This is an optimization exercise on Yosys and OpenROAD, whose aim is small area, not a production implementation. In this exercise RTL edits were held to simulation tests only and were not proved equivalent to the original. Some runs may be left out. An edit can pass the tests and still lose a function that they never use.

Figure 1. Register map, names as in the netlist (run 1).
Drawn at 1 px/um. Other sequential cells in the stronger gray, the rest of the logic in the fainter gray.
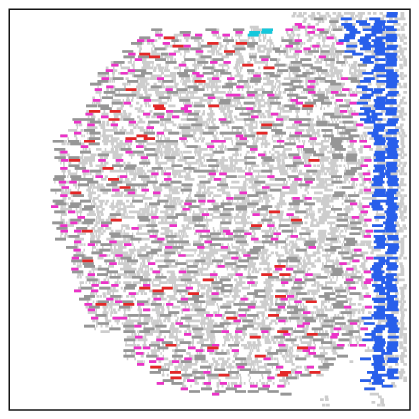
Figure 2. Flops by top-level scope (run 1).
Drawn at 1 px/um. Other sequential cells in the stronger gray, the rest of the logic in the fainter gray.
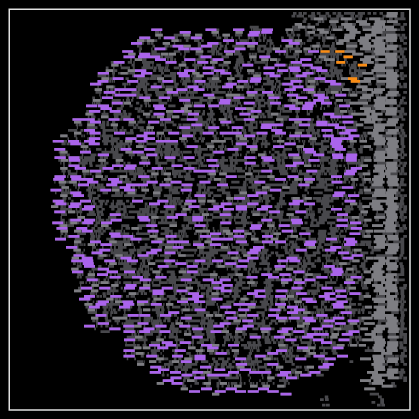
Figure 3. Wires after detailed routing (run 1).
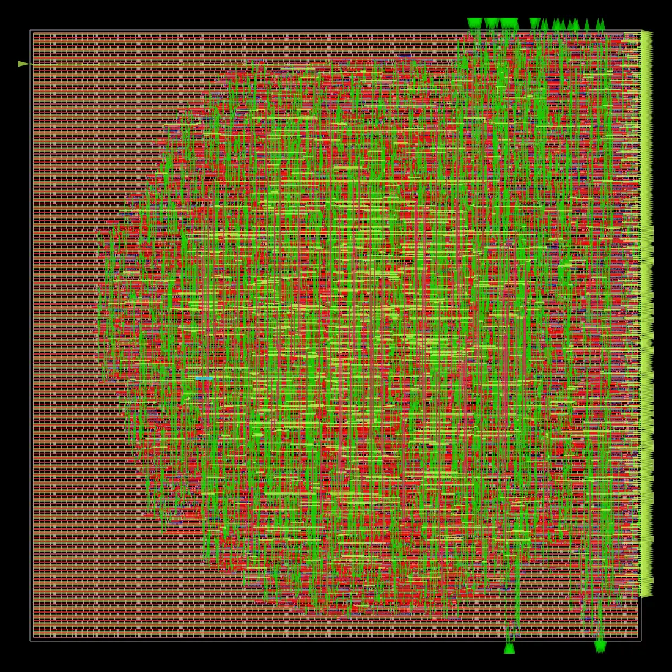
Figure 4. Metal 2 (run 1).
Drawn at 1 px/um.
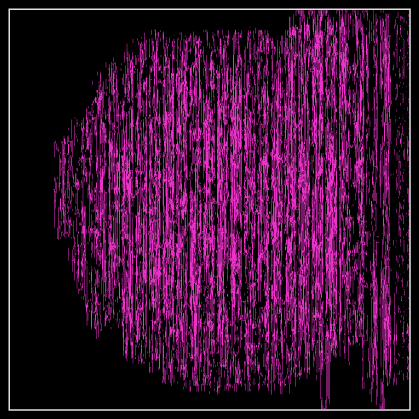
==> flow/design.v <==
module ascon_permutation (
    input logic clk,
    input logic permutation_start,
    input logic [319:0] state_in,
    output logic [319:0] state_out,
    output logic permutation_done
);
function [63:0] round_constant;
    input integer index;
    begin
        case (index)
            0: round_constant = 64'h000000000000003c;
            1: round_constant = 64'h000000000000002d;
            2: round_constant = 64'h000000000000001e;
            3: round_constant = 64'h000000000000000f;
            4: round_constant = 64'h00000000000000f0;
            5: round_constant = 64'h00000000000000e1;
            6: round_constant = 64'h00000000000000d2;
            7: round_constant = 64'h00000000000000c3;
            8: round_constant = 64'h00000000000000b4;
            9: round_constant = 64'h00000000000000a5;
            10: round_constant = 64'h0000000000000096;
            11: round_constant = 64'h0000000000000087;
            default: round_constant = 64'h0000000000000000;
        endcase
    end
endfunction
function [63:0] rot;
    input [63:0] x;     
    input [5:0] n;      
    begin
        rot = (x >> n) | (x << (64 - n));   
    end
endfunction
logic [3:0] round;
logic [63:0] s0, s1, s2, s3, s4;  
logic [63:0] s0_next, s1_next, s2_next, s3_next, s4_next;
logic [63:0] T[4:0];
always @(posedge clk) begin
    if (permutation_start && !permutation_done) begin
        s2 = s2 ^ round_constant(round);
        s0_next = s0 ^ s4;
        s4_next = s4 ^ s3;
        s2_next = s2 ^ s1;
        T[0] = (s0_next ^ 64'hFFFFFFFFFFFFFFFF) & s1;
        T[1] = (s1 ^ 64'hFFFFFFFFFFFFFFFF) & s2_next;
        T[2] = (s2_next ^ 64'hFFFFFFFFFFFFFFFF) & s3;
        T[3] = (s3 ^ 64'hFFFFFFFFFFFFFFFF) & s4_next;
        T[4] = (s4_next ^ 64'hFFFFFFFFFFFFFFFF) & s0_next;
        s0_next = s0_next ^ T[1];
        s1_next = s1 ^ T[2];
        s2_next = s2_next ^ T[3];
        s3_next = s3 ^ T[4];
        s4_next = s4_next ^ T[0];
        s1_next = s1_next ^ s0_next;
        s0_next = s0_next ^ s4_next;
        s3_next = s3_next ^ s2_next;
        s2_next = s2_next ^ 64'hFFFFFFFFFFFFFFFF;
        s0_next = s0_next ^ rot(s0_next, 19) ^ rot(s0_next, 28);
        s1_next = s1_next ^ rot(s1_next, 61) ^ rot(s1_next, 39);
        s2_next = s2_next ^ rot(s2_next, 1) ^ rot(s2_next, 6);
        s3_next = s3_next ^ rot(s3_next, 10) ^ rot(s3_next, 17);
        s4_next = s4_next ^ rot(s4_next, 7) ^ rot(s4_next, 41);
        s0 = s0_next;
        s1 = s1_next;
        s2 = s2_next;
        s3 = s3_next;
        s4 = s4_next;
        if (round == 11) begin  
            state_out = {s0_next, s1_next, s2_next, s3_next, s4_next};
            permutation_done <= 1;
        end else begin
            round <= round + 1;
        end
    end else if (!permutation_start) begin
        round <= 0;
        permutation_done <= 0;
        state_out <= 0;
        s0 <= state_in[319:256];
        s1 <= state_in[255:192];
        s2 <= state_in[191:128];
        s3 <= state_in[127:64];
        s4 <= state_in[63:0];
    end
end
endmodule
module ascon_state_machine ( 
    input logic clk,
    input logic rst_n,
    input logic msg_start,
    input logic msg_last,
    input logic permutation_done,
    input logic absorb_done,
    output reg [2:0] current_state,
    output reg hash_ready,
    output reg [2:0] squeeze_counter
);
localparam INIT = 3'b000;
localparam IDLE = 3'b001;
localparam ABSORB = 3'b010;
localparam PERMUTE = 3'b011;
localparam SQUEEZE = 3'b100;
always @(posedge clk or negedge rst_n) begin
    if (!rst_n) begin
        current_state <= INIT;
        squeeze_counter <= 2'd0;
        hash_ready <= 1'b0;
    end else begin
        case (current_state)
            INIT: begin  
                current_state <= PERMUTE;
                squeeze_counter <= 2'd0;
                hash_ready <= 1'b0;
            end
            IDLE: begin
                if (msg_start == 1'b1) begin
                    current_state <= ABSORB;
                end else begin
                    current_state <= IDLE;
                end
            end
            ABSORB: begin  
                if(msg_start == 1'b1 && absorb_done == 1'b1)
                    current_state <= PERMUTE;
                else if(msg_start == 1)
                    current_state <= ABSORB;
                else
                    current_state <= IDLE;
            end
            PERMUTE: begin  
                if(msg_last == 1'b0 && permutation_done) begin
                    current_state <= IDLE;
                end else if(msg_last == 1'b1 && permutation_done) begin  
                    current_state <= SQUEEZE;
                end else begin
                end
            end
            SQUEEZE: begin  
                if (squeeze_counter == 3) begin
                    current_state <= IDLE;
                    hash_ready = 1'b1;
                end else begin
                    current_state <= PERMUTE;
                    squeeze_counter <= squeeze_counter + 1;
                end if(hash_ready == 1'b1)
                        squeeze_counter <= 2'd0;
            end
            default: begin
                current_state <= IDLE;
            end
        endcase
    end
end
endmodule
module ascon_statmachine_top (
    input logic clk,
    input logic rst_n,
    input logic [63:0] msg_in,
    input logic msg_start,
    input logic msg_last,
    output logic [0:255] hash_out,
    output wire hash_ready
);
logic [319:0] state_in;
wire [319:0] state_out;
wire [2:0] current_state;  
wire [319:0] permutation_out;
wire [2:0] squeeze_counter;
logic permutation_done;
logic absorb_done;
logic msg_start_prev;
logic msg_start_short;
logic [1:0] pulse_counter;
localparam INIT = 3'b000;
localparam IDLE = 3'b001;
localparam ABSORB = 3'b010;
localparam PERMUTE = 3'b011;
localparam SQUEEZE = 3'b100;
localparam [63:0] IV = 64'h0000080100cc0002;
reg [319:0] state_reg;
ascon_state_machine state_machine (
    .clk(clk),
    .rst_n(rst_n),
    .msg_start(msg_start_short),  
    .msg_last(msg_last),
    .permutation_done(permutation_done),
    .absorb_done(absorb_done),
    .current_state(current_state),
    .hash_ready(hash_ready),
    .squeeze_counter(squeeze_counter)
);
ascon_permutation ascon_permutation (
    .clk(clk),
    .state_in(state_reg),  
    .permutation_start(current_state == PERMUTE),  
    .state_out(permutation_out),
    .permutation_done(permutation_done)
);
always @(posedge clk) begin
    if (!rst_n) begin
        state_reg <= {IV, 256'b0};     
    end else begin
        case (current_state)
            INIT: state_reg <= {IV, 256'b0};  
            IDLE: begin 
                state_in = state_reg;  
                absorb_done <= 0;
            end
            ABSORB: begin
                    if(absorb_done == 0)
                        state_reg <= {state_reg[319:256] ^ msg_in, state_reg[255:0]};  
                        absorb_done <= 1;
                    if(absorb_done == 1) begin
                        absorb_done <= 0;
                        end
                    end 
            PERMUTE: begin   
                    if (permutation_done)
                        state_reg <= permutation_out;  
                    end
            SQUEEZE: begin
                case (squeeze_counter)
                    0: hash_out[192:255] <= state_reg[319:256];  
                    1: hash_out[128:191] <= state_reg[319:256];  
                    2: hash_out[64:127] <= state_reg[319:256];  
                    3: hash_out[0:63] <= state_reg[319:256];  
                    default: hash_out = hash_out;  
                endcase
            end
            default: state_in = state_reg;  
        endcase
    end
end
always @(posedge clk or negedge rst_n) begin
    if (!rst_n) begin
        msg_start_prev <= 0;
        msg_start_short <= 0;
        pulse_counter <= 0;
    end else begin
        msg_start_prev <= msg_start;
        if (msg_start && !msg_start_prev) begin
            msg_start_short <= 1;
            pulse_counter <= 2'd2;
        end else if (pulse_counter > 0) begin
            pulse_counter <= pulse_counter - 1;
        end else begin
            msg_start_short <= 0;
        end
    end
end
endmodule
==> flow/run.sh <==
#!/bin/bash
# synth_recipe.tcl (not shown) runs the flow's synth.tcl, then flattens the netlist and writes it again
# the make line also repeats each setting of config.mk as NAME=value (left out here)
make -C /OpenROAD-flow-scripts/flow DESIGN_CONFIG=/design/flow/config.mk WORK_HOME=/design/flow/orfs CLKGATE_MAP_FILE= SYNTH_SCRIPT=/design/flow/synth_recipe.tcl finish
==> flow/config.mk <==
export PLATFORM = sky130hd
export DESIGN_NAME = ascon_statmachine_top
export DESIGN_NICKNAME = ascon_statmachine_top
export VERILOG_FILES = /design/flow/design.v
export SDC_FILE = /design/flow/constraint.sdc
export NUM_CORES = 4
export LEC_CHECK = 0
export CAP_MARGIN = 20
export CORE_MARGIN = 2
export CORE_UTILIZATION = 40
export SLEW_MARGIN = 20
==> flow/constraint.sdc <==
create_clock -name core_clock -period 6.0 [get_ports {clk}]
set_input_delay 1.2000 -clock core_clock [delete_from_list [all_inputs] [get_ports {clk}]]
set_output_delay 1.2000 -clock core_clock [all_outputs]
set_load 0.01 [all_outputs]
==> results.yml, run 1 <==
yosys:
  yosys-top-cells-area: "sky130_fd_sc_hd__edfxtp_1 (43%), sky130_fd_sc_hd__dfxtp_1 (11%), sky130_fd_sc_hd__xnor3_1 (8.1%), sky130_fd_sc_hd__xnor2_1 (6.5%), sky130_fd_sc_hd__nand2_1 (4.4%)"
  synth_top_family_by_area: "XOR/XNOR gates"
  postSynth.topFlopCell: "sky130_fd_sc_hd__edfxtp_1"
  synth_top_area_frac: 0.434
  synth.net_count: 5357
  synth_compound_area_frac: 0.0909
  synth_cell_types: 50
  synth_edf_count: 902
  syn_inst: 5154
  muxShareOfSynthArea: 0.00306
  fraction_of_the_mapped_netlist_area_in_simple_logic_gates: 0.0989
  seq_area_frac_synth: 0.543
  synth-xor-area-share: 0.192
  ys.warnings.count: 4
  yosys_register_bits: 1241
  synth_adder_area_share: 0.0320
  post_synth_instance_area_um2: 62500
  synth.avg_cell_area_um2: 12.1
  async_flop_share: 0.00886
critical_path:
  critPathCapture: "state_reg[295]"
  worst_path_max_delay_cell: "sky130_fd_sc_hd__buf_4"
  worst_path_largest_cell_delay_ps: 920
  timing.critical_path.depth: 7
  critical_path.top_delay_family: "buffers and inverters"
  crit_path_end_kind: "flip-flop"
  timing.critical_path.cells: "nand2_1 -> nor2_4 -> buf_12 -> buf_4 -> a32o_1 -> a22oi_1 -> nor2b_1"
  crit_start: "state_machine.current_state[0]"
  critPathRequiredTime_ps: 6720
  r2r_setup_slack_ps: 2660
  timing_worst_setup_path_type: "flip-flop to flip-flop"
  rr_endpoint: "state_reg[295]"
  worstPathArrival_ps: 4060
  worst_r2r_start: "state_machine.current_state[0]"
  r2r_cells: 7
  path_max_fanout: 129
  worstPathBufferInverterCount: 2
  critPathLaunchType: "flip-flop"
cts:
  clock_sinks: 1241
  post-cts-setup-buffer-count: 0
  tritoncts: "built"
  tritoncts.num_buffers: 133
  hold_bufs_inserted_after_cts: 0
  clockRootBuffer: "sky130_fd_sc_hd__clkbuf_16"
  cts_htree_levels: 4
  clk_transition_reported_paths_ps: 60
  clock_tree.buffer_depth: 3
  cts.repair.resized: 0
  clock_insertion_delay_worst_skew_ps: 790
timing:
  worst_slack_ps: 2660
  relSlewSlack: 0.115
  whs_ps: 412
  timing_max_transition_violations_final: 0
  finalCritPeriodShare: 0.556
  grt_setup_unrepaired: "no"
  hold_viol: 0
  post-route-min-period_ps: 3340
  fmax_mhz: 300
  timing.setup.tns_ps: 0
  setup-violations-final: 0
  timing_worst_slew_pin_value_ps: 1320
  fin_skew_ps: 39.2
placed_design:
  dp.final_hpwl_mm: 140
  dpl-instance-area_um2: 67600
  dp_cells: 7356
  portBuffers: 324
  placer_congestion_estimate: 0.951
  place_worst_setup_slack_ps: 1990
global_routing:
  grt_pass1_vias: 37651
  global_route.usage.total: 0.240
  grt_start_max_net_pins: 145
  first_pass_grt_wire_length_mm: 275
  grt_antenna_before_repair: 1
  globalRouteOverflowTotal: 0
finish:
  layout.area.top_class: "registers"
  area.sequential_um2: 33900
  n_multi_input_combinational_cell: 3427
  layout.non_clock_inverters: 225
  n_antenna_cell: 0
  nClkBuffers: 199
  clock_tree_area_fraction: 0.0626
  most-common-layout-cells: "sky130_fd_sc_hd__edfxtp_1 (902), sky130_fd_sc_hd__nand2_1 (724), sky130_fd_sc_hd__xnor2_1 (457), sky130_fd_sc_hd__dfxtp_1 (328), sky130_fd_sc_hd__nor2_1 (326)"
  nNetsFinal: 5636
  seq_cells: 1241
  fin_area_um2: 72100
  layout.cells.most_common: "sky130_fd_sc_hd__edfxtp_1"
  num-nonclk-buffers: 405
  seq_area_frac: 0.471
  multi_input_area_um2: 26200
  ratio_of_cells_with_drive_above_1_in_the_final_layout: 0.0776
  fill_cells: 13962
  fraction_of_area_in_multi_input_gates: 0.363
  signal_buf_overhead: 0.0561
  syn_to_final_growth_pct: 15.4
detailed_routing:
  drt_pass1_iterations: 6
  drt_first_iter_violations: 4379
  routed_via_density: 5.35
  drt_drc_violations_left: 0
  route.detailed.wl_per_inst_um: 25.5
  ant_nets: 0
floorplan:
  floorplan.tapcells: 2058
  floorplan.core_area_um2: 156000
  floorplan.rows: 145
  initial_utilization: 0.401
  floorplan.die.height_um: 399
  die_x_um: 399
  num_io_pins: 325
hold_path:
  hold_class: "input port to asynchronous set/reset pin"
run_status:
  outcome: "timing/DRC/antenna clean"
run:
  max_cap_viols: 0
Notes on Figure 1 above:
- hash_out: blue (flops 256; where a column on the right)
- ascon_permutation.round: cyan (flops 4)
- state_reg: magenta (flops 320; where spread over the die)
- ascon_permutation.s2: red (flops 64)
- not colored: 597
core occupancy in the finished layout: 0.463

Notes on Figure 2 above:
- ascon_permutation: purple (flops 645)
- state_machine: orange (flops 7; where north-east)
die outline area: 159,000 um2
non-filler cells in the finished layout: 7,602

Notes on Figure 3 above:
Met3 Wirelength: 15.8 mm
met2 layer wire length in the routed design: 87.2 mm

Notes on Figure 4 above:
- share of all routed wire: 45%
- longest straight run: 166 um
- wire length on this layer: 87.2 mm
- nets with wire on the layer: 4,584
- main direction: vertical
total wire length after detailed routing: 194 mm
M2 GR Usage: 0.374
via total after detailed routing: 40,661

==> run 1: per-layer routing <==
| metal | GRT usage | share of wire | vias up |
|---|---|---|---|
| li1 | - | - | 18471 |
| met1 | 0.329 | 0.42 | 20011 |
| met2 | 0.374 | 0.45 | 1852 |
| met3 | 0.0407 | 0.081 | 325 |
| met4 | 0.108 | 0.048 | 2 |
| met5 | 0 | 0.000046 | - |
==> run 1: synthesized netlist by cell type (3+ instances only) <==
| library cell | count |
|---|---|
| sky130_fd_sc_hd__o21a_1 | 6 |
| sky130_fd_sc_hd__xor3_1 | 30 |
| sky130_fd_sc_hd__ha_1 | 135 |
| sky130_fd_sc_hd__buf_4 | 22 |
| sky130_fd_sc_hd__inv_1 | 225 |
| sky130_fd_sc_hd__a21o_1 | 67 |
| sky130_fd_sc_hd__nor3_1 | 4 |
| sky130_fd_sc_hd__mux2i_1 | 18 |
| sky130_fd_sc_hd__a21boi_1 | 211 |
| sky130_fd_sc_hd__xnor3_1 | 226 |
| sky130_fd_sc_hd__edfxtp_1 | 902 |
| sky130_fd_sc_hd__and2_1 | 5 |
| sky130_fd_sc_hd__xnor2_2 | 61 |
| sky130_fd_sc_hd__dfrtp_1 | 11 |
| sky130_fd_sc_hd__nand2_1 | 725 |
| sky130_fd_sc_hd__maj3_1 | 31 |
| sky130_fd_sc_hd__a22oi_1 | 57 |
| sky130_fd_sc_hd__clkbuf_1 | 93 |
| sky130_fd_sc_hd__o21ai_1 | 252 |
| sky130_fd_sc_hd__buf_2 | 79 |
| sky130_fd_sc_hd__a31oi_1 | 6 |
| sky130_fd_sc_hd__o21ai_0 | 114 |
| sky130_fd_sc_hd__o31ai_1 | 3 |
| sky130_fd_sc_hd__nand3_1 | 258 |
| sky130_fd_sc_hd__o22ai_1 | 9 |
| sky130_fd_sc_hd__xor2_1 | 128 |
| sky130_fd_sc_hd__nand2b_1 | 5 |
| sky130_fd_sc_hd__buf_6 | 67 |
| sky130_fd_sc_hd__dfxtp_1 | 328 |
| sky130_fd_sc_hd__xnor2_1 | 464 |
| sky130_fd_sc_hd__nor2_2 | 64 |
| sky130_fd_sc_hd__nor2_1 | 329 |
| sky130_fd_sc_hd__nor2b_1 | 58 |
| sky130_fd_sc_hd__a21boi_0 | 45 |
| sky130_fd_sc_hd__a32o_1 | 57 |
| sky130_fd_sc_hd__a21oi_1 | 40 |
==> run 1 -> run 2 <==
==> flow/design.v (replaced) <==
module ascon_permutation (
    input  logic [319:0] state_in,
    input  logic [3:0]   rc,
    output logic [319:0] state_out
);
function automatic [63:0] rot(input [63:0] x, input integer n);
    rot = (x >> n) | (x << (64 - n));
endfunction
logic [63:0] x0, x1, x2, x3, x4;
logic [63:0] a0, a1, a2, a3, a4;
logic [63:0] b0, b1, b2, b3, b4;
always_comb begin
    x0 = state_in[319:256];
    x1 = state_in[255:192];
    x2 = state_in[191:128] ^ {56'd0, ~rc, rc};
    x3 = state_in[127:64];
    x4 = state_in[63:0];
    a0 = x0 ^ x4;
    a4 = x4 ^ x3;
    a2 = x2 ^ x1;
    b0 = a0 ^ (~x1 & a2);
    b1 = x1 ^ (~a2 & x3);
    b2 = a2 ^ (~x3 & a4);
    b3 = x3 ^ (~a4 & a0);
    b4 = a4 ^ (~a0 & x1);
    b1 = b1 ^ b0;
    b0 = b0 ^ b4;
    b3 = b3 ^ b2;
    b2 = ~b2;
    state_out[319:256] = b0 ^ rot(b0, 19) ^ rot(b0, 28);
    state_out[255:192] = b1 ^ rot(b1, 61) ^ rot(b1, 39);
    state_out[191:128] = b2 ^ rot(b2, 1)  ^ rot(b2, 6);
    state_out[127:64]  = b3 ^ rot(b3, 10) ^ rot(b3, 17);
    state_out[63:0]    = b4 ^ rot(b4, 7)  ^ rot(b4, 41);
end
endmodule
module ascon_state_machine (
    input  logic       clk,
    input  logic       rst_n,
    input  logic       msg_start,
    input  logic       msg_last,
    output logic       run,         
    output logic [3:0] rc,
    output logic       absorb,      
    output logic       capture,     
    output logic       hash_ready
);
logic       start_prev;
logic [1:0] sq;
wire block_edge = msg_start & ~start_prev & ~run & ~hash_ready;
wire last_round = (rc == 4'd7);
always_ff @(posedge clk or negedge rst_n) begin
    if (!rst_n) begin
        start_prev <= 1'b0;
        run        <= 1'b0;
        rc         <= 4'd12;
        sq         <= 2'd0;
        hash_ready <= 1'b0;
    end else begin
        start_prev <= msg_start;
        if (run) begin
            rc <= last_round ? 4'd12 : rc + 4'd1;
            if (last_round) begin
                if (!msg_last) begin
                    run <= 1'b0;
                end else if (sq == 2'd3) begin
                    run        <= 1'b0;
                    hash_ready <= 1'b1;
                end else begin
                    sq <= sq + 2'd1;
                end
            end
        end else if (block_edge) begin
            run <= 1'b1;
        end
    end
end
assign absorb  = run & (rc == 4'd12) & (sq == 2'd0);
assign capture = run & (rc == 4'd12) & (sq != 2'd0);
endmodule
module ascon_statmachine_top (
    input logic clk,
    input logic rst_n,
    input logic [63:0] msg_in,
    input logic msg_start,
    input logic msg_last,
    output logic [0:255] hash_out,
    output wire hash_ready
);
localparam [319:0] INIT_STATE = 320'h6a7a78353667c5aac79a235d95b5ac4847cd172ccff3184fa1893074191cd8dc0033ab61e5b0cdbd;
logic [319:0] state;
logic [319:0] round_out;
logic [63:0]  h2, h1, h0;
logic         run, absorb, capture;
logic [3:0]   rc;
ascon_state_machine state_machine (
    .clk(clk),
    .rst_n(rst_n),
    .msg_start(msg_start),
    .msg_last(msg_last),
    .run(run),
    .rc(rc),
    .absorb(absorb),
    .capture(capture),
    .hash_ready(hash_ready)
);
ascon_permutation ascon_permutation (
    .state_in({state[319:256] ^ (msg_in & {64{absorb}}), state[255:0]}),
    .rc(rc),
    .state_out(round_out)
);
always_ff @(posedge clk) begin
    if (!rst_n)
        state <= INIT_STATE;
    else if (run)
        state <= round_out;
end
always_ff @(posedge clk) begin
    if (capture) begin
        h2 <= state[319:256];
        h1 <= h2;
        h0 <= h1;
    end
end
assign hash_out = {state[319:256], h2, h1, h0};
endmodule
==> flow/flow/run.sh (new file) <==
#!/bin/bash
# Standard ORFS layout with area-oriented tweaks:
#  - port buffers use the smallest buffer (buf_1) instead of clkdlybuf4s50_1
#  - CTS without dummy loads
#  - power (area) recovery after global routing downsizes non-critical cells
set -euo pipefail
export BUFFER_PORTS_ARGS="-buffer_cell sky130_fd_sc_hd__buf_1"
export CTS_ARGS="-sink_clustering_enable -repair_clock_nets -dont_use_dummy_load"
export RECOVER_POWER=100
bash standard.sh > orfs_make.log 2>&1
==> flow/standard.sh (new file) <==
#!/bin/bash
# synth_recipe.tcl (not shown) runs the flow's synth.tcl, then flattens the netlist and writes it again
# the make line also repeats each setting of config.mk as NAME=value (left out here)
make -C /OpenROAD-flow-scripts/flow DESIGN_CONFIG=/design/flow/config.mk WORK_HOME=/design/flow/orfs CLKGATE_MAP_FILE= SYNTH_SCRIPT=/design/flow/synth_recipe.tcl "${@:-finish}"
--- a/flow/config.mk
+++ b/flow/config.mk
@@ -8,4 +8,4 @@
 export CAP_MARGIN = 20
 export CORE_MARGIN = 2
-export CORE_UTILIZATION = 40
+export CORE_UTILIZATION = 60
 export SLEW_MARGIN = 20
removed: flow/run.sh
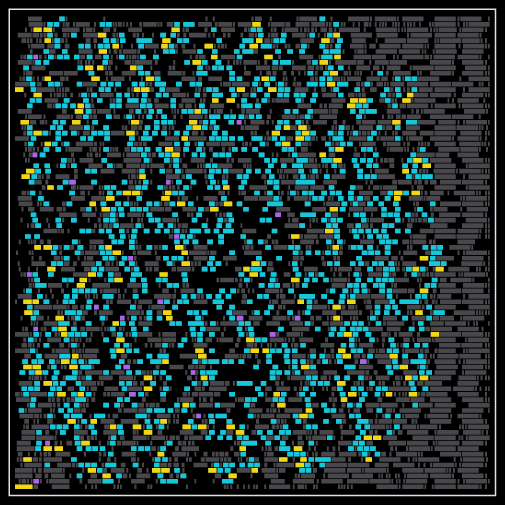
Figure 5: run 2, selected gate families.
Drawn at 2 px/um.
- AND-OR and OR-AND gates: purple (cells 23)
- adder and majority cells: yellow (cells 196; where spread over the die)
- XOR/XNOR gates: cyan (cells 1,176; where spread over the die)
non-filler cells in the finished layout: 4,565
fraction of area in multi-input gates: 0.547
most common cell after layout, fill and taps aside: sky130_fd_sc_hd__xnor2_1

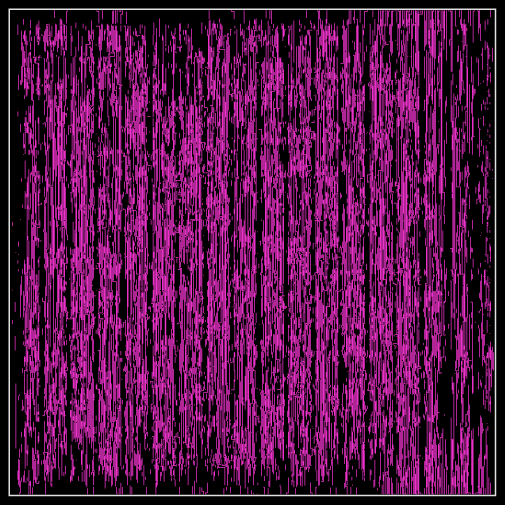
Figure 6: run 2, metal 2.
Drawn at 2 px/um.
- wire length on this layer: 56.7 mm
- share of all routed wire: 42%
via total after detailed routing: 28,135
total wire length after detailed routing: 134 mm
M2 GR Usage: 0.667

==> run 2 against run 1 <==
  * Fmax fell by 34%
  * Now fails the layout checks on capacitance limit, slew limit
  * Critical path type is now input port to flip-flop
  * Sequential share of layout area fell by 14 points
  * Worst hold slack improved by 23 ps
  * Critical path depth fell by 2
==> results.yml, run 2 <==
yosys:
  fraction_of_the_mapped_netlist_area_in_simple_logic_gates: 0.0989
  synth.avg_cell_area_um2: 9.73
  postSynth.topFlopCell: "sky130_fd_sc_hd__dfxtp_1"
  async_flop_share: 0.0173
  synth_edf_count: 192
  synth.net_count: 3704
  ys.warnings.count: 3
  yosys-top-cells-area: "sky130_fd_sc_hd__xnor2_1 (22%), sky130_fd_sc_hd__dfxtp_1 (19%), sky130_fd_sc_hd__edfxtp_1 (17%), sky130_fd_sc_hd__xor2_1 (6.2%), sky130_fd_sc_hd__ha_1 (4.8%)"
  muxShareOfSynthArea: 0.0373
  synthTopCellsByCount: "sky130_fd_sc_hd__xnor2_1 (858), sky130_fd_sc_hd__nor2_1 (351), sky130_fd_sc_hd__dfxtp_1 (320)"
  synth_adder_area_share: 0.0675
  synth_top_family_by_area: "XOR/XNOR gates"
  yosys_register_bits: 521
  post_synth_instance_area_um2: 34100
  synth-xor-area-share: 0.322
  seq_area_frac_synth: 0.364
  synth_compound_area_frac: 0.0771
  syn_inst: 3504
  post-synth-top-count-cell: "sky130_fd_sc_hd__xnor2_1"
detailed_routing:
  drt_drc_violations_left: 0
  route.detailed.wl_per_inst_um: 29.3
  drt_first_iter_violations: 3816
run:
  max_cap_viols: 8
floorplan:
  initial_utilization: 0.606
  floorplan.die.height_um: 242
  floorplan.rows: 87
  floorplan.core_area_um2: 56300
  dieArea_um2: 58800
  num_io_pins: 325
timing:
  timing_worst_slew_pin_value_ps: 2860
  timing.setup.tns_ps: 0
  relSlewSlack: -0.906
  post-route-min-period_ps: 5070
  finalCritPeriodShare: 0.846
  timing_max_transition_violations_final: 329
hold_path:
  hold_class: "flip-flop to flip-flop"
critical_path:
  timing_worst_setup_path_type: "input port to flip-flop"
  critPathLaunchType: "input port"
  worst_path_largest_cell_delay_ps: 2060
  critPathRequiredTime_ps: 6530
  worst_path_max_delay_cell: "sky130_fd_sc_hd__clkbuf_1"
  crit_path_end_kind: "flip-flop"
  worstPathArrival_ps: 5600
  path_max_fanout: 48
run_status:
  violatedChecks: "capacitance limit, slew limit"
  outcome: "failed layout checks"
placed_design:
  dp_cells: 4504
  dp.final_hpwl_mm: 104
  portBuffers: 324
  placer_congestion_estimate: 1.13
finish:
  most-common-layout-cells: "sky130_fd_sc_hd__xnor2_1 (866), sky130_fd_sc_hd__nor2_1 (351), sky130_fd_sc_hd__buf_1 (323), sky130_fd_sc_hd__dfxtp_1 (320), sky130_fd_sc_hd__xor2_1 (242)"
  multi_input_area_um2: 20500
  ratio_of_cells_with_drive_above_1_in_the_final_layout: 0.0499
  syn_to_final_growth_pct: 9.63
  area.sequential_um2: 12400
  fill_cells: 4603
  nNetsFinal: 4008
cts:
  post-cts-setup-buffer-count: 0
  clock_tree.buffer_depth: 3
  tritoncts: "built"
  tritoncts.num_buffers: 57
  cts.repair.resized: 0
  cts_htree_levels: 2
  clk_transition_reported_paths_ps: 60
  hold_bufs_inserted_after_cts: 0
global_routing:
  first_pass_grt_wire_length_mm: 189
  globalRouteOverflowTotal: 0
  grt_start_max_net_pins: 207
  grt_pass1_vias: 27063
==> run 2: area by class of cell <==
cell class | count | share of cell area
Inverter | 144 | 0.0146
Tap cell | 756 | 0.0253
Antenna cell | 3 | 0.000201
Sequential cell | 521 | 0.332
Timing Repair Buffer | 380 | 0.0431
Clock buffer | 57 | 0.0381
Multi-Input combinational cell | 2704 | 0.547
==> run 2: critical path, delay by kind of cell <==
| kind | cells | cell delay [ps] |
|---|---|---|
| AO/OA/AOI/OAI | 2 | 420 |
| buffers and inverters | 3 | 3830 |
==> run 2: worst paths after layout <==
| kind | startpoint | end | slack, ps | cells after the start |
|---|---|---|---|---|
| max | rst_n | state[236] | 930 | 5 |
| min | h1[35] | h0[35] | 440 | 0 |
| max reg2reg | state_machine.rc[0] | state[250] | 940 | 11 |
| min reg2reg | h1[35] | h0[35] | 440 | 0 |
| max in group asynchronous | rst_n | state_machine.rc[1] | 2170 | 2 |
| min in group asynchronous | rst_n | state_machine.hash_ready | 650 | 1 |
==> run 2: logic make-up after synthesis <==
family / after synthesis
DFF: 521
xor gates and xnor gates: 1176
buffers and inverters: 279
AOI/OAI and AO/OA: 452
muxes: 127
and+or+nand+nor: 753
adders and majority gates: 196
==> run 2: per-layer routing <==
| layer | vias to the layer above | part of all wire | track usage |
|---|---|---|---|
| met5 | - | 0.000090 | 0 |
| met4 | 2 | 0.082 | 0.303 |
| met3 | 496 | 0.12 | 0.109 |
| met2 | 1881 | 0.42 | 0.667 |
| met1 | 13539 | 0.37 | 0.578 |
| li1 | 12217 | - | - |
==> run 2: through the flow <==
step	setup WS [ps]	cell area [um2]
after floorplan	1410	34100
after CTS	1930	37600
final	927	37400
after detailed placement	1950	36200
after global placement	1700	36100
after global routing	850	37400
Figure 7. Wires after detailed routing (run 2).
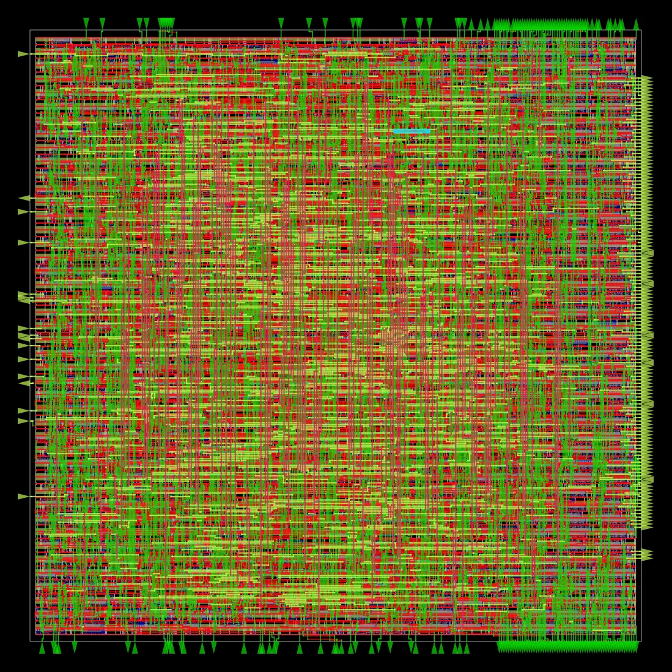

==> run 2 -> run 3 <==
==> flow/flow/run.sh (replaced) <==
#!/bin/bash
# Standard ORFS layout with area-oriented tweaks:
#  - port buffers use the smallest buffer (buf_1) instead of clkdlybuf4s50_1
#  - CTS with small clock buffers and without dummy loads
set -euo pipefail
export BUFFER_PORTS_ARGS="-buffer_cell sky130_fd_sc_hd__buf_1"
export CTS_ARGS="-sink_clustering_enable -repair_clock_nets -dont_use_dummy_load -buf_list sky130_fd_sc_hd__clkbuf_8"
bash standard.sh > orfs_make.log 2>&1
--- a/flow/config.mk
+++ b/flow/config.mk
@@ -8,4 +8,4 @@
 export CAP_MARGIN = 20
 export CORE_MARGIN = 2
-export CORE_UTILIZATION = 60
+export CORE_UTILIZATION = 70
 export SLEW_MARGIN = 20
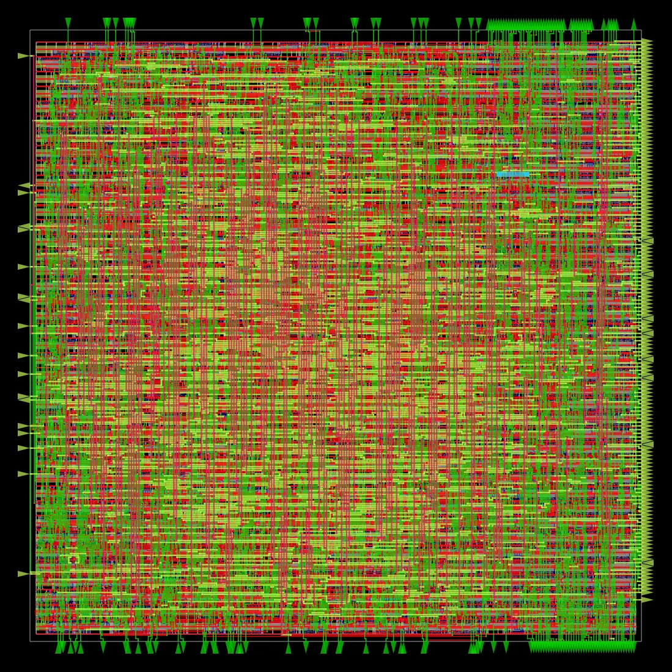
Figure 8: run 3, wires after detailed routing.
Post-Route M1 WL: 44.3 mm
met2 layer wire length in the routed design: 53.7 mm
total wire length after detailed routing: 131 mm
Met3 Wirelength: 19.6 mm
top routing layer in use: met5

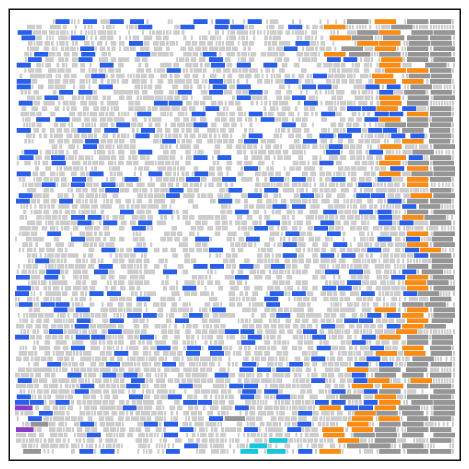
Figure 9: run 3, register map, names as in the netlist.
Drawn at 2 px/um. Other sequential cells in the stronger gray, the rest of the logic in the fainter gray.
- state_machine.sq: purple (flops 2)
- state_machine.rc: cyan (flops 4; where south)
- h2: orange (flops 64; where a column on the right)
- state: blue (flops 320; where spread over the die)
flip-flop and latch share of the layout cell area: 0.334
register area: 12,400 um2

==> run 3 against run 2 <==
  * Now clean on timing, DRC and antenna
  * Register-to-register slack improved by 50 ps
  * Worst setup slack improved by 65 ps
  * Critical path depth rose by 4
  * Area after synthesis did not move
  * Wire length fell by 1.9%
  * First-iteration DRC count rose by 6.3%
  * Fmax rose by 1.3%
  * Non-clock buffer count fell by 10
  * Design area fell by 0.66%
  * Critical endpoint is now state[233]
==> results.yml, run 3 <==
hold_path:
  hold_class: "flip-flop to flip-flop"
floorplan:
  floorplan.rows: 80
  die_x_um: 225
  floorplan.core_area_um2: 47900
  num_io_pins: 325
  dieArea_um2: 50500
  floorplan.die.height_um: 225
  initial_utilization: 0.711
cts:
  clk_transition_reported_paths_ps: 60
  cts.repair.resized: 0
  clock_sinks: 521
  tritoncts: "built"
  clock_insertion_delay_worst_skew_ps: 700
  tritoncts.num_buffers: 86
  clock_tree.buffer_depth: 3
  post-cts-setup-buffer-count: 0
  clockRootBuffer: "sky130_fd_sc_hd__clkbuf_8"
  hold_bufs_inserted_after_cts: 0
  cts_htree_levels: 3
finish:
  syn_to_final_growth_pct: 8.91
  top_register: "state"
  nNetsFinal: 4027
  layout.cells.most_common: "sky130_fd_sc_hd__xnor2_1"
  ratio_of_cells_with_drive_above_1_in_the_final_layout: 0.0682
  most-common-layout-cells: "sky130_fd_sc_hd__xnor2_1 (847), sky130_fd_sc_hd__nor2_1 (350), sky130_fd_sc_hd__buf_1 (323), sky130_fd_sc_hd__dfxtp_1 (320), sky130_fd_sc_hd__xor2_1 (239)"
  fin_area_um2: 37100
  flip_flop_count_of_the_largest_register_all_copies_and_words_added: 320
global_routing:
  globalRouteOverflowTotal: 0
  grt_start_max_net_pins: 100
  global_route.usage.total: 0.518
  grt_antenna_before_repair: 2
  first_pass_grt_wire_length_mm: 187
  grt_pass1_vias: 27567
yosys:
  synthTopCellsByCount: "sky130_fd_sc_hd__xnor2_1 (858), sky130_fd_sc_hd__nor2_1 (351), sky130_fd_sc_hd__dfxtp_1 (320)"
  async_flop_share: 0.0173
  syn_inst: 3504
  synth_top_area_frac: 0.220
  synth-xor-area-share: 0.322
  ys.warnings.count: 3
  seq_area_frac_synth: 0.364
  synth_cell_types: 67
  post-synth-top-count-cell: "sky130_fd_sc_hd__xnor2_1"
  postSynth.topFlopCell: "sky130_fd_sc_hd__dfxtp_1"
  synth_adder_area_share: 0.0675
  post_synth_instance_area_um2: 34100
  synth.avg_cell_area_um2: 9.73
  fraction_of_the_mapped_netlist_area_in_simple_logic_gates: 0.0989
  yosys-top-cells-area: "sky130_fd_sc_hd__xnor2_1 (22%), sky130_fd_sc_hd__dfxtp_1 (19%), sky130_fd_sc_hd__edfxtp_1 (17%), sky130_fd_sc_hd__xor2_1 (6.2%), sky130_fd_sc_hd__ha_1 (4.8%)"
  synth_compound_area_frac: 0.0771
  synth.net_count: 3704
  yosys_register_bits: 521
  synth_edf_count: 192
  synth_top_cell_by_area: "sky130_fd_sc_hd__xnor2_1"
  synth_top_family_by_area: "XOR/XNOR gates"
  muxShareOfSynthArea: 0.0373
placed_design:
  dpl-instance-area_um2: 35900
  portBuffers: 324
  placer_congestion_estimate: 1.16
  dp.final_hpwl_mm: 101
critical_path:
  timing.critical_path.cells: "nand4_4 -> buf_4 -> or3_1 -> and2_1 -> xnor2_2 -> xor2_1 -> xnor2_1 -> nor2_1 -> o21ai_0"
  worstPathArrival_ps: 5500
  r2r_setup_slack_ps: 990
  critPathLaunchType: "flip-flop"
  critPathRequiredTime_ps: 6490
  rr_endpoint: "state[233]"
  timing_worst_setup_path_type: "flip-flop to flip-flop"
  crit_path_end_kind: "flip-flop"
  path_max_fanout: 63
  worst_path_largest_cell_delay_ps: 880
  worst_r2r_start: "state_machine.run"
  critPathCapture: "state[233]"
  worst_path_max_delay_cell: "sky130_fd_sc_hd__dfrtp_4"
  crit_start: "state_machine.run"
  r2r_cells: 9
timing:
  timing_max_transition_violations_final: 0
  post-route-min-period_ps: 5010
  timing_worst_slew_pin_value_ps: 1370
  grt_setup_unrepaired: "no"
  finalCritPeriodShare: 0.835
  hold_viol: 0
  fin_skew_ps: 40.4
  whs_ps: 439
  setup-violations-final: 0
  relSlewSlack: 0.0826
  fmax_mhz: 200
  timing.setup.tns_ps: 0
detailed_routing:
  drt_first_iter_violations: 4058
  routed_via_density: 6.45
  route.detailed.wl_per_inst_um: 29.6
  drt_drc_violations_left: 0
  drt_pass1_iterations: 8
  ant_nets: 0
  num_vias: 28643
run:
  max_cap_viols: 0
run_status:
  outcome: "timing/DRC/antenna clean"
==> run 3: cell counts after synthesis <==
Identical to the previous run, type by type.
==> run 3: layout make-up <==
| type | instances | area, um2 |
|---|---|---|
| multi-input cells | 2704 | 20700 |
| flip-flops and latches | 521 | 12400 |
| fillers | 3254 | 10800 |
| repair buffers | 370 | 1580 |
| clock buffers | 86 | 1180 |
| well taps | 615 | 769 |
| inverters | 144 | 551 |
| diodes | 2 | 5.00 |
==> run 3: worst min-delay path by stage <==
stage | to | cells past startpoint | start
5_1_grt | h0[8] | 0 | h1[8]
2_1_floorplan | state[79] | 2 | state[79]
3_3_place_gp | h1[56] | 0 | h2[56]
6_report | h0[44] | 0 | h1[44]
3_5_place_dp | h1[5] | 0 | h2[5]
4_1_cts | h0[8] | 0 | h1[8]
==> run 3: layer usage <==
layer | wire length, um | GRT usage | up-vias
met2 | 53700 | 0.737 | 2238
met1 | 44300 | 0.620 | 13523
met3 | 19600 | 0.190 | 640
met4 | 13800 | 0.443 | 2
met5 | 10 | 0.00489 | -
li1 | - | - | 12240
==> run 3: cell families (layout without fill, tap and decap cells) <==
logic type,after synthesis,in the layout
compound gates,452,452
xor+xnor,1176,1176
fa+ha+maj,196,196
buf+inv,279,600
flops,521,521
mux,127,127
other cells,0,2
simple gates,753,753
==> run 3: critical path, delay by kind of cell, from the launching register on <==
kind	cells	cell delay, ps
buffers and inverters	1	640
AOI/OAI and AO/OA	1	80
xor gates and xnor gates	3	1500
DFF	1	880
and+or+nand+nor	4	1630
==> run 3: stage by stage <==
| step | setup slack [ps] | util | std cells |
|---|---|---|---|
| floorplan | 1410 | - | 3504 |
| global placement | 1450 | 0.748 | 4354 |
| detailed placement | 1430 | 0.749 | 4354 |
| CTS | 1350 | 0.773 | 4440 |
| global route | 1020 | 0.775 | 4441 |
| finish | 992 | 0.775 | 4442 |
==> run 3 -> run 4 <==
--- a/flow/flow/run.sh
+++ b/flow/flow/run.sh
@@ -5,4 +5,4 @@
 set -euo pipefail
 export BUFFER_PORTS_ARGS="-buffer_cell sky130_fd_sc_hd__buf_1"
-export CTS_ARGS="-sink_clustering_enable -repair_clock_nets -dont_use_dummy_load -buf_list sky130_fd_sc_hd__clkbuf_8"
+export CTS_ARGS="-sink_clustering_enable -repair_clock_nets -dont_use_dummy_load -buf_list {sky130_fd_sc_hd__clkbuf_4 sky130_fd_sc_hd__clkbuf_8}"
 bash standard.sh > orfs_make.log 2>&1
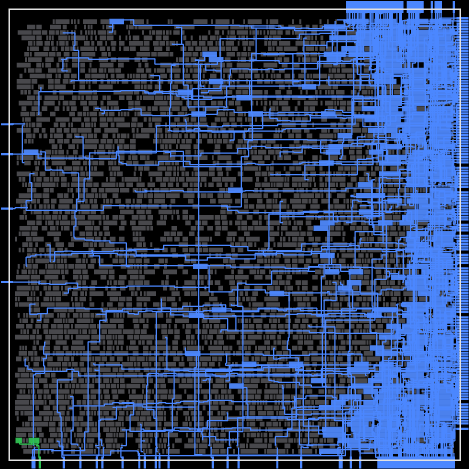
Figure 10: run 4, I/O nets highlighted.
Drawn at 2 px/um.
- hash_out: blue (direction output; edge 143 east, 63 south, 46 north, 4 west; end cells 256; buffers 259; wire 19,900 um)
- msg_last: green (direction input; edge south; end cells 3; buffers 1; wire 23.7 um)
Top Ports: 325
count of buffers inserted at the top-level ports: 324

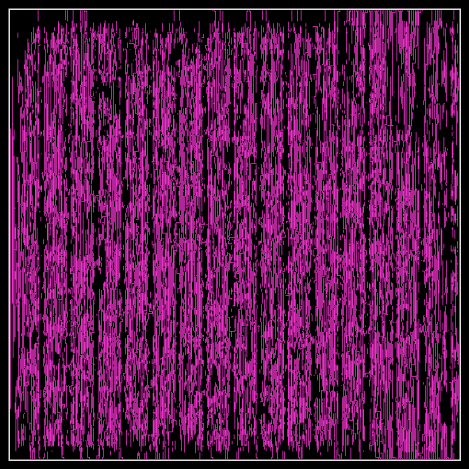
Figure 11: run 4, metal 2.
Drawn at 2 px/um.
- wire length on this layer: 53.7 mm
- nets with wire on the layer: 3,507
- longest straight run: 140 um
- main direction: vertical
- share of all routed wire: 41%
via total after detailed routing: 28,643
M2 GR Usage: 0.737

==> run 4 against run 3 <==
  * Area after synthesis unchanged
  * Clock skew is the same
  * Critical endpoint unchanged
  * Design area unchanged
  * Worst setup slack is the same
  * Still clean
  * Global-route usage unchanged
  * Cell count stayed put
  * Worst hold slack is the same
  * Via count unchanged
==> results.yml, run 4 <==
critical_path:
  timing.critical_path.cells: "nand4_4 -> buf_4 -> or3_1 -> and2_1 -> xnor2_2 -> xor2_1 -> xnor2_1 -> nor2_1 -> o21ai_0"
  worst_path_max_delay_cell: "sky130_fd_sc_hd__dfrtp_4"
  critical_path.top_delay_family: "simple AND/OR/NAND/NOR gates"
  critPathLaunchType: "flip-flop"
  path_max_fanout: 63
  worstPathArrival_ps: 5500
timing:
  setup-violations-final: 0
  finalCritPeriodShare: 0.835
  timing_worst_slew_pin_value_ps: 1370
  fmax_mhz: 200
  timing.setup.tns_ps: 0
  relSlewSlack: 0.0826
  fin_skew_ps: 40.4
floorplan:
  floorplan.core_area_um2: 47900
  initial_utilization: 0.711
  floorplan.rows: 80
  die_x_um: 225
  floorplan.die.height_um: 225
detailed_routing:
  drt_pass1_iterations: 8
  met1_length_mm: 44.3
  drt_first_iter_violations: 4058
  route.detailed.wl_per_inst_um: 29.6
  total_wire_length_after_detailed_routing_mm: 131
  ant_nets: 0
  route.top_layer_used: "met5"
  routed_via_density: 6.45
yosys:
  muxShareOfSynthArea: 0.0373
  syn_inst: 3504
  synth_top_cell_by_area: "sky130_fd_sc_hd__xnor2_1"
  ys.warnings.count: 3
  synth_edf_count: 192
  seq_area_frac_synth: 0.364
  fraction_of_the_mapped_netlist_area_in_simple_logic_gates: 0.0989
  synth_top_area_frac: 0.220
  async_flop_share: 0.0173
  postSynth.topFlopCell: "sky130_fd_sc_hd__dfxtp_1"
  synth.net_count: 3704
finish:
  top_register: "state"
  most-common-layout-cells: "sky130_fd_sc_hd__xnor2_1 (847), sky130_fd_sc_hd__nor2_1 (350), sky130_fd_sc_hd__buf_1 (323), sky130_fd_sc_hd__dfxtp_1 (320), sky130_fd_sc_hd__xor2_1 (239)"
  syn_to_final_growth_pct: 8.91
  layout.cells.most_common: "sky130_fd_sc_hd__xnor2_1"
  nNetsFinal: 4027
  utilization: 0.775
  fill_cells: 3254
  multi_input_area_um2: 20700
cts:
  tritoncts: "built"
  tritoncts.num_buffers: 86
  clock_sinks: 521
  cts.repair.resized: 0
  post-cts-setup-buffer-count: 0
  clock_tree.buffer_depth: 3
  clockRootBuffer: "sky130_fd_sc_hd__clkbuf_8"
  cts_htree_levels: 3
  clock_insertion_delay_worst_skew_ps: 700
  hold_bufs_inserted_after_cts: 0
run:
  max_cap_viols: 0
placed_design:
  placer_congestion_estimate: 1.16
global_routing:
  grt_start_max_net_pins: 100
  first_pass_grt_wire_length_mm: 187
  globalRouteOverflowTotal: 0
  grt_pass1_vias: 27567
  grt_antenna_before_repair: 2
hold_path:
  hold_class: "flip-flop to flip-flop"
run_status:
  outcome: "timing/DRC/antenna clean"
-- run 4: layout make-up --
class | instances | area share
Multi-Input combinational cell | 2704 | 0.556
Sequential cell | 521 | 0.334
Timing Repair Buffer | 370 | 0.0425
Clock buffer | 86 | 0.0319
Tap cell | 615 | 0.0207
Inverter | 144 | 0.0148
Antenna cell | 2 | 0.000135
-- run 4: worst register-to-register path, stage by stage (launching register included) --
cell and delay, ps:
sky130_fd_sc_hd__dfrtp_4 880, sky130_fd_sc_hd__nand4_4 820, sky130_fd_sc_hd__buf_4 660, sky130_fd_sc_hd__or3_1 500
sky130_fd_sc_hd__and2_1 200, sky130_fd_sc_hd__xnor2_2 640, sky130_fd_sc_hd__xor2_1 590, sky130_fd_sc_hd__xnor2_1 270
sky130_fd_sc_hd__nor2_1 150, sky130_fd_sc_hd__o21ai_0 80
-- run 4: stage by stage --
stage	instances	cell area, um2	worst slack (ps)
2_1_floorplan	3504	34100	1410
3_3_place_gp	4354	35900	1450
3_5_place_dp	4354	35900	1430
4_1_cts	4440	37100	1350
5_1_grt	4441	37100	1020
6_report	4442	37100	992
-- run 4: final timing paths --
kind | slack [ps] | startpoint | endpoint | depth (start not counted)
worst max-delay path | 990 | state_machine.run | state[233] | 9
worst min-delay path | 440 | h1[44] | h0[44] | 0
worst max register to register | 990 | state_machine.run | state[233] | 9
worst min register to register | 440 | h1[44] | h0[44] | 0
max in group asynchronous | 3830 | rst_n | state_machine.rc[1] | 2
min in group asynchronous | 740 | rst_n | state_machine.hash_ready | 1
-- run 4: kinds of logic after synthesis --
logic type | count (synthesis)
buffers and inverters | 279
DFF | 521
and+or+nand+nor | 753
adders and majority gates | 196
xor gates and xnor gates | 1176
AOI/OAI and AO/OA | 452
muxes | 127
-- run 4: routing by layer --
layer / vias up / global-route usage
met2: 2238 / 0.737
met5: - / 0.00489
met4: 2 / 0.443
met3: 640 / 0.190
li1: 12240 / -
met1: 13523 / 0.620
Figure 12. Selected gate families (run 4).
Drawn at 2 px/um.
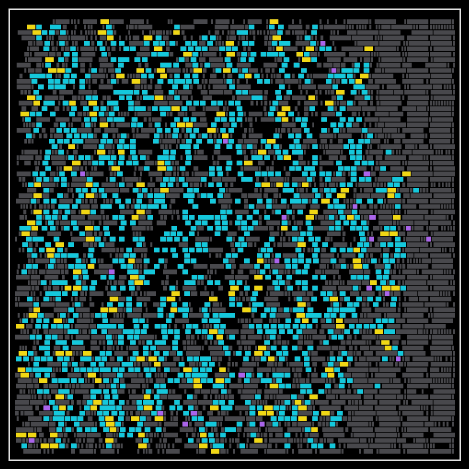

==> run 4 -> run 5 <==
==> flow/run.sh (new file) <==
#!/bin/bash
# synth_recipe.tcl (not shown) runs the flow's synth.tcl, then flattens the netlist and writes it again
# the make line also repeats each setting of config.mk as NAME=value (left out here)
make -C /OpenROAD-flow-scripts/flow DESIGN_CONFIG=/design/flow/config.mk WORK_HOME=/design/flow/orfs CLKGATE_MAP_FILE= SYNTH_SCRIPT=/design/flow/synth_recipe.tcl finish
--- a/flow/config.mk
+++ b/flow/config.mk
@@ -8,4 +8,4 @@
 export CAP_MARGIN = 20
 export CORE_MARGIN = 2
-export CORE_UTILIZATION = 70
+export CORE_UTILIZATION = 40
 export SLEW_MARGIN = 20
removed: flow/flow/run.sh
removed: flow/standard.sh
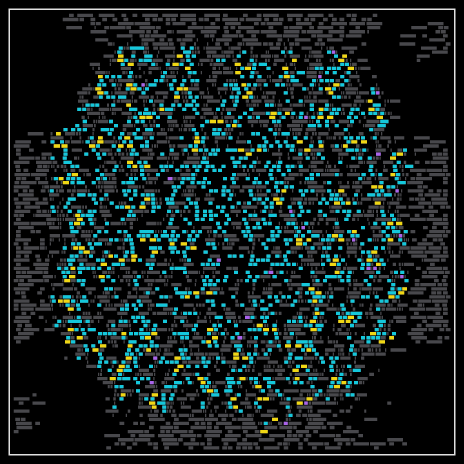
Figure 13: run 5, selected gate families.
Drawn at 1.5 px/um.
- XOR/XNOR gates: cyan (cells 1,176)
- AND-OR and OR-AND gates: purple (cells 23)
- adder and majority cells: yellow (cells 196; where spread over the die)
fraction of area in multi-input gates: 0.504
non-filler cells in the finished layout: 5,012

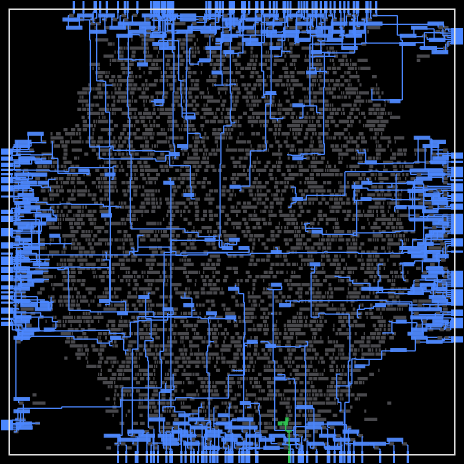
Figure 14: run 5, I/O nets highlighted.
Drawn at 1.5 px/um.
- msg_last: green (direction input; edge south; end cells 3; buffers 1; wire 31.9 um)
- hash_out: blue (direction output; edge 72 north, 71 east, 57 south, 56 west; end cells 256; buffers 258; wire 11,800 um)

==> run 5 against run 4 <==
  * Clock skew shrank 8.0 ps
  * Sequential share of layout area shrank 3.1 points
  * Wire length decreased by 2.2%
  * Area after synthesis did not move
  * Sequential cell count stayed put
  * Worst hold slack worse by 3.5 ps
  * Critical path type unchanged
==> results.yml, run 5 <==
run_status:
  outcome: "timing/DRC/antenna clean"
critical_path:
  worst_r2r_start: "state_machine.rc[0]"
  path_max_fanout: 59
  critPathRequiredTime_ps: 6460
  worst_path_max_delay_cell: "sky130_fd_sc_hd__xnor2_1"
  r2r_setup_slack_ps: 1600
  crit_path_end_kind: "flip-flop"
  rr_endpoint: "state[8]"
  critical_path.top_delay_family: "XOR/XNOR gates"
  worstPathArrival_ps: 4860
  worst_path_largest_cell_delay_ps: 820
  timing.critical_path.cells: "inv_1 -> ha_1 -> nand4_4 -> buf_12 -> buf_4 -> or3_1 -> a21oi_1 -> xnor2_1 -> buf_4 -> xnor2_1 -> xnor2_1 -> nor2_1 -> o21ai_0"
  r2r_cells: 13
  worstPathBufferInverterCount: 4
  critPathLaunchType: "flip-flop"
  timing_worst_setup_path_type: "flip-flop to flip-flop"
  crit_start: "state_machine.rc[0]"
cts:
  post-cts-setup-buffer-count: 0
  clk_transition_reported_paths_ps: 60
  clock_sinks: 521
  tritoncts: "built"
  hold_bufs_inserted_after_cts: 0
  cts.repair.resized: 0
  clockRootBuffer: "sky130_fd_sc_hd__clkbuf_16"
  clock_tree.buffer_depth: 3
  clock_insertion_delay_worst_skew_ps: 630
  tritoncts.num_buffers: 69
  cts_htree_levels: 3
timing:
  post-route-min-period_ps: 4400
  setup-violations-final: 0
  relSlewSlack: 0.135
  timing_worst_slew_pin_value_ps: 1290
  hold_viol: 0
  timing_max_transition_violations_final: 0
  grt_setup_unrepaired: "no"
  finalCritPeriodShare: 0.734
  timing.setup.tns_ps: 0
  fmax_mhz: 227
yosys:
  muxShareOfSynthArea: 0.0373
  synth_top_area_frac: 0.220
  syn_inst: 3504
  post_synth_instance_area_um2: 34100
  seq_area_frac_synth: 0.364
  async_flop_share: 0.0173
  synth_edf_count: 192
  synth_top_cell_by_area: "sky130_fd_sc_hd__xnor2_1"
  synth.net_count: 3704
  yosys_register_bits: 521
  synth_compound_area_frac: 0.0771
  synth.avg_cell_area_um2: 9.73
  synth_adder_area_share: 0.0675
  post-synth-top-count-cell: "sky130_fd_sc_hd__xnor2_1"
  fraction_of_the_mapped_netlist_area_in_simple_logic_gates: 0.0989
  postSynth.topFlopCell: "sky130_fd_sc_hd__dfxtp_1"
  ys.warnings.count: 3
  synth_top_family_by_area: "XOR/XNOR gates"
  synth_cell_types: 67
  yosys-top-cells-area: "sky130_fd_sc_hd__xnor2_1 (22%), sky130_fd_sc_hd__dfxtp_1 (19%), sky130_fd_sc_hd__edfxtp_1 (17%), sky130_fd_sc_hd__xor2_1 (6.2%), sky130_fd_sc_hd__ha_1 (4.8%)"
  synth-xor-area-share: 0.322
finish:
  flip_flop_count_of_the_largest_register_all_copies_and_words_added: 320
  most-common-layout-cells: "sky130_fd_sc_hd__xnor2_1 (851), sky130_fd_sc_hd__nor2_1 (350), sky130_fd_sc_hd__clkdlybuf4s50_1 (323), sky130_fd_sc_hd__dfxtp_1 (320), sky130_fd_sc_hd__xor2_1 (241)"
  top_register: "state"
  syn_to_final_growth_pct: 19.9
  layout.cells.most_common: "sky130_fd_sc_hd__xnor2_1"
  n_antenna_cell: 0
  nNetsFinal: 4015
placed_design:
  placer_congestion_estimate: 1.08
  dp.final_hpwl_mm: 100
  portBuffers: 324
run:
  max_cap_viols: 0
hold_path:
  hold_class: "flip-flop to flip-flop"
  hold_path_end: "h0[4]"
  source_of_the_worst_hold_timing_path: "h1[4]"
detailed_routing:
  route.detailed.wl_per_inst_um: 25.6
  num_vias: 26531
  drt_pass1_iterations: 6
  drt_drc_violations_left: 0
  ant_nets: 0
  drt_first_iter_violations: 2873
  routed_via_density: 5.29
  total_wire_length_after_detailed_routing_mm: 128
floorplan:
  floorplan.die.height_um: 296
  floorplan.rows: 107
  num_io_pins: 325
  initial_utilization: 0.402
  die_x_um: 296
  floorplan.core_area_um2: 84900
  dieArea_um2: 87600
global_routing:
  grt_antenna_before_repair: 3
  first_pass_grt_wire_length_mm: 180
  grt_start_max_net_pins: 102
  grt_pass1_vias: 24547
  global_route.usage.total: 0.289
  globalRouteOverflowTotal: 0
-- run 5: cell counts after synthesis --
No cell type changed its count.
-- run 5: per-layer routing --
layer	wire length, um	GRT usage
met5	70	0
met1	53300	0.384
met4	7350	0.151
met3	12400	0.0653
met2	55300	0.437
-- run 5: worst max path at each step --
stage	depth (start not counted)	slack, ps	to
2_1_floorplan	8	1410	h0[0]
5_1_grt	11	1470	state[18]
6_report	13	1600	state[8]
3_5_place_dp	13	1770	state[8]
4_1_cts	13	1760	state[8]
3_3_place_gp	13	1770	state[8]
-- run 5: cell families after synthesis --
group,after synthesis
compound gates,452
xor+xnor,1176
flops,521
simple gates,753
mux,127
buf+inv,279
fa+ha+maj,196
-- run 5: worst reg2reg max path, stage by stage, from the launching register on --
cell and delay, ps:
sky130_fd_sc_hd__dfrtp_1 470, sky130_fd_sc_hd__inv_1 110, sky130_fd_sc_hd__ha_1 210, sky130_fd_sc_hd__nand4_4 550, sky130_fd_sc_hd__buf_12 540, sky130_fd_sc_hd__buf_4 240, sky130_fd_sc_hd__or3_1 410, sky130_fd_sc_hd__a21oi_1 190
sky130_fd_sc_hd__xnor2_1 80, sky130_fd_sc_hd__buf_4 200, sky130_fd_sc_hd__xnor2_1 830, sky130_fd_sc_hd__xnor2_1 210, sky130_fd_sc_hd__nor2_1 130, sky130_fd_sc_hd__o21ai_0 80
-- run 5: per-stage QoR --
stage | setup slack [ps] | hold slack [ps] | util | cell area, um2 | cells
CTS | 1760 | 427 | 0.482 | 40900 | 5012
floorplan | 1410 | 455 | - | 34100 | 3504
finish | 1600 | 436 | 0.482 | 40900 | 5012
global placement | 1770 | 427 | 0.455 | 38600 | 4888
detailed placement | 1770 | 431 | 0.456 | 38700 | 4888
global route | 1470 | 432 | 0.482 | 40900 | 5012
-- run 5: cell type report --
type                       count  area (um2)
multi-input combinational   2704       20600
inverter                     144         548
tap                         1144        1430
sequential                   521       12400
clock buffer                  93        1870
fill                        8060       44000
timing repair buffer         375        3690
clock inverter                31         339
Figure 15. Metal 2 (run 5).
Drawn at 1.5 px/um.
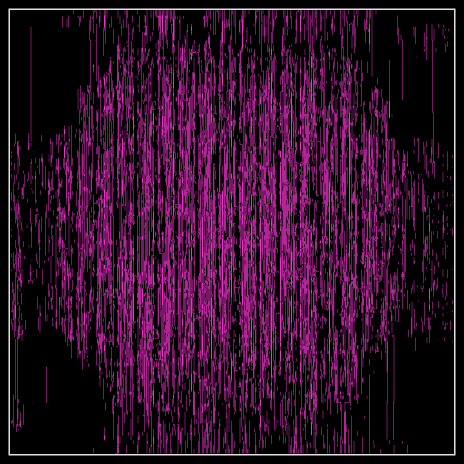

==> run 5 -> run 6 <==
==> flow/flow/run.sh (new file) <==
#!/bin/bash
# ORFS layout with area-oriented changes. Each tool's output goes to the ORFS
# logs under orfs/logs/ and the make output to synth_make.log / layout_make.log.
#  - synthesis: the standard synthesis script, unchanged except that ABC
#    maps for area (flow/area.abc) and full adders are not extracted first;
#    registers, flattening and renaming are as in the standard synthesis
#  - port buffers use the smallest buffer (buf_1) instead of clkdlybuf4s50_1
#  - CTS with clkbuf_8 buffers and without dummy loads
set -euo pipefail
W=$(pwd)
ABC_SCRIPT="$W/flow/area.abc"
{
  head -n 1 "$W/synth_recipe.tcl"
  sed "s#^source \$::env(SCRIPTS_DIR)/synth_preamble.tcl\$#&\nlset abc_args 1 $ABC_SCRIPT#" "$FLOW_HOME/scripts/synth.tcl"
  tail -n +3 "$W/synth_recipe.tcl"
} > "$W/area_synth.tcl"
grep -q "lset abc_args 1" "$W/area_synth.tcl"
bash standard.sh SYNTH_SCRIPT="$W/area_synth.tcl" ADDER_MAP_FILE= synth > synth_make.log 2>&1
export BUFFER_PORTS_ARGS="-buffer_cell sky130_fd_sc_hd__buf_1"
export CTS_ARGS="-sink_clustering_enable -repair_clock_nets -dont_use_dummy_load -buf_list sky130_fd_sc_hd__clkbuf_8"
bash standard.sh > layout_make.log 2>&1
==> flow/flow/area.abc (new file) <==
&get -n
&st
&dch
&nf -R 1000
&put
==> flow/standard.sh (new file) <==
#!/bin/bash
# synth_recipe.tcl (not shown) runs the flow's synth.tcl, then flattens the netlist and writes it again
# the make line also repeats each setting of config.mk as NAME=value (left out here)
make -C /OpenROAD-flow-scripts/flow DESIGN_CONFIG=/design/flow/config.mk WORK_HOME=/design/flow/orfs CLKGATE_MAP_FILE= SYNTH_SCRIPT=/design/flow/synth_recipe.tcl "${@:-finish}"
--- a/flow/config.mk
+++ b/flow/config.mk
@@ -8,4 +8,4 @@
 export CAP_MARGIN = 20
 export CORE_MARGIN = 2
-export CORE_UTILIZATION = 40
+export CORE_UTILIZATION = 70
 export SLEW_MARGIN = 20
removed: flow/run.sh
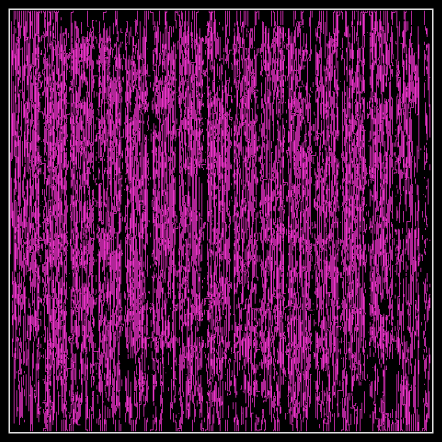
Figure 16: run 6, metal 2.
Drawn at 2 px/um.
- nets with wire on the layer: 3,070
- share of all routed wire: 43%
total wire length after detailed routing: 111 mm
M2 GR Usage: 0.726

==> run 6 against run 5 <==
  * Still clean
  * Die area fell by 49%
  * Largest cell class unchanged
  * Sequential cell count did not move
  * Sequential share of layout area rose by 4.5 points
==> results.yml, run 6 <==
finish:
  syn_to_final_growth_pct: 18.7
  flip_flop_count_of_the_largest_register_all_copies_and_words_added: 320
  utilization: 0.845
  most-common-layout-cells: "sky130_fd_sc_hd__xnor2_1 (641), sky130_fd_sc_hd__buf_1 (323), sky130_fd_sc_hd__dfxtp_1 (320), sky130_fd_sc_hd__nand2_1 (308), sky130_fd_sc_hd__xor2_1 (273)"
placed_design:
  portBuffers: 324
  dpl-instance-area_um2: 34400
  dp.final_hpwl_mm: 82.9
  dp_cells: 3840
  place_worst_setup_slack_ps: 1040
floorplan:
  dieArea_um2: 44500
  initial_utilization: 0.712
  floorplan.rows: 75
  die_x_um: 211
  num_io_pins: 325
critical_path:
  crit_path_end_kind: "flip-flop"
  critPathRequiredTime_ps: 6630
  worstPathArrival_ps: 5970
  worst_path_max_delay_cell: "sky130_fd_sc_hd__xor2_1"
  timing_worst_setup_path_type: "flip-flop to flip-flop"
  path_max_fanout: 54
  critical_path.top_delay_family: "XOR/XNOR gates"
yosys:
  post_synth_instance_area_um2: 30000
  synthTopCellsByCount: "sky130_fd_sc_hd__xnor2_1 (820), sky130_fd_sc_hd__xor2_1 (380), sky130_fd_sc_hd__dfxtp_1 (320)"
  async_flop_share: 0.0173
  yosys-top-cells-area: "sky130_fd_sc_hd__xnor2_1 (24%), sky130_fd_sc_hd__dfxtp_1 (21%), sky130_fd_sc_hd__edfxtp_1 (19%), sky130_fd_sc_hd__xor2_1 (11%), sky130_fd_sc_hd__mux2i_1 (6.7%)"
  ys.warnings.count: 3
  postSynth.topFlopCell: "sky130_fd_sc_hd__dfxtp_1"
  post-synth-top-count-cell: "sky130_fd_sc_hd__xnor2_1"
  synth.net_count: 3014
  syn_inst: 2946
  seq_area_frac_synth: 0.414
detailed_routing:
  route.detailed.wl_per_inst_um: 28.2
  ant_nets: 0
  num_vias: 24853
  drt_first_iter_violations: 3651
timing:
  setup-violations-final: 0
  post-route-min-period_ps: 5350
  whs_ps: 437
  timing_max_transition_violations_final: 0
global_routing:
  globalRouteOverflowTotal: 0
  grt_util_met1: 0.601
  grt_start_max_net_pins: 137
  grt_pass1_vias: 24318
  globalRoute.busiestLayer: "met2"
  global_route.usage.total: 0.496
  grt_util_met3: 0.173
  first_pass_grt_wire_length_mm: 158
cts:
  clock_tree.buffer_depth: 3
  hold_bufs_inserted_after_cts: 0
  clock_sinks: 521
  tritoncts.num_buffers: 87
  clock_insertion_delay_worst_skew_ps: 710
hold_path:
  hold_class: "flip-flop to flip-flop"
run:
  max_cap_viols: 0
run_status:
  outcome: "timing/DRC/antenna clean"
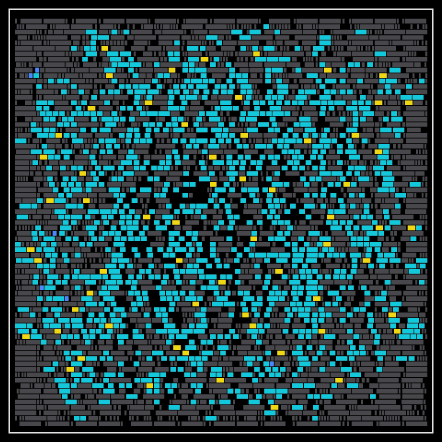
Figure 17: run 6, selected gate families.
Drawn at 2 px/um.
- XOR/XNOR gates: cyan (cells 1,200; where spread over the die)
- adder and majority cells: yellow (cells 62; where spread over the die)
- AND and OR gates: blue (cells 6)
non-filler cells in the finished layout: 3,928
fraction of area in multi-input gates: 0.549

## run 6: cell types whose count changed after synthesis, moves of 58 or more
cell	previous run	this run
sky130_fd_sc_hd__a21oi_1	127	224
sky130_fd_sc_hd__clkbuf_1	89	0
sky130_fd_sc_hd__clkinv_1	0	65
sky130_fd_sc_hd__ha_1	132	0
sky130_fd_sc_hd__inv_1	144	0
sky130_fd_sc_hd__mux2i_1	125	201
sky130_fd_sc_hd__nand2_1	186	308
sky130_fd_sc_hd__nor2_1	351	92
sky130_fd_sc_hd__nor2b_1	2	62
sky130_fd_sc_hd__or3_1	58	0
sky130_fd_sc_hd__xnor2_2	59	0
sky130_fd_sc_hd__xor2_1	241	380
## run 6: cell families after synthesis
logic type               share of synthesized area
AO/OA/AOI/OAI                               0.0744
buffers and inverters                      0.00814
adder cells (fa/ha/maj)                     0.0207
XOR/XNOR                                     0.351
multiplexers                                0.0671
flip-flops                                   0.414
AND/OR/NAND/NOR                             0.0654
## run 6: final timing paths
check,startpoint,end,slack [ps],cells past startpoint
setup reg to reg,state_machine.run,state[293],650,12
setup / recovery,state_machine.run,state[293],650,12
hold reg to reg,h2[42],h1[42],440,0
min in group asynchronous,rst_n,state_machine.hash_ready,610,1
max in group asynchronous,rst_n,state_machine.run,4850,1
hold / removal,h2[42],h1[42],440,0
## run 6: area by class of cell
type	count	area [um2]
clock buffers	87	1200
multi-input cells	2360	19500
well taps	539	674
flip-flops and latches	521	12400
repair buffers	356	1530
fillers	2367	6540
inverters	65	244
## run 6: routing by layer
metal  vias to the layer above  wire (um)
li1                      10606          -
met1                     11859      38100
met2                      1856      47200
met3                       530      15100
met4                         2      10300
met5                         -          8
==> run 6 -> run 7 <==
--- a/flow/flow/run.sh
+++ b/flow/flow/run.sh
@@ -18,4 +18,4 @@
 bash standard.sh SYNTH_SCRIPT="$W/area_synth.tcl" ADDER_MAP_FILE= synth > synth_make.log 2>&1
 export BUFFER_PORTS_ARGS="-buffer_cell sky130_fd_sc_hd__buf_1"
-export CTS_ARGS="-sink_clustering_enable -repair_clock_nets -dont_use_dummy_load -buf_list sky130_fd_sc_hd__clkbuf_8"
+export CTS_ARGS="-sink_clustering_enable -repair_clock_nets -dont_use_dummy_load -buf_list sky130_fd_sc_hd__clkbuf_8 -sink_clustering_size 24 -sink_clustering_max_diameter 120"
 bash standard.sh > layout_make.log 2>&1
--- a/flow/config.mk
+++ b/flow/config.mk
@@ -8,4 +8,4 @@
 export CAP_MARGIN = 20
 export CORE_MARGIN = 2
-export CORE_UTILIZATION = 70
+export CORE_UTILIZATION = 85
 export SLEW_MARGIN = 20
==> run 7 against run 6 <==
  * The flow now stops in global placement without I/O
  * Synthesized cell count is the same
  * Area after synthesis is the same
==> results.yml, run 7 <==
yosys:
  synth.net_count: 3014
  synth_edf_count: 192
  yosys_register_bits: 521
  synth_top_cell_by_area: "sky130_fd_sc_hd__xnor2_1"
  syn_inst: 2946
  synth_cell_types: 27
  synth-xor-area-share: 0.351
  async_flop_share: 0.0173
  fraction_of_the_mapped_netlist_area_in_simple_logic_gates: 0.0654
  yosys-top-cells-area: "sky130_fd_sc_hd__xnor2_1 (24%), sky130_fd_sc_hd__dfxtp_1 (21%), sky130_fd_sc_hd__edfxtp_1 (19%), sky130_fd_sc_hd__xor2_1 (11%), sky130_fd_sc_hd__mux2i_1 (6.7%)"
  ys.warnings.count: 3
  synth_top_area_frac: 0.240
  synth_compound_area_frac: 0.0744
  synthTopCellsByCount: "sky130_fd_sc_hd__xnor2_1 (820), sky130_fd_sc_hd__xor2_1 (380), sky130_fd_sc_hd__dfxtp_1 (320)"
  post_synth_instance_area_um2: 30000
  synth_top_family_by_area: "XOR/XNOR gates"
  synth.avg_cell_area_um2: 10.2
  synth_adder_area_share: 0.0207
  seq_area_frac_synth: 0.414
  post-synth-top-count-cell: "sky130_fd_sc_hd__xnor2_1"
  postSynth.topFlopCell: "sky130_fd_sc_hd__dfxtp_1"
  muxShareOfSynthArea: 0.0671
run_status:
  outcome: "aborted with a tool error"
  toolErrorMsg: "[ERROR GPL-0301] Utilization 100.417 % exceeds 100%."
  haltStage: "global placement without I/O"
floorplan:
  die_x_um: 192
  initial_utilization: 0.866
  floorplan.die.height_um: 192
  floorplan.rows: 68
==> run 7: cell counts after synthesis <==
No cell type changed its count.
==> run 7: cells by family after synthesis <==
kind of cell,count (synthesis)
AOI/OAI and AO/OA,423
xor gates and xnor gates,1200
adders and majority gates,62
buffers and inverters,65
DFF,521
muxes,201
and+or+nand+nor,474
==> run 7 -> run 8 <==
--- a/flow/flow/run.sh
+++ b/flow/flow/run.sh
@@ -5,4 +5,5 @@
 #    maps for area (flow/area.abc) and full adders are not extracted first;
 #    registers, flattening and renaming are as in the standard synthesis
+#  - no timing repair at floorplan (REMOVE_ABC_BUFFERS)
 #  - port buffers use the smallest buffer (buf_1) instead of clkdlybuf4s50_1
 #  - CTS with clkbuf_8 buffers and without dummy loads
@@ -17,5 +18,8 @@
 grep -q "lset abc_args 1" "$W/area_synth.tcl"
 bash standard.sh SYNTH_SCRIPT="$W/area_synth.tcl" ADDER_MAP_FILE= synth > synth_make.log 2>&1
+# no sizing pass on the unbuffered area-mapped netlist at floorplan; the
+# placement-stage repair_design buffers the high-fanout nets instead
+export REMOVE_ABC_BUFFERS=1
 export BUFFER_PORTS_ARGS="-buffer_cell sky130_fd_sc_hd__buf_1"
-export CTS_ARGS="-sink_clustering_enable -repair_clock_nets -dont_use_dummy_load -buf_list sky130_fd_sc_hd__clkbuf_8 -sink_clustering_size 24 -sink_clustering_max_diameter 120"
+export CTS_ARGS="-sink_clustering_enable -repair_clock_nets -dont_use_dummy_load -buf_list sky130_fd_sc_hd__clkbuf_8 -sink_clustering_size 14 -sink_clustering_max_diameter 80"
 bash standard.sh > layout_make.log 2>&1
--- a/flow/config.mk
+++ b/flow/config.mk
@@ -8,4 +8,4 @@
 export CAP_MARGIN = 20
 export CORE_MARGIN = 2
-export CORE_UTILIZATION = 85
+export CORE_UTILIZATION = 72
 export SLEW_MARGIN = 20
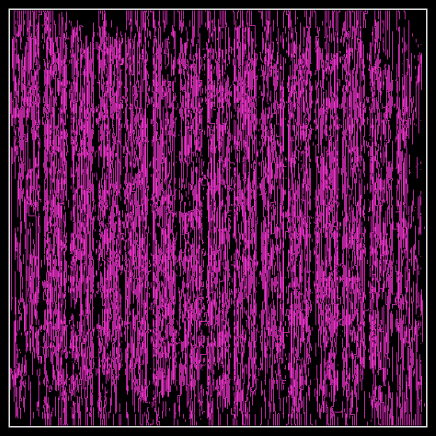
Figure 18: run 8, metal 2.
Drawn at 2 px/um.
- nets with wire on the layer: 3,032
- wire length on this layer: 44.8 mm
- longest straight run: 92.1 um
total wire length after detailed routing: 104 mm
M2 GR Usage: 0.707

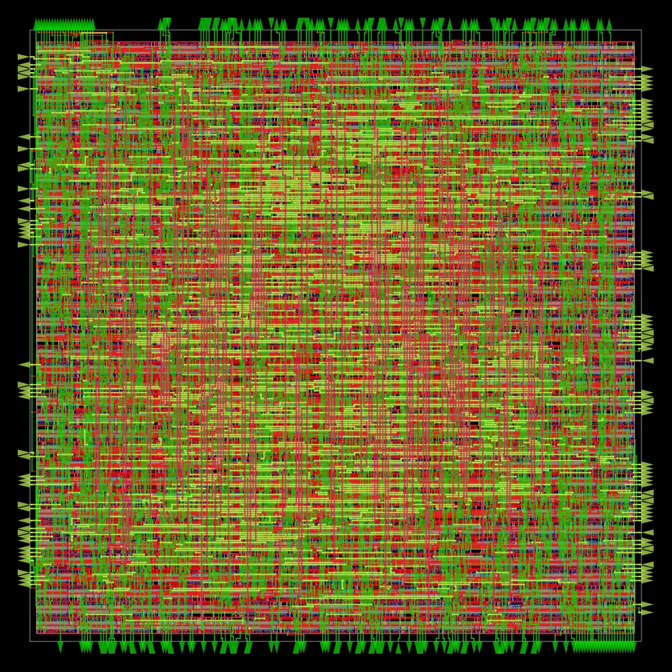
Figure 19: run 8, wires after detailed routing.
Met3 Wirelength: 12.9 mm
via total after detailed routing: 24,465
overall global routing resource usage: 0.468
top routing layer in use: met4
met2 layer wire length in the routed design: 44.8 mm

==> run 8 against run 7 <==
  * The run now finishes clean
  * Area after synthesis unchanged
  * Synthesized cell count did not move
==> results.yml, run 8 <==
timing:
  fin_skew_ps: 61.7
  fmax_mhz: 204
  timing_worst_slew_pin_value_ps: 1340
  setup-violations-final: 0
  relSlewSlack: 0.0976
  worst_slack_ps: 1110
  hold_viol: 0
  finalCritPeriodShare: 0.815
  post-route-min-period_ps: 4890
finish:
  fin_cells: 3943
  area.sequential_um2: 12400
  top_register: "state"
  layout.cells.most_common: "sky130_fd_sc_hd__xnor2_1"
  syn_to_final_growth_pct: 11.1
  nNetsFinal: 3480
  multi_input_area_um2: 17400
  flip_flop_count_of_the_largest_register_all_copies_and_words_added: 320
  utilization: 0.814
  most-common-layout-cells: "sky130_fd_sc_hd__xnor2_1 (815), sky130_fd_sc_hd__xor2_1 (380), sky130_fd_sc_hd__buf_1 (323), sky130_fd_sc_hd__dfxtp_1 (320), sky130_fd_sc_hd__nand2_1 (308)"
  fill_cells: 2634
yosys:
  synth_top_area_frac: 0.240
  yosys_register_bits: 521
  post-synth-top-count-cell: "sky130_fd_sc_hd__xnor2_1"
  synth_top_cell_by_area: "sky130_fd_sc_hd__xnor2_1"
  synth_cell_types: 27
  syn_inst: 2946
  postSynth.topFlopCell: "sky130_fd_sc_hd__dfxtp_1"
  synth_edf_count: 192
  yosys-top-cells-area: "sky130_fd_sc_hd__xnor2_1 (24%), sky130_fd_sc_hd__dfxtp_1 (21%), sky130_fd_sc_hd__edfxtp_1 (19%), sky130_fd_sc_hd__xor2_1 (11%), sky130_fd_sc_hd__mux2i_1 (6.7%)"
  seq_area_frac_synth: 0.414
  async_flop_share: 0.0173
  synthTopCellsByCount: "sky130_fd_sc_hd__xnor2_1 (820), sky130_fd_sc_hd__xor2_1 (380), sky130_fd_sc_hd__dfxtp_1 (320)"
  ys.warnings.count: 3
detailed_routing:
  ant_nets: 0
  drt_pass1_iterations: 6
  routed_via_density: 6.20
  drt_first_iter_violations: 3338
  drt_drc_violations_left: 0
  met1_length_mm: 37.1
floorplan:
  floorplan.core_area_um2: 40900
  initial_utilization: 0.733
  floorplan.rows: 74
  num_io_pins: 325
  die_x_um: 208
  floorplan.die.height_um: 208
  dieArea_um2: 43300
critical_path:
  worstPathBufferInverterCount: 2
  timing_worst_setup_path_type: "flip-flop to flip-flop"
  critPathLaunchType: "flip-flop"
  timing.critical_path.cells: "nand4_1 -> nor3_2 -> buf_4 -> buf_4 -> nand2_1 -> xor2_1 -> mux2i_1 -> xnor2_1 -> xor2_1 -> xor2_1 -> xnor2_1 -> mux2i_1 -> nand2_1"
  path_max_fanout: 50
  crit_path_end_kind: "flip-flop"
  worst_path_max_delay_cell: "sky130_fd_sc_hd__dfrtp_4"
  worst_path_largest_cell_delay_ps: 850
  critical_path.top_delay_family: "XOR/XNOR gates"
cts:
  post-cts-setup-buffer-count: 0
  clock_tree.buffer_depth: 3
  tritoncts: "built"
  hold_bufs_inserted_after_cts: 0
  clock_insertion_delay_worst_skew_ps: 700
  cts_htree_levels: 2
  cts.repair.resized: 0
  clk_transition_reported_paths_ps: 100
  clockRootBuffer: "sky130_fd_sc_hd__clkbuf_8"
  clock_sinks: 521
run_status:
  outcome: "timing/DRC/antenna clean"
placed_design:
  dp.final_hpwl_mm: 80.5
  portBuffers: 324
  placer_congestion_estimate: 1.11
  place_worst_setup_slack_ps: 1230
  dp_cells: 3898
global_routing:
  grt_antenna_before_repair: 0
  first_pass_grt_wire_length_mm: 150
  grt_start_max_net_pins: 194
  grt_pass1_vias: 23541
  globalRouteOverflowTotal: 0
run:
  max_cap_viols: 0
hold_path:
  hold_class: "input port to asynchronous set/reset pin"
## run 8: cell counts after synthesis
Identical to the previous run, type by type.
## run 8: metal layers
layer  track usage  vias up
li1              -    10759
met1         0.591    11656
met2         0.707     1634
met3         0.114      416
met4         0.326        0
met5             0        -
## run 8: layout make-up
cell class	count	area share
multi-input combinational	2360	0.522
sequential	521	0.372
clock buffer	43	0.0178
timing repair buffer	421	0.0604
antenna	1	0.0000751
inverter	65	0.00733
tap	532	0.0200
## run 8: cells by family after synthesis
family | share of synthesized area
xor gates and xnor gates | 0.351
DFF | 0.414
and+or+nand+nor | 0.0654
buffers and inverters | 0.00814
AOI/OAI and AO/OA | 0.0744
muxes | 0.0671
adders and majority gates | 0.0207
## run 8: stage by stage
step,hold WS (ps),instance area [um2]
detailed placement,431,32700
global route,446,33300
floorplan,411,30000
global placement,411,32700
finish,422,33300
CTS,413,33300
## run 8: worst paths after layout
path | from | endpoint | slack [ps] | cells past startpoint
min in group core_clock | h1[62] | h0[62] | 430 | 0
hold / removal | rst_n | state_machine.sq[0] | 420 | 1
setup / recovery | state_machine.run | state[264] | 1110 | 13
hold reg to reg | h1[62] | h0[62] | 430 | 0
setup reg to reg | state_machine.run | state[264] | 1110 | 13
max in group asynchronous | rst_n | state_machine.run | 4720 | 2
Figure 20. Selected gate families (run 8).
Drawn at 2 px/um.
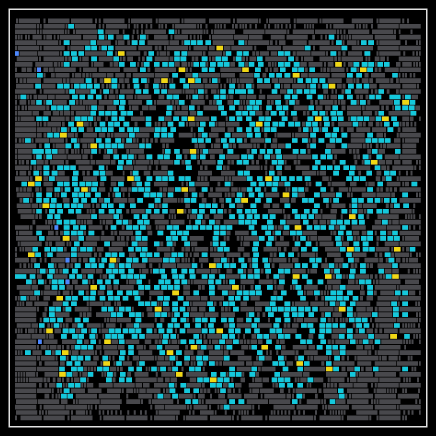

==> run 8 -> run 9 <==
--- a/flow/flow/run.sh
+++ b/flow/flow/run.sh
@@ -7,5 +7,5 @@
 #  - no timing repair at floorplan (REMOVE_ABC_BUFFERS)
 #  - port buffers use the smallest buffer (buf_1) instead of clkdlybuf4s50_1
-#  - CTS with clkbuf_8 buffers and without dummy loads
+#  - CTS with clkbuf_16 buffers, large sink clusters and without dummy loads
 set -euo pipefail
 W=$(pwd)
@@ -22,4 +22,4 @@
 export REMOVE_ABC_BUFFERS=1
 export BUFFER_PORTS_ARGS="-buffer_cell sky130_fd_sc_hd__buf_1"
-export CTS_ARGS="-sink_clustering_enable -repair_clock_nets -dont_use_dummy_load -buf_list sky130_fd_sc_hd__clkbuf_8 -sink_clustering_size 14 -sink_clustering_max_diameter 80"
+export CTS_ARGS="-sink_clustering_enable -repair_clock_nets -dont_use_dummy_load -buf_list sky130_fd_sc_hd__clkbuf_16 -sink_clustering_size 24 -sink_clustering_max_diameter 120"
 bash standard.sh > layout_make.log 2>&1
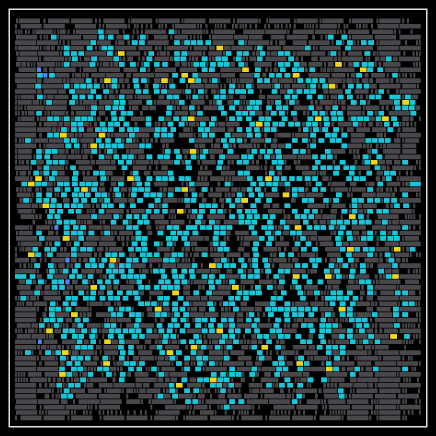
Figure 21: run 9, selected gate families.
Drawn at 2 px/um.
- XOR/XNOR gates: cyan (cells 1,200; where spread over the die)
- AND and OR gates: blue (cells 6)
- adder and majority cells: yellow (cells 62; where spread over the die)
fraction of area in multi-input gates: 0.522
non-filler cells in the finished layout: 3,923

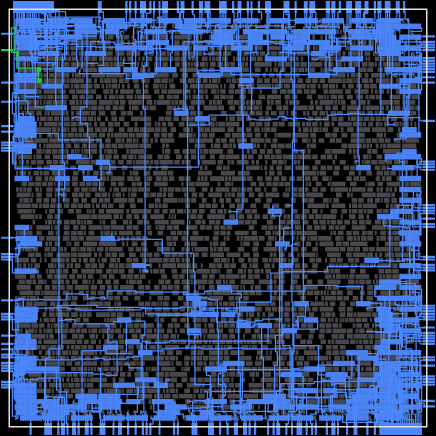
Figure 22: run 9, I/O nets highlighted.
Drawn at 2 px/um.
- hash_out: blue (direction output; edge 89 north, 87 south, 51 east, 29 west; end cells 256; buffers 256; wire 12,600 um)
- msg_last: green (direction input; edge west; end cells 3; buffers 1; wire 58.4 um)

==> run 9 against run 8 <==
  * First-iteration DRC count increased by 3.7%
  * Via count about the same
  * Synthesized cell count unchanged
  * Still clean on timing, DRC and antenna
  * Largest cell class unchanged
  * Sequential share of layout area about the same
  * Fmax decreased by 1.1%
  * Non-clock buffer count decreased by 1
  * Core utilization increased by 0.076 points
  * Die area unchanged
==> results.yml, run 9 <==
yosys:
  seq_area_frac_synth: 0.414
  post-synth-top-count-cell: "sky130_fd_sc_hd__xnor2_1"
  synthTopCellsByCount: "sky130_fd_sc_hd__xnor2_1 (820), sky130_fd_sc_hd__xor2_1 (380), sky130_fd_sc_hd__dfxtp_1 (320)"
  async_flop_share: 0.0173
  synth_edf_count: 192
  syn_inst: 2946
  postSynth.topFlopCell: "sky130_fd_sc_hd__dfxtp_1"
  post_synth_instance_area_um2: 30000
  yosys-top-cells-area: "sky130_fd_sc_hd__xnor2_1 (24%), sky130_fd_sc_hd__dfxtp_1 (21%), sky130_fd_sc_hd__edfxtp_1 (19%), sky130_fd_sc_hd__xor2_1 (11%), sky130_fd_sc_hd__mux2i_1 (6.7%)"
  ys.warnings.count: 3
  synth_top_cell_by_area: "sky130_fd_sc_hd__xnor2_1"
  yosys_register_bits: 521
  synth.avg_cell_area_um2: 10.2
  synth_cell_types: 27
  synth_top_area_frac: 0.240
cts:
  post-cts-setup-buffer-count: 0
  cts_htree_levels: 1
  clock_sinks: 521
  tritoncts: "built"
  clock_tree.buffer_depth: 3
  clk_transition_reported_paths_ps: 90
  cts.repair.resized: 0
  tritoncts.num_buffers: 25
  hold_bufs_inserted_after_cts: 0
  clock_insertion_delay_worst_skew_ps: 610
  clockRootBuffer: "sky130_fd_sc_hd__clkbuf_16"
critical_path:
  worst_path_largest_cell_delay_ps: 850
  critical_path.top_delay_family: "XOR/XNOR gates"
  worst_path_most_repeated_cell: "sky130_fd_sc_hd__xnor2_1"
  worst_path_max_delay_cell: "sky130_fd_sc_hd__dfrtp_4"
  worstPathArrival_ps: 5380
  crit_path_end_kind: "flip-flop"
  timing.critical_path.cells: "nand4_1 -> nor3_2 -> buf_4 -> nand2_1 -> xor2_1 -> mux2i_1 -> xnor2_1 -> xor2_1 -> xnor2_1 -> xnor2_1 -> a21oi_1"
  r2r_cells: 11
  timing_worst_setup_path_type: "flip-flop to flip-flop"
  timing.critical_path.depth: 11
  worstPathBufferInverterCount: 1
  path_max_fanout: 50
  critPathRequiredTime_ps: 6440
  critPathLaunchType: "flip-flop"
finish:
  n_antenna_cell: 0
  flip_flop_count_of_the_largest_register_all_copies_and_words_added: 320
  layout.cells.most_common: "sky130_fd_sc_hd__xnor2_1"
  syn_to_final_growth_pct: 11.2
  utilization: 0.815
  top_register: "state"
  nNetsFinal: 3461
  most-common-layout-cells: "sky130_fd_sc_hd__xnor2_1 (814), sky130_fd_sc_hd__xor2_1 (380), sky130_fd_sc_hd__buf_1 (323), sky130_fd_sc_hd__dfxtp_1 (320), sky130_fd_sc_hd__nand2_1 (308)"
  fin_area_um2: 33300
  ratio_of_cells_with_drive_above_1_in_the_final_layout: 0.0392
detailed_routing:
  total_wire_length_after_detailed_routing_mm: 104
  route.top_layer_used: "met5"
  met2_layer_wire_length_in_the_routed_design_mm: 44.7
  met1_length_mm: 37.4
  num_vias: 24464
  drt_first_iter_violations: 3461
  ant_nets: 0
  drt_pass1_iterations: 6
  met3WireLength_mm: 12.9
  drt_drc_violations_left: 0
  route.detailed.wl_per_inst_um: 26.5
  routed_via_density: 6.24
placed_design:
  dp.final_hpwl_mm: 80.5
  dp_cells: 3898
  dpl-instance-area_um2: 32700
  portBuffers: 324
  placer_congestion_estimate: 1.11
floorplan:
  dieArea_um2: 43300
  die_x_um: 208
  floorplan.core_area_um2: 40900
  floorplan.rows: 74
  initial_utilization: 0.733
  num_io_pins: 325
  floorplan.die.height_um: 208
hold_path:
  hold_class: "flip-flop to flip-flop"
  min_path_cells: 0
global_routing:
  globalRouteOverflowTotal: 0
  global_route.usage.total: 0.466
  grt_pass1_vias: 23479
  grt_antenna_before_repair: 1
  first_pass_grt_wire_length_mm: 150
  grt_start_max_net_pins: 194
timing:
  post-route-min-period_ps: 4950
  grt_setup_unrepaired: "no"
  setup-violations-final: 0
  hold_viol: 0
  fin_skew_ps: 49.9
  timing_max_transition_violations_final: 0
  finalCritPeriodShare: 0.824
  whs_ps: 425
  relSlewSlack: 0.149
  fmax_mhz: 202
  timing_worst_slew_pin_value_ps: 1270
run_status:
  outcome: "timing/DRC/antenna clean"
run:
  max_cap_viols: 0
==> run 9: cell types whose count changed in the layout (fill, tap and decap cells not counted), sizes merged <==
cell	before	now
clkbuf	44	26
diode	1	0
buf	420	419
==> run 9: cell type report <==
class,instances,area (um2)
clock buffers,25,626
fillers,2614,7590
well taps,532,666
inverters,65,244
repair buffers,420,2000
multi-input cells,2360,17400
flip-flops and latches,521,12400
==> run 9: cell families after synthesis <==
family                     after synthesis  share of synthesized area
xor gates and xnor gates              1200                      0.351
DFF                                    521                      0.414
and+or+nand+nor                        474                     0.0654
AOI/OAI and AO/OA                      423                     0.0744
muxes                                  201                     0.0671
buffers and inverters                   65                    0.00814
adders and majority gates               62                     0.0207
==> run 9: through the flow <==
| stage | worst slack (ps) | TNS (ps) |
|---|---|---|
| after floorplan | -13020 | -5230740 |
| after global placement | 1440 | 0 |
| after detailed placement | 1230 | 0 |
| after CTS | 1200 | 0 |
| after global routing | 1080 | 0 |
| final | 1050 | 0 |
==> run 9: path summary, 6_finish.rpt <==
path / start / endpoint / slack [ps]
max: state_machine.run / state[291] / 1050
min: h1[62] / h0[62] / 430
max reg2reg: state_machine.run / state[291] / 1050
min reg2reg: h1[62] / h0[62] / 430
max in group asynchronous: rst_n / state_machine.run / 4630
min in group asynchronous: rst_n / state_machine.sq[1] / 500
==> run 9: worst register-to-register path, cell delays in order (launching register included) <==
cell and delay [ps]:
sky130_fd_sc_hd__dfrtp_4 850, sky130_fd_sc_hd__nand4_1 340, sky130_fd_sc_hd__nor3_2 330, sky130_fd_sc_hd__buf_4 470
sky130_fd_sc_hd__nand2_1 170, sky130_fd_sc_hd__xor2_1 300, sky130_fd_sc_hd__mux2i_1 150, sky130_fd_sc_hd__xnor2_1 700
sky130_fd_sc_hd__xor2_1 680, sky130_fd_sc_hd__xnor2_1 210, sky130_fd_sc_hd__xnor2_1 460, sky130_fd_sc_hd__a21oi_1 130
==> run 9: metal layers <==
metal  track usage  vias to the layer above
met5             0                        -
met4         0.322                        2
met3         0.117                      410
met2         0.701                     1671
met1         0.591                    11659
li1              -                    10722
Figure 23. Register map, names as in the netlist (run 9).
Drawn at 2 px/um. Other sequential cells in the stronger gray, the rest of the logic in the fainter gray.
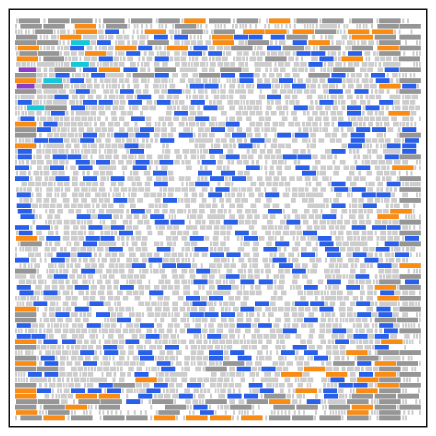

==> run 9 -> run 10 <==
--- a/flow/config.mk
+++ b/flow/config.mk
@@ -9,3 +9,4 @@
 export CORE_MARGIN = 2
 export CORE_UTILIZATION = 72
+export GPL_TIMING_DRIVEN = 0
 export SLEW_MARGIN = 20
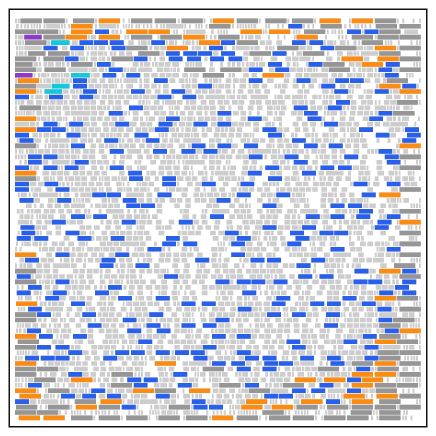
Figure 24: run 10, register map, names as in the netlist.
Drawn at 2 px/um. Other sequential cells in the stronger gray, the rest of the logic in the fainter gray.
- h2: orange (flops 64; where spread over the die)
- state_machine.rc: cyan (flops 4; where north-west)
- state_machine.sq: purple (flops 2)
- state: blue (flops 320; where spread over the die)
- not colored: 131
core occupancy in the finished layout: 0.809

==> run 10 against run 9 <==
  * Still clean on timing, DRC and antenna
  * Core utilization decreased by 0.58 points
  * Non-clock buffer count decreased by 68
  * Sequential share of layout area increased by 0.27 points
  * Synthesized cell count unchanged
  * Worst hold slack got worse by 6.5 ps
  * Via count decreased by 2.2%
  * Register-to-register slack got worse by 360 ps
  * Clock skew decreased by 7.9 ps
  * Sequential cell count unchanged
  * Design area decreased by 0.71%
==> results.yml, run 10 <==
detailed_routing:
  drt_first_iter_violations: 3298
  drt_pass1_iterations: 6
  route.detailed.wl_per_inst_um: 25.6
  drt_drc_violations_left: 0
  met3WireLength_mm: 10.6
  route.top_layer_used: "met5"
  routed_via_density: 6.21
  num_vias: 23922
critical_path:
  crit_start: "state_machine.run"
  worst_r2r_start: "state_machine.run"
  r2r_setup_slack_ps: 690
  critPathRequiredTime_ps: 6530
  worst_path_largest_cell_delay_ps: 1020
  worstPathArrival_ps: 5840
  worst_path_max_delay_cell: "sky130_fd_sc_hd__xor2_1"
  critical_path.top_delay_family: "XOR/XNOR gates"
  worstPathBufferInverterCount: 2
  timing.critical_path.cells: "nand4_1 -> nor3_2 -> buf_4 -> buf_4 -> nand2_1 -> xor2_1 -> mux2i_1 -> xnor2_1 -> xor2_1 -> xor2_1 -> xnor2_1 -> mux2i_1 -> nand2_1"
  r2r_cells: 13
global_routing:
  globalRouteOverflowTotal: 0
  grt_pass1_vias: 22683
  first_pass_grt_wire_length_mm: 143
  grt_antenna_before_repair: 2
  grt_start_max_net_pins: 80
  global_route.usage.total: 0.443
finish:
  flip_flop_count_of_the_largest_register_all_copies_and_words_added: 320
  nNetsFinal: 3393
  syn_to_final_growth_pct: 10.4
  fill_cells: 2672
  top_register: "state"
timing:
  relSlewSlack: 0.139
  worst_slack_ps: 691
  hold_viol: 0
  fin_skew_ps: 42.0
  fmax_mhz: 188
  timing_worst_slew_pin_value_ps: 1280
yosys:
  yosys_register_bits: 521
  seq_area_frac_synth: 0.414
  async_flop_share: 0.0173
  synth_top_cell_by_area: "sky130_fd_sc_hd__xnor2_1"
  synth_edf_count: 192
  syn_inst: 2946
  postSynth.topFlopCell: "sky130_fd_sc_hd__dfxtp_1"
  yosys-top-cells-area: "sky130_fd_sc_hd__xnor2_1 (24%), sky130_fd_sc_hd__dfxtp_1 (21%), sky130_fd_sc_hd__edfxtp_1 (19%), sky130_fd_sc_hd__xor2_1 (11%), sky130_fd_sc_hd__mux2i_1 (6.7%)"
  synth_cell_types: 27
  synth_top_area_frac: 0.240
  synth.avg_cell_area_um2: 10.2
floorplan:
  initial_utilization: 0.733
  floorplan.rows: 74
  dieArea_um2: 43300
  die_x_um: 208
cts:
  clk_transition_reported_paths_ps: 100
  tritoncts.num_buffers: 25
  cts.repair.resized: 0
  clock_insertion_delay_worst_skew_ps: 610
  clock_sinks: 521
  hold_bufs_inserted_after_cts: 0
placed_design:
  portBuffers: 324
  placer_congestion_estimate: 1.07
  dp.final_hpwl_mm: 77.5
  dp_cells: 3830
hold_path:
  source_of_the_worst_hold_timing_path: "h1[7]"
run_status:
  outcome: "timing/DRC/antenna clean"
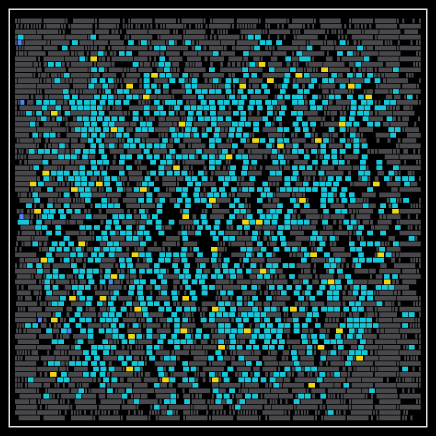
Figure 25: run 10, selected gate families.
Drawn at 2 px/um.
- adder and majority cells: yellow (cells 62; where spread over the die)
- XOR/XNOR gates: cyan (cells 1,200; where spread over the die)
- AND and OR gates: blue (cells 6)
non-filler cells in the finished layout: 3,855
fraction of area in multi-input gates: 0.526

[run 10: how the worst min path moves through the flow]
stage	end	slack (ps)	depth (start not counted)
3_5_place_dp	h0[62]	430	0
2_1_floorplan	state_machine.run	410	1
5_1_grt	h0[7]	440	0
4_1_cts	h0[7]	430	0
6_report	h0[7]	420	0
3_3_place_gp	state_machine.run	420	1
[run 10: cell families (layout without fill, tap and decap cells)]
kind of cell	Yosys count	after routing	share of synthesized area
mux	201	201	0.0671
simple gates	474	474	0.0654
buf+inv	65	442	0.00814
compound gates	423	423	0.0744
xor+xnor	1200	1200	0.351
fa+ha+maj	62	62	0.0207
flops	521	521	0.414
[run 10: through the flow]
step / setup TNS [ps] / instance area (um2) / hold WS, ps
detailed placement: 0 / 32400 / 431
finish: 0 / 33100 / 419
global route: 0 / 33100 / 438
floorplan: -5230740 / 30000 / 411
global placement: -8652650 / 31900 / 420
CTS: 0 / 33100 / 428
[run 10: area by class of cell]
type / count / area (um2) / share of cell area
multi-input combinational: 2360 / 17400 / 0.526
timing repair buffer: 352 / 1760 / 0.0531
clock buffer: 25 / 626 / 0.0189
tap: 532 / 666 / 0.0201
inverter: 65 / 244 / 0.00737
sequential: 521 / 12400 / 0.375
[run 10: metal layers]
metal	track usage	up-vias
li1	-	10574
met4	0.289	4
met1	0.568	11531
met5	0	-
met2	0.686	1493
met3	0.0883	320
[run 10: worst register-to-register path: stages (launching register included)]
cell and delay (ps):
sky130_fd_sc_hd__dfrtp_4 740, sky130_fd_sc_hd__nand4_1 280, sky130_fd_sc_hd__nor3_2 330, sky130_fd_sc_hd__buf_4 280
sky130_fd_sc_hd__buf_4 240, sky130_fd_sc_hd__nand2_1 90, sky130_fd_sc_hd__xor2_1 330, sky130_fd_sc_hd__mux2i_1 160
sky130_fd_sc_hd__xnor2_1 720, sky130_fd_sc_hd__xor2_1 1020, sky130_fd_sc_hd__xor2_1 180, sky130_fd_sc_hd__xnor2_1 630
sky130_fd_sc_hd__mux2i_1 160, sky130_fd_sc_hd__nand2_1 100
Figure 26. I/O nets highlighted (run 10).
Drawn at 2 px/um.
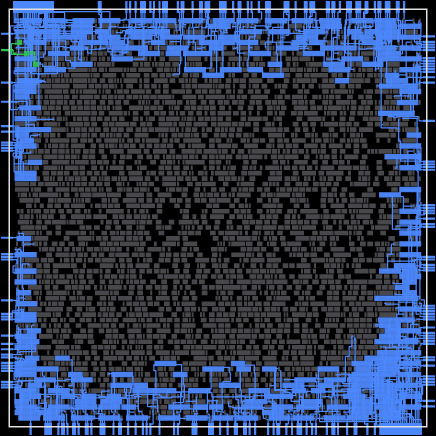

==> run 10 -> run 11 <==
--- a/flow/config.mk
+++ b/flow/config.mk
@@ -8,5 +8,5 @@
 export CAP_MARGIN = 20
 export CORE_MARGIN = 2
-export CORE_UTILIZATION = 72
+export CORE_UTILIZATION = 60
 export GPL_TIMING_DRIVEN = 0
 export SLEW_MARGIN = 20
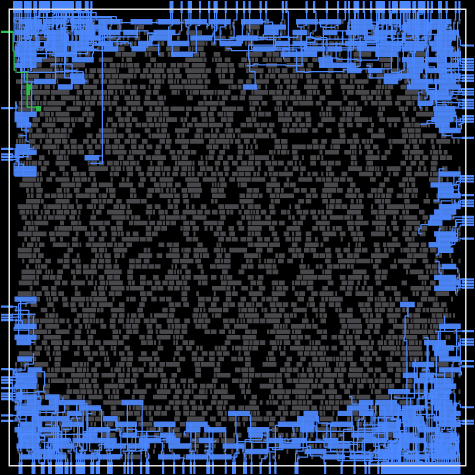
Figure 27: run 11, I/O nets highlighted.
Drawn at 2 px/um.
- msg_last: green (direction input; edge west; end cells 3; buffers 1; wire 50.9 um)
- hash_out: blue (direction output; edge 101 south, 91 north, 45 east, 19 west; end cells 256; buffers 256; wire 8,720 um)

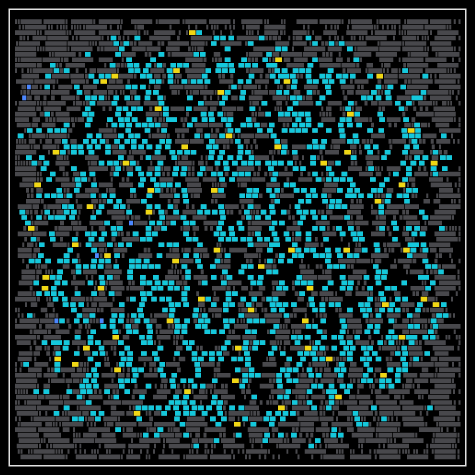
Figure 28: run 11, selected gate families.
Drawn at 2 px/um.
- AND and OR gates: blue (cells 6)
- XOR/XNOR gates: cyan (cells 1,200; where spread over the die)
- adder and majority cells: yellow (cells 62; where spread over the die)
non-filler cells in the finished layout: 3,989
fraction of area in multi-input gates: 0.523

==> run 11 against run 10 <==
  * Still clean on timing, DRC and antenna
  * Critical path depth stayed put
  * Clock skew is 29 ps higher
  * Synthesized cell count stayed put
  * Sequential share of layout area is 0.27 points lower
  * Die area is 20% higher
  * Cell count is 3.5% higher
  * Critical path type unchanged
==> results.yml, run 11 <==
detailed_routing:
  routed_via_density: 5.75
  drt_pass1_iterations: 5
  total_wire_length_after_detailed_routing_mm: 99.2
  drt_drc_violations_left: 0
  route.detailed.wl_per_inst_um: 24.9
  num_vias: 22919
  drt_first_iter_violations: 2376
  ant_nets: 0
finish:
  layout.cells.most_common: "sky130_fd_sc_hd__xnor2_1"
  flip_flop_count_of_the_largest_register_all_copies_and_words_added: 320
  fin_area_um2: 33300
  multi_input_area_um2: 17400
  most-common-layout-cells: "sky130_fd_sc_hd__xnor2_1 (809), sky130_fd_sc_hd__xor2_1 (378), sky130_fd_sc_hd__buf_1 (323), sky130_fd_sc_hd__dfxtp_1 (320), sky130_fd_sc_hd__nand2_1 (308)"
  top_register: "state"
  fill_cells: 4018
  ratio_of_cells_with_drive_above_1_in_the_final_layout: 0.0223
  syn_to_final_growth_pct: 11.2
  n_antenna_cell: 0
  area.sequential_um2: 12400
  nNetsFinal: 3395
cts:
  tritoncts: "built"
  clock_insertion_delay_worst_skew_ps: 630
  post-cts-setup-buffer-count: 0
  clk_transition_reported_paths_ps: 100
  clock_tree.buffer_depth: 3
  tritoncts.num_buffers: 25
  clock_sinks: 521
  cts.repair.resized: 0
  clockRootBuffer: "sky130_fd_sc_hd__clkbuf_16"
  cts_htree_levels: 1
  hold_bufs_inserted_after_cts: 0
critical_path:
  critical_path.top_delay_family: "XOR/XNOR gates"
  worst_path_largest_cell_delay_ps: 830
  crit_path_end_kind: "flip-flop"
  r2r_setup_slack_ps: 550
  critPathLaunchType: "flip-flop"
  path_max_fanout: 38
  timing.critical_path.cells: "nand4_1 -> nor3_2 -> buf_4 -> buf_4 -> buf_4 -> nand2_1 -> xor2_1 -> mux2i_1 -> xnor2_1 -> xor2_1 -> xor2_1 -> xnor2_1 -> a21oi_1"
  worst_path_max_delay_cell: "sky130_fd_sc_hd__xor2_1"
  timing_worst_setup_path_type: "flip-flop to flip-flop"
  worst_r2r_start: "state_machine.run"
  worstPathArrival_ps: 5930
  r2r_cells: 13
  critPathRequiredTime_ps: 6480
  rr_endpoint: "state[283]"
  worstPathBufferInverterCount: 3
floorplan:
  dieArea_um2: 51800
  initial_utilization: 0.610
  die_x_um: 228
  floorplan.core_area_um2: 49200
  num_io_pins: 325
  floorplan.die.height_um: 228
  floorplan.rows: 81
yosys:
  synth-xor-area-share: 0.351
  seq_area_frac_synth: 0.414
  ys.warnings.count: 3
  synth_top_cell_by_area: "sky130_fd_sc_hd__xnor2_1"
  postSynth.topFlopCell: "sky130_fd_sc_hd__dfxtp_1"
  yosys_register_bits: 521
  synth_adder_area_share: 0.0207
  synth_top_area_frac: 0.240
  synth_cell_types: 27
  post_synth_instance_area_um2: 30000
  synth_top_family_by_area: "XOR/XNOR gates"
  muxShareOfSynthArea: 0.0671
  syn_inst: 2946
  synth_compound_area_frac: 0.0744
  synth.avg_cell_area_um2: 10.2
  yosys-top-cells-area: "sky130_fd_sc_hd__xnor2_1 (24%), sky130_fd_sc_hd__dfxtp_1 (21%), sky130_fd_sc_hd__edfxtp_1 (19%), sky130_fd_sc_hd__xor2_1 (11%), sky130_fd_sc_hd__mux2i_1 (6.7%)"
  async_flop_share: 0.0173
  fraction_of_the_mapped_netlist_area_in_simple_logic_gates: 0.0654
  synthTopCellsByCount: "sky130_fd_sc_hd__xnor2_1 (820), sky130_fd_sc_hd__xor2_1 (380), sky130_fd_sc_hd__dfxtp_1 (320)"
  post-synth-top-count-cell: "sky130_fd_sc_hd__xnor2_1"
  synth_edf_count: 192
timing:
  grt_setup_unrepaired: "no"
  timing_worst_slew_pin_value_ps: 1230
  setup-violations-final: 0
  relSlewSlack: 0.175
  finalCritPeriodShare: 0.908
  timing_max_transition_violations_final: 0
  timing.setup.tns_ps: 0
  whs_ps: 421
  post-route-min-period_ps: 5450
  fin_skew_ps: 71.2
  hold_viol: 0
  fmax_mhz: 184
global_routing:
  grt_antenna_before_repair: 1
  global_route.usage.total: 0.377
  globalRouteOverflowTotal: 0
  grt_pass1_vias: 21332
  grt_start_max_net_pins: 73
  first_pass_grt_wire_length_mm: 141
hold_path:
  hold_class: "flip-flop to flip-flop"
  source_of_the_worst_hold_timing_path: "h1[58]"
  min_path_cells: 0
  hold_path_end: "h0[58]"
run:
  max_cap_viols: 0
placed_design:
  dpl-instance-area_um2: 32700
  placer_congestion_estimate: 1.01
  dp.final_hpwl_mm: 80.3
  portBuffers: 324
run_status:
  outcome: "timing/DRC/antenna clean"
## run 11: cell counts after synthesis
No cell type changed its count.
## run 11: how the worst max path moves through the flow
| stage | from | to | slack [ps] | cells after the start |
|---|---|---|---|---|
| after floorplan | state_machine.run | h0[0] | -13020 | 2 |
| after global placement | state_machine.run | h0[35] | -19640 | 2 |
| after detailed placement | state_machine.run | state[292] | 710 | 14 |
| after CTS | state_machine.run | state[292] | 710 | 14 |
| after global routing | state_machine.run | state[283] | 340 | 13 |
| final | state_machine.run | state[283] | 550 | 13 |
## run 11: through the flow
step | utilization | cells | setup WS, ps
2_1_floorplan | - | 2946 | -13020
3_3_place_gp | 0.652 | 3934 | -19640
3_5_place_dp | 0.665 | 3964 | 710
4_1_cts | 0.678 | 3989 | 711
5_1_grt | 0.678 | 3989 | 342
6_report | 0.678 | 3989 | 551
## run 11: layout make-up
class	instances	area share
Clock buffer	25	0.0188
Inverter	65	0.00732
Multi-Input combinational cell	2360	0.523
Sequential cell	521	0.372
Tap cell	664	0.0249
Timing Repair Buffer	354	0.0537
## run 11: kinds of logic after synthesis
family | after synthesis
xor+xnor | 1200
buf+inv | 65
fa+ha+maj | 62
simple gates | 474
mux | 201
flops | 521
compound gates | 423
## run 11: layer usage
| metal | vias to the layer above | GRT usage | wire, um | part of all wire |
|---|---|---|---|---|
| met4 | 2 | 0.211 | 6440 | 0.065 |
| met2 | 948 | 0.574 | 43800 | 0.44 |
| met1 | 11180 | 0.510 | 40800 | 0.41 |
| li1 | 10590 | - | - | - |
| met5 | - | 0 | 11 | 0.00011 |
| met3 | 199 | 0.0616 | 8060 | 0.081 |
Figure 29. Wires after detailed routing (run 11).
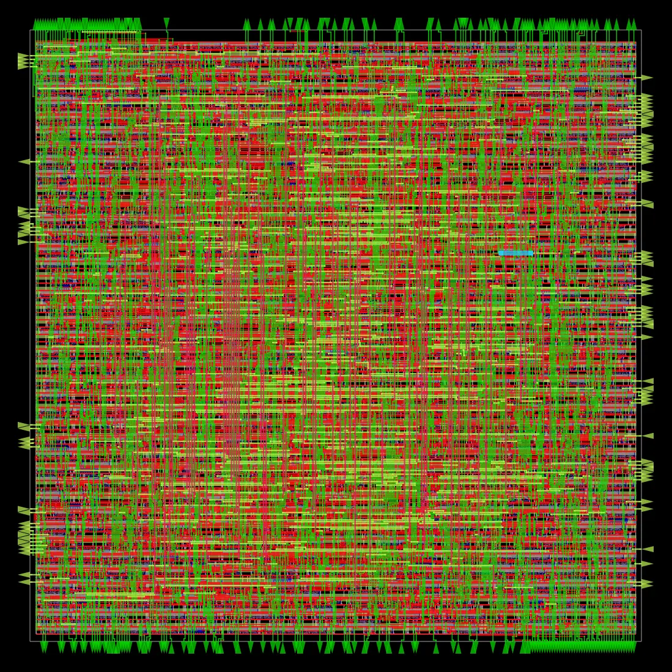

==> run 11 -> run 12 <==
--- a/flow/config.mk
+++ b/flow/config.mk
@@ -6,7 +6,7 @@
 export NUM_CORES = 4
 export LEC_CHECK = 0
-export CAP_MARGIN = 20
+export CAP_MARGIN = 0
 export CORE_MARGIN = 2
-export CORE_UTILIZATION = 60
+export CORE_UTILIZATION = 72
 export GPL_TIMING_DRIVEN = 0
-export SLEW_MARGIN = 20
+export SLEW_MARGIN = 0
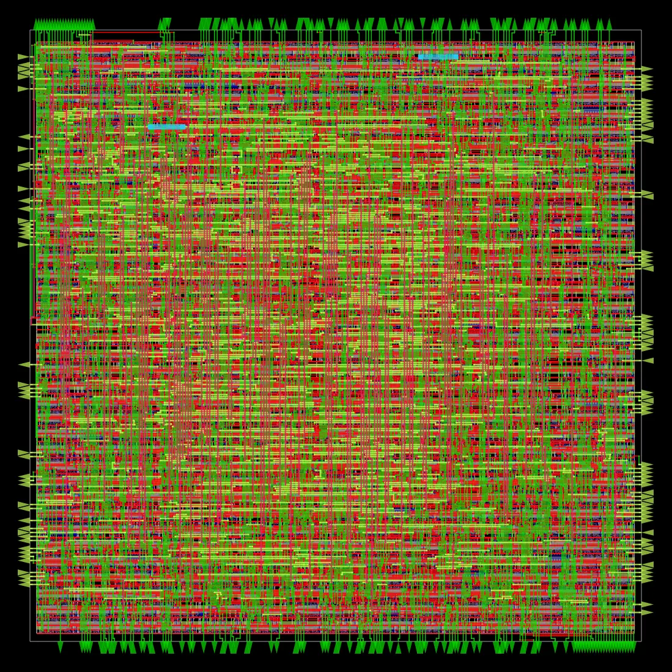
Figure 30: run 12, wires after detailed routing.
top routing layer in use: met5
overall global routing resource usage: 0.443
total wire length after detailed routing: 98.7 mm
detailed-route wire length per cell: 25.6 um

==> run 12 against run 11 <==
  * Now fails the layout checks on capacitance limit, slew limit
  * Non-clock buffer count fell by 9
  * Worst setup slack lost 94 ps
  * Sequential cell count is the same
  * First-iteration DRC count increased by 36%
  * Core utilization rose by 13 points
  * Area after synthesis did not move
  * Sequential share of layout area is 0.44 points higher
  * Global-route usage up 6.7 points
  * Clock-buffer cell count is the same
  * Critical path type unchanged
  * Critical endpoint is now state[292]
  * Largest cell class unchanged
==> results.yml, run 12 <==
global_routing:
  globalRouteOverflowTotal: 0
  grt_util_met3: 0.0823
  first_pass_grt_wire_length_mm: 144
  grt_pass1_vias: 23039
  globalRoute.busiestLayer: "met2"
  globalRouteMet2Util: 0.675
  grt_start_max_net_pins: 97
  grt_util_met1: 0.576
  grt_antenna_before_repair: 2
finish:
  fill_cells: 2660
  layout.cells.most_common: "sky130_fd_sc_hd__xnor2_1"
  most-common-layout-cells: "sky130_fd_sc_hd__xnor2_1 (819), sky130_fd_sc_hd__xor2_1 (380), sky130_fd_sc_hd__buf_1 (323), sky130_fd_sc_hd__dfxtp_1 (320), sky130_fd_sc_hd__nand2_1 (308)"
  num-nonclk-buffers: 345
  utilization: 0.805
  n_antenna_cell: 0
  layout.area.top_class: "multi-input gates"
  area.sequential_um2: 12400
  top_register: "state"
  layout.non_clock_inverters: 65
  syn_to_final_growth_pct: 9.91
  flip_flop_count_of_the_largest_register_all_copies_and_words_added: 320
  seq_area_frac: 0.376
  ratio_of_cells_with_drive_above_1_in_the_final_layout: 0.0160
  multi_input_area_um2: 17400
  clock_tree_area_fraction: 0.0190
  n_multi_input_combinational_cell: 2360
  nNetsFinal: 3386
  signal_buf_overhead: 0.0502
  seq_cells: 521
  nClkBuffers: 25
critical_path:
  critPathRequiredTime_ps: 6530
  crit_path_end_kind: "flip-flop"
  worstPathArrival_ps: 6080
  r2r_setup_slack_ps: 460
  path_max_fanout: 15
  rr_endpoint: "state[292]"
  worst_r2r_start: "state_machine.rc[3]"
  critPathLaunchType: "flip-flop"
  r2r_cells: 12
  timing_worst_setup_path_type: "flip-flop to flip-flop"
cts:
  clock_tree.buffer_depth: 3
  clock_sinks: 521
  clockRootBuffer: "sky130_fd_sc_hd__clkbuf_16"
  cts_htree_levels: 1
  hold_bufs_inserted_after_cts: 0
  cts.repair.resized: 0
  tritoncts: "built"
  clk_transition_reported_paths_ps: 110
  tritoncts.num_buffers: 25
  clock_insertion_delay_worst_skew_ps: 610
  post-cts-setup-buffer-count: 0
yosys:
  yosys-top-cells-area: "sky130_fd_sc_hd__xnor2_1 (24%), sky130_fd_sc_hd__dfxtp_1 (21%), sky130_fd_sc_hd__edfxtp_1 (19%), sky130_fd_sc_hd__xor2_1 (11%), sky130_fd_sc_hd__mux2i_1 (6.7%)"
  async_flop_share: 0.0173
  synth_cell_types: 27
  synth_edf_count: 192
  post-synth-top-count-cell: "sky130_fd_sc_hd__xnor2_1"
  post_synth_instance_area_um2: 30000
  synth.avg_cell_area_um2: 10.2
  seq_area_frac_synth: 0.414
  synth_top_cell_by_area: "sky130_fd_sc_hd__xnor2_1"
  synthTopCellsByCount: "sky130_fd_sc_hd__xnor2_1 (820), sky130_fd_sc_hd__xor2_1 (380), sky130_fd_sc_hd__dfxtp_1 (320)"
  synth_top_area_frac: 0.240
  postSynth.topFlopCell: "sky130_fd_sc_hd__dfxtp_1"
  yosys_register_bits: 521
  ys.warnings.count: 3
  syn_inst: 2946
run_status:
  violatedChecks: "capacitance limit, slew limit"
  outcome: "failed layout checks"
detailed_routing:
  num_vias: 23965
  drt_drc_violations_left: 0
  ant_nets: 0
  drt_first_iter_violations: 3240
  routed_via_density: 6.23
  drt_pass1_iterations: 8
placed_design:
  portBuffers: 324
  dp.final_hpwl_mm: 77.3
  dp_cells: 3823
  placer_congestion_estimate: 1.07
timing:
  post-route-min-period_ps: 5540
  relSlewSlack: -0.0106
  timing_max_transition_violations_final: 5
  finalCritPeriodShare: 0.924
  setup-violations-final: 0
  timing.setup.tns_ps: 0
  whs_ps: 433
  fin_skew_ps: 39.1
  fmax_mhz: 180
  timing_worst_slew_pin_value_ps: 1510
  hold_viol: 0
  grt_setup_unrepaired: "no"
floorplan:
  floorplan.core_area_um2: 40900
  floorplan.tapcells: 532
  dieArea_um2: 43300
  floorplan.rows: 74
  num_io_pins: 325
  die_x_um: 208
  initial_utilization: 0.733
  floorplan.die.height_um: 208
hold_path:
  hold_path_end: "h0[28]"
  hold_class: "flip-flop to flip-flop"
  min_path_cells: 0
  source_of_the_worst_hold_timing_path: "h1[28]"
run:
  max_cap_viols: 1
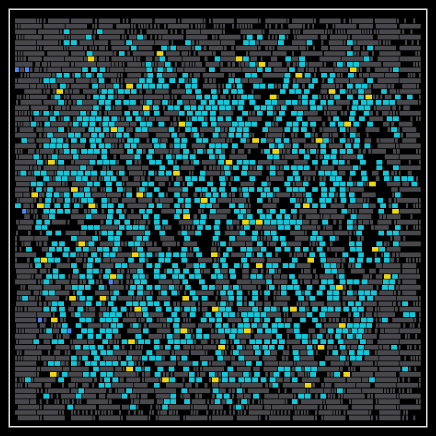
Figure 31: run 12, selected gate families.
Drawn at 2 px/um.
- adder and majority cells: yellow (cells 62; where spread over the die)
- AND and OR gates: blue (cells 6)
- XOR/XNOR gates: cyan (cells 1,200; where spread over the die)
non-filler cells in the finished layout: 3,848
fraction of area in multi-input gates: 0.527

## run 12: how the worst max path moves through the flow
stage / startpoint / to / slack [ps] / cells after the start
floorplan: state_machine.run / h0[0] / -13020 / 2
global placement: state_machine.run / h0[23] / -18990 / 2
detailed placement: state_machine.rc[3] / state[308] / 790 / 13
CTS: state_machine.rc[3] / state[292] / 750 / 12
global route: state_machine.rc[3] / state[292] / 500 / 12
finish: state_machine.rc[3] / state[292] / 460 / 12
## run 12: per-stage QoR
step                area [um2]  worst slack [ps]
floorplan                30000            -13020
global placement         31900            -18990
detailed placement       32300               793
CTS                      32900               748
global route             32900               499
finish                   32900               457
## run 12: cell families (layout without fill, tap and decap cells)
| group | count (synthesis) | after routing | synth area share |
|---|---|---|---|
| simple gates | 474 | 474 | 0.0654 |
| fa+ha+maj | 62 | 62 | 0.0207 |
| compound gates | 423 | 423 | 0.0744 |
| mux | 201 | 201 | 0.0671 |
| flops | 521 | 521 | 0.414 |
| buf+inv | 65 | 435 | 0.00814 |
| xor+xnor | 1200 | 1200 | 0.351 |
## run 12: critical path, cell delays in order (launching register included)
cell,delay (ps)
sky130_fd_sc_hd__dfstp_2,670
sky130_fd_sc_hd__nand4_1,220
sky130_fd_sc_hd__nor3_2,790
sky130_fd_sc_hd__buf_6,290
sky130_fd_sc_hd__nand2_1,100
sky130_fd_sc_hd__xor2_1,320
sky130_fd_sc_hd__mux2i_1,160
sky130_fd_sc_hd__xnor2_1,630
sky130_fd_sc_hd__xor2_1,1060
sky130_fd_sc_hd__xor2_1,210
sky130_fd_sc_hd__xnor2_1,690
sky130_fd_sc_hd__mux2i_1,190
sky130_fd_sc_hd__nand2_1,120
## run 12: metal layers
metal | wire length [um] | share of wire
met5 | 23 | 0.00023
met2 | 43100 | 0.44
met4 | 8390 | 0.085
met3 | 10900 | 0.11
met1 | 36300 | 0.37

==> notes/layouts.md <==
Pictures saved along the way, in no particular order.

Wires after detailed routing.
image #1
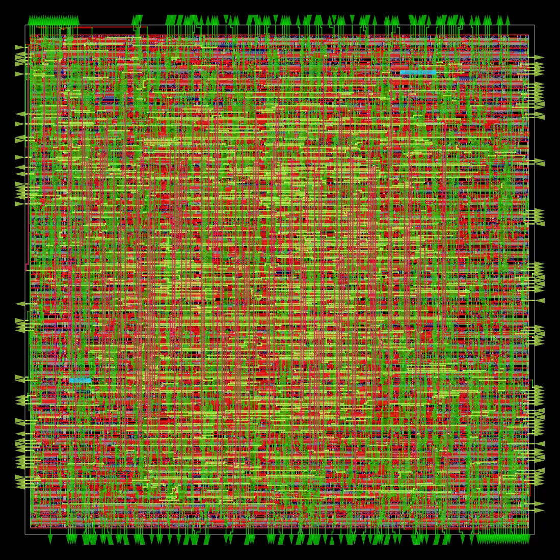
image #2
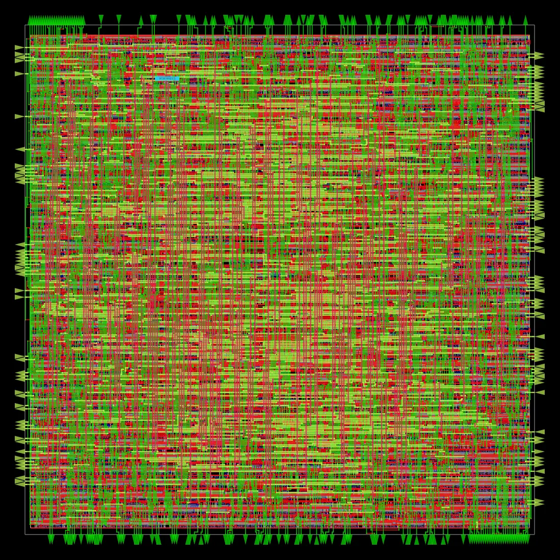
image #3
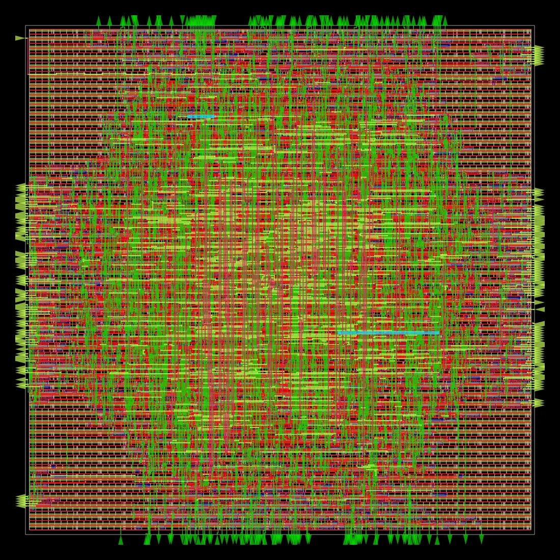
image #4
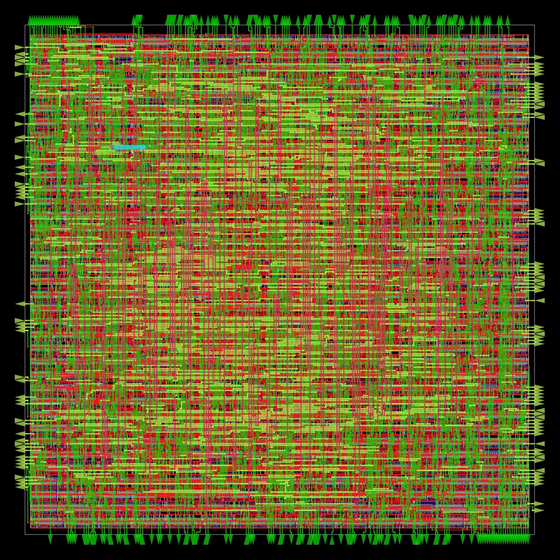
Image #4 is run 9.
Image #3 is run 5.
Image #1 is run 10.
Image #2 is run 6.
- lowest track usage: image #3
- most wire: image #3


==> screenshots <==
I/O nets highlighted.
Drawn at 2 px/um.
picture 1
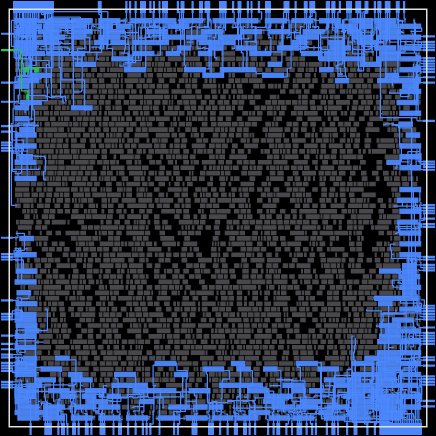
picture 2
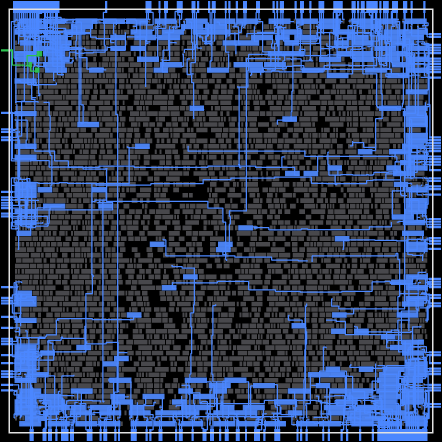
picture 3
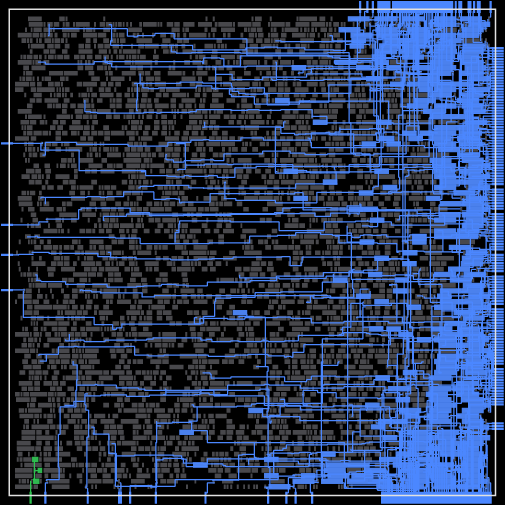
| picture | from |
|---|---|
| picture 1 | run 12 |
| picture 3 | run 2 |
| picture 2 | run 6 |
The one with the largest die is picture 3.
The one with the most cells is picture 3.

Key to picture 1:
- msg_last: green (direction input; edge west; end cells 3; buffers 1; wire 38.4 um)
- hash_out: blue (direction output; edge 89 north, 87 south, 51 east, 29 west; end cells 256; buffers 256; wire 9,300 um)

==> what the ideal ports hide <==
How much do the figures lean on ideal ports? The routed layouts below were timed once more, with nothing changed but the port constraints.
Step 1: set_driving_cell puts a clkbuf_16 on clk and a buf_2 on each other input, an assumption about the parent block.
Step 2 times the ports against the registers' clock, not the clock port: input delays grow and output delays shrink by t, the midpoint of the rising clock arrivals with the driver on.
Three values: no drivers, after step 1, after step 2; two values: the first two.
run | t (ns) | setup WS [ns] | hold WS [ns] | worst slew at a driven data input, ns
run 1 | 0.859 | 2.663 / 2.663 / 1.998 | 0.412 / 0.388 / 0.446 | 0.08
run 2 | 0.679 | 0.927 / 0.940 / 0.291 | 0.435 / 0.435 / 0.435 | 0.06
run 3 | 0.736 | 0.992 / 0.992 / 0.992 | 0.439 / 0.439 / 0.439 | 0.04
run 4 | 0.736 | 0.992 / 0.992 / 0.992 | 0.439 / 0.439 / 0.439 | 0.04
run 5 | 0.683 | 1.597 / 1.597 / 1.597 | 0.436 / 0.436 / 0.436 | 0.06
run 6 | 0.742 | 0.655 / 0.655 / 0.655 | 0.437 / 0.437 / 0.437 | 0.05
run 8 | 0.722 | 1.110 / 1.110 / 1.110 | 0.422 / 0.406 / 0.434 | 0.05
run 9 | 0.647 | 1.055 / 1.055 / 1.055 | 0.425 / 0.425 / 0.425 | 0.06
run 10 | 0.654 | 0.691 / 0.691 / 0.691 | 0.419 / 0.419 / 0.419 | 0.06
run 11 | 0.653 | 0.551 / 0.551 / 0.551 | 0.421 / 0.421 / 0.421 | 0.05
run 12 | 0.651 | 0.457 / 0.457 / 0.457 | 0.433 / 0.433 / 0.433 | 0.07
For run 1, which loses most, drivers alone change the setup slack by 0.000 ns; drivers and shift together by -0.665 ns.
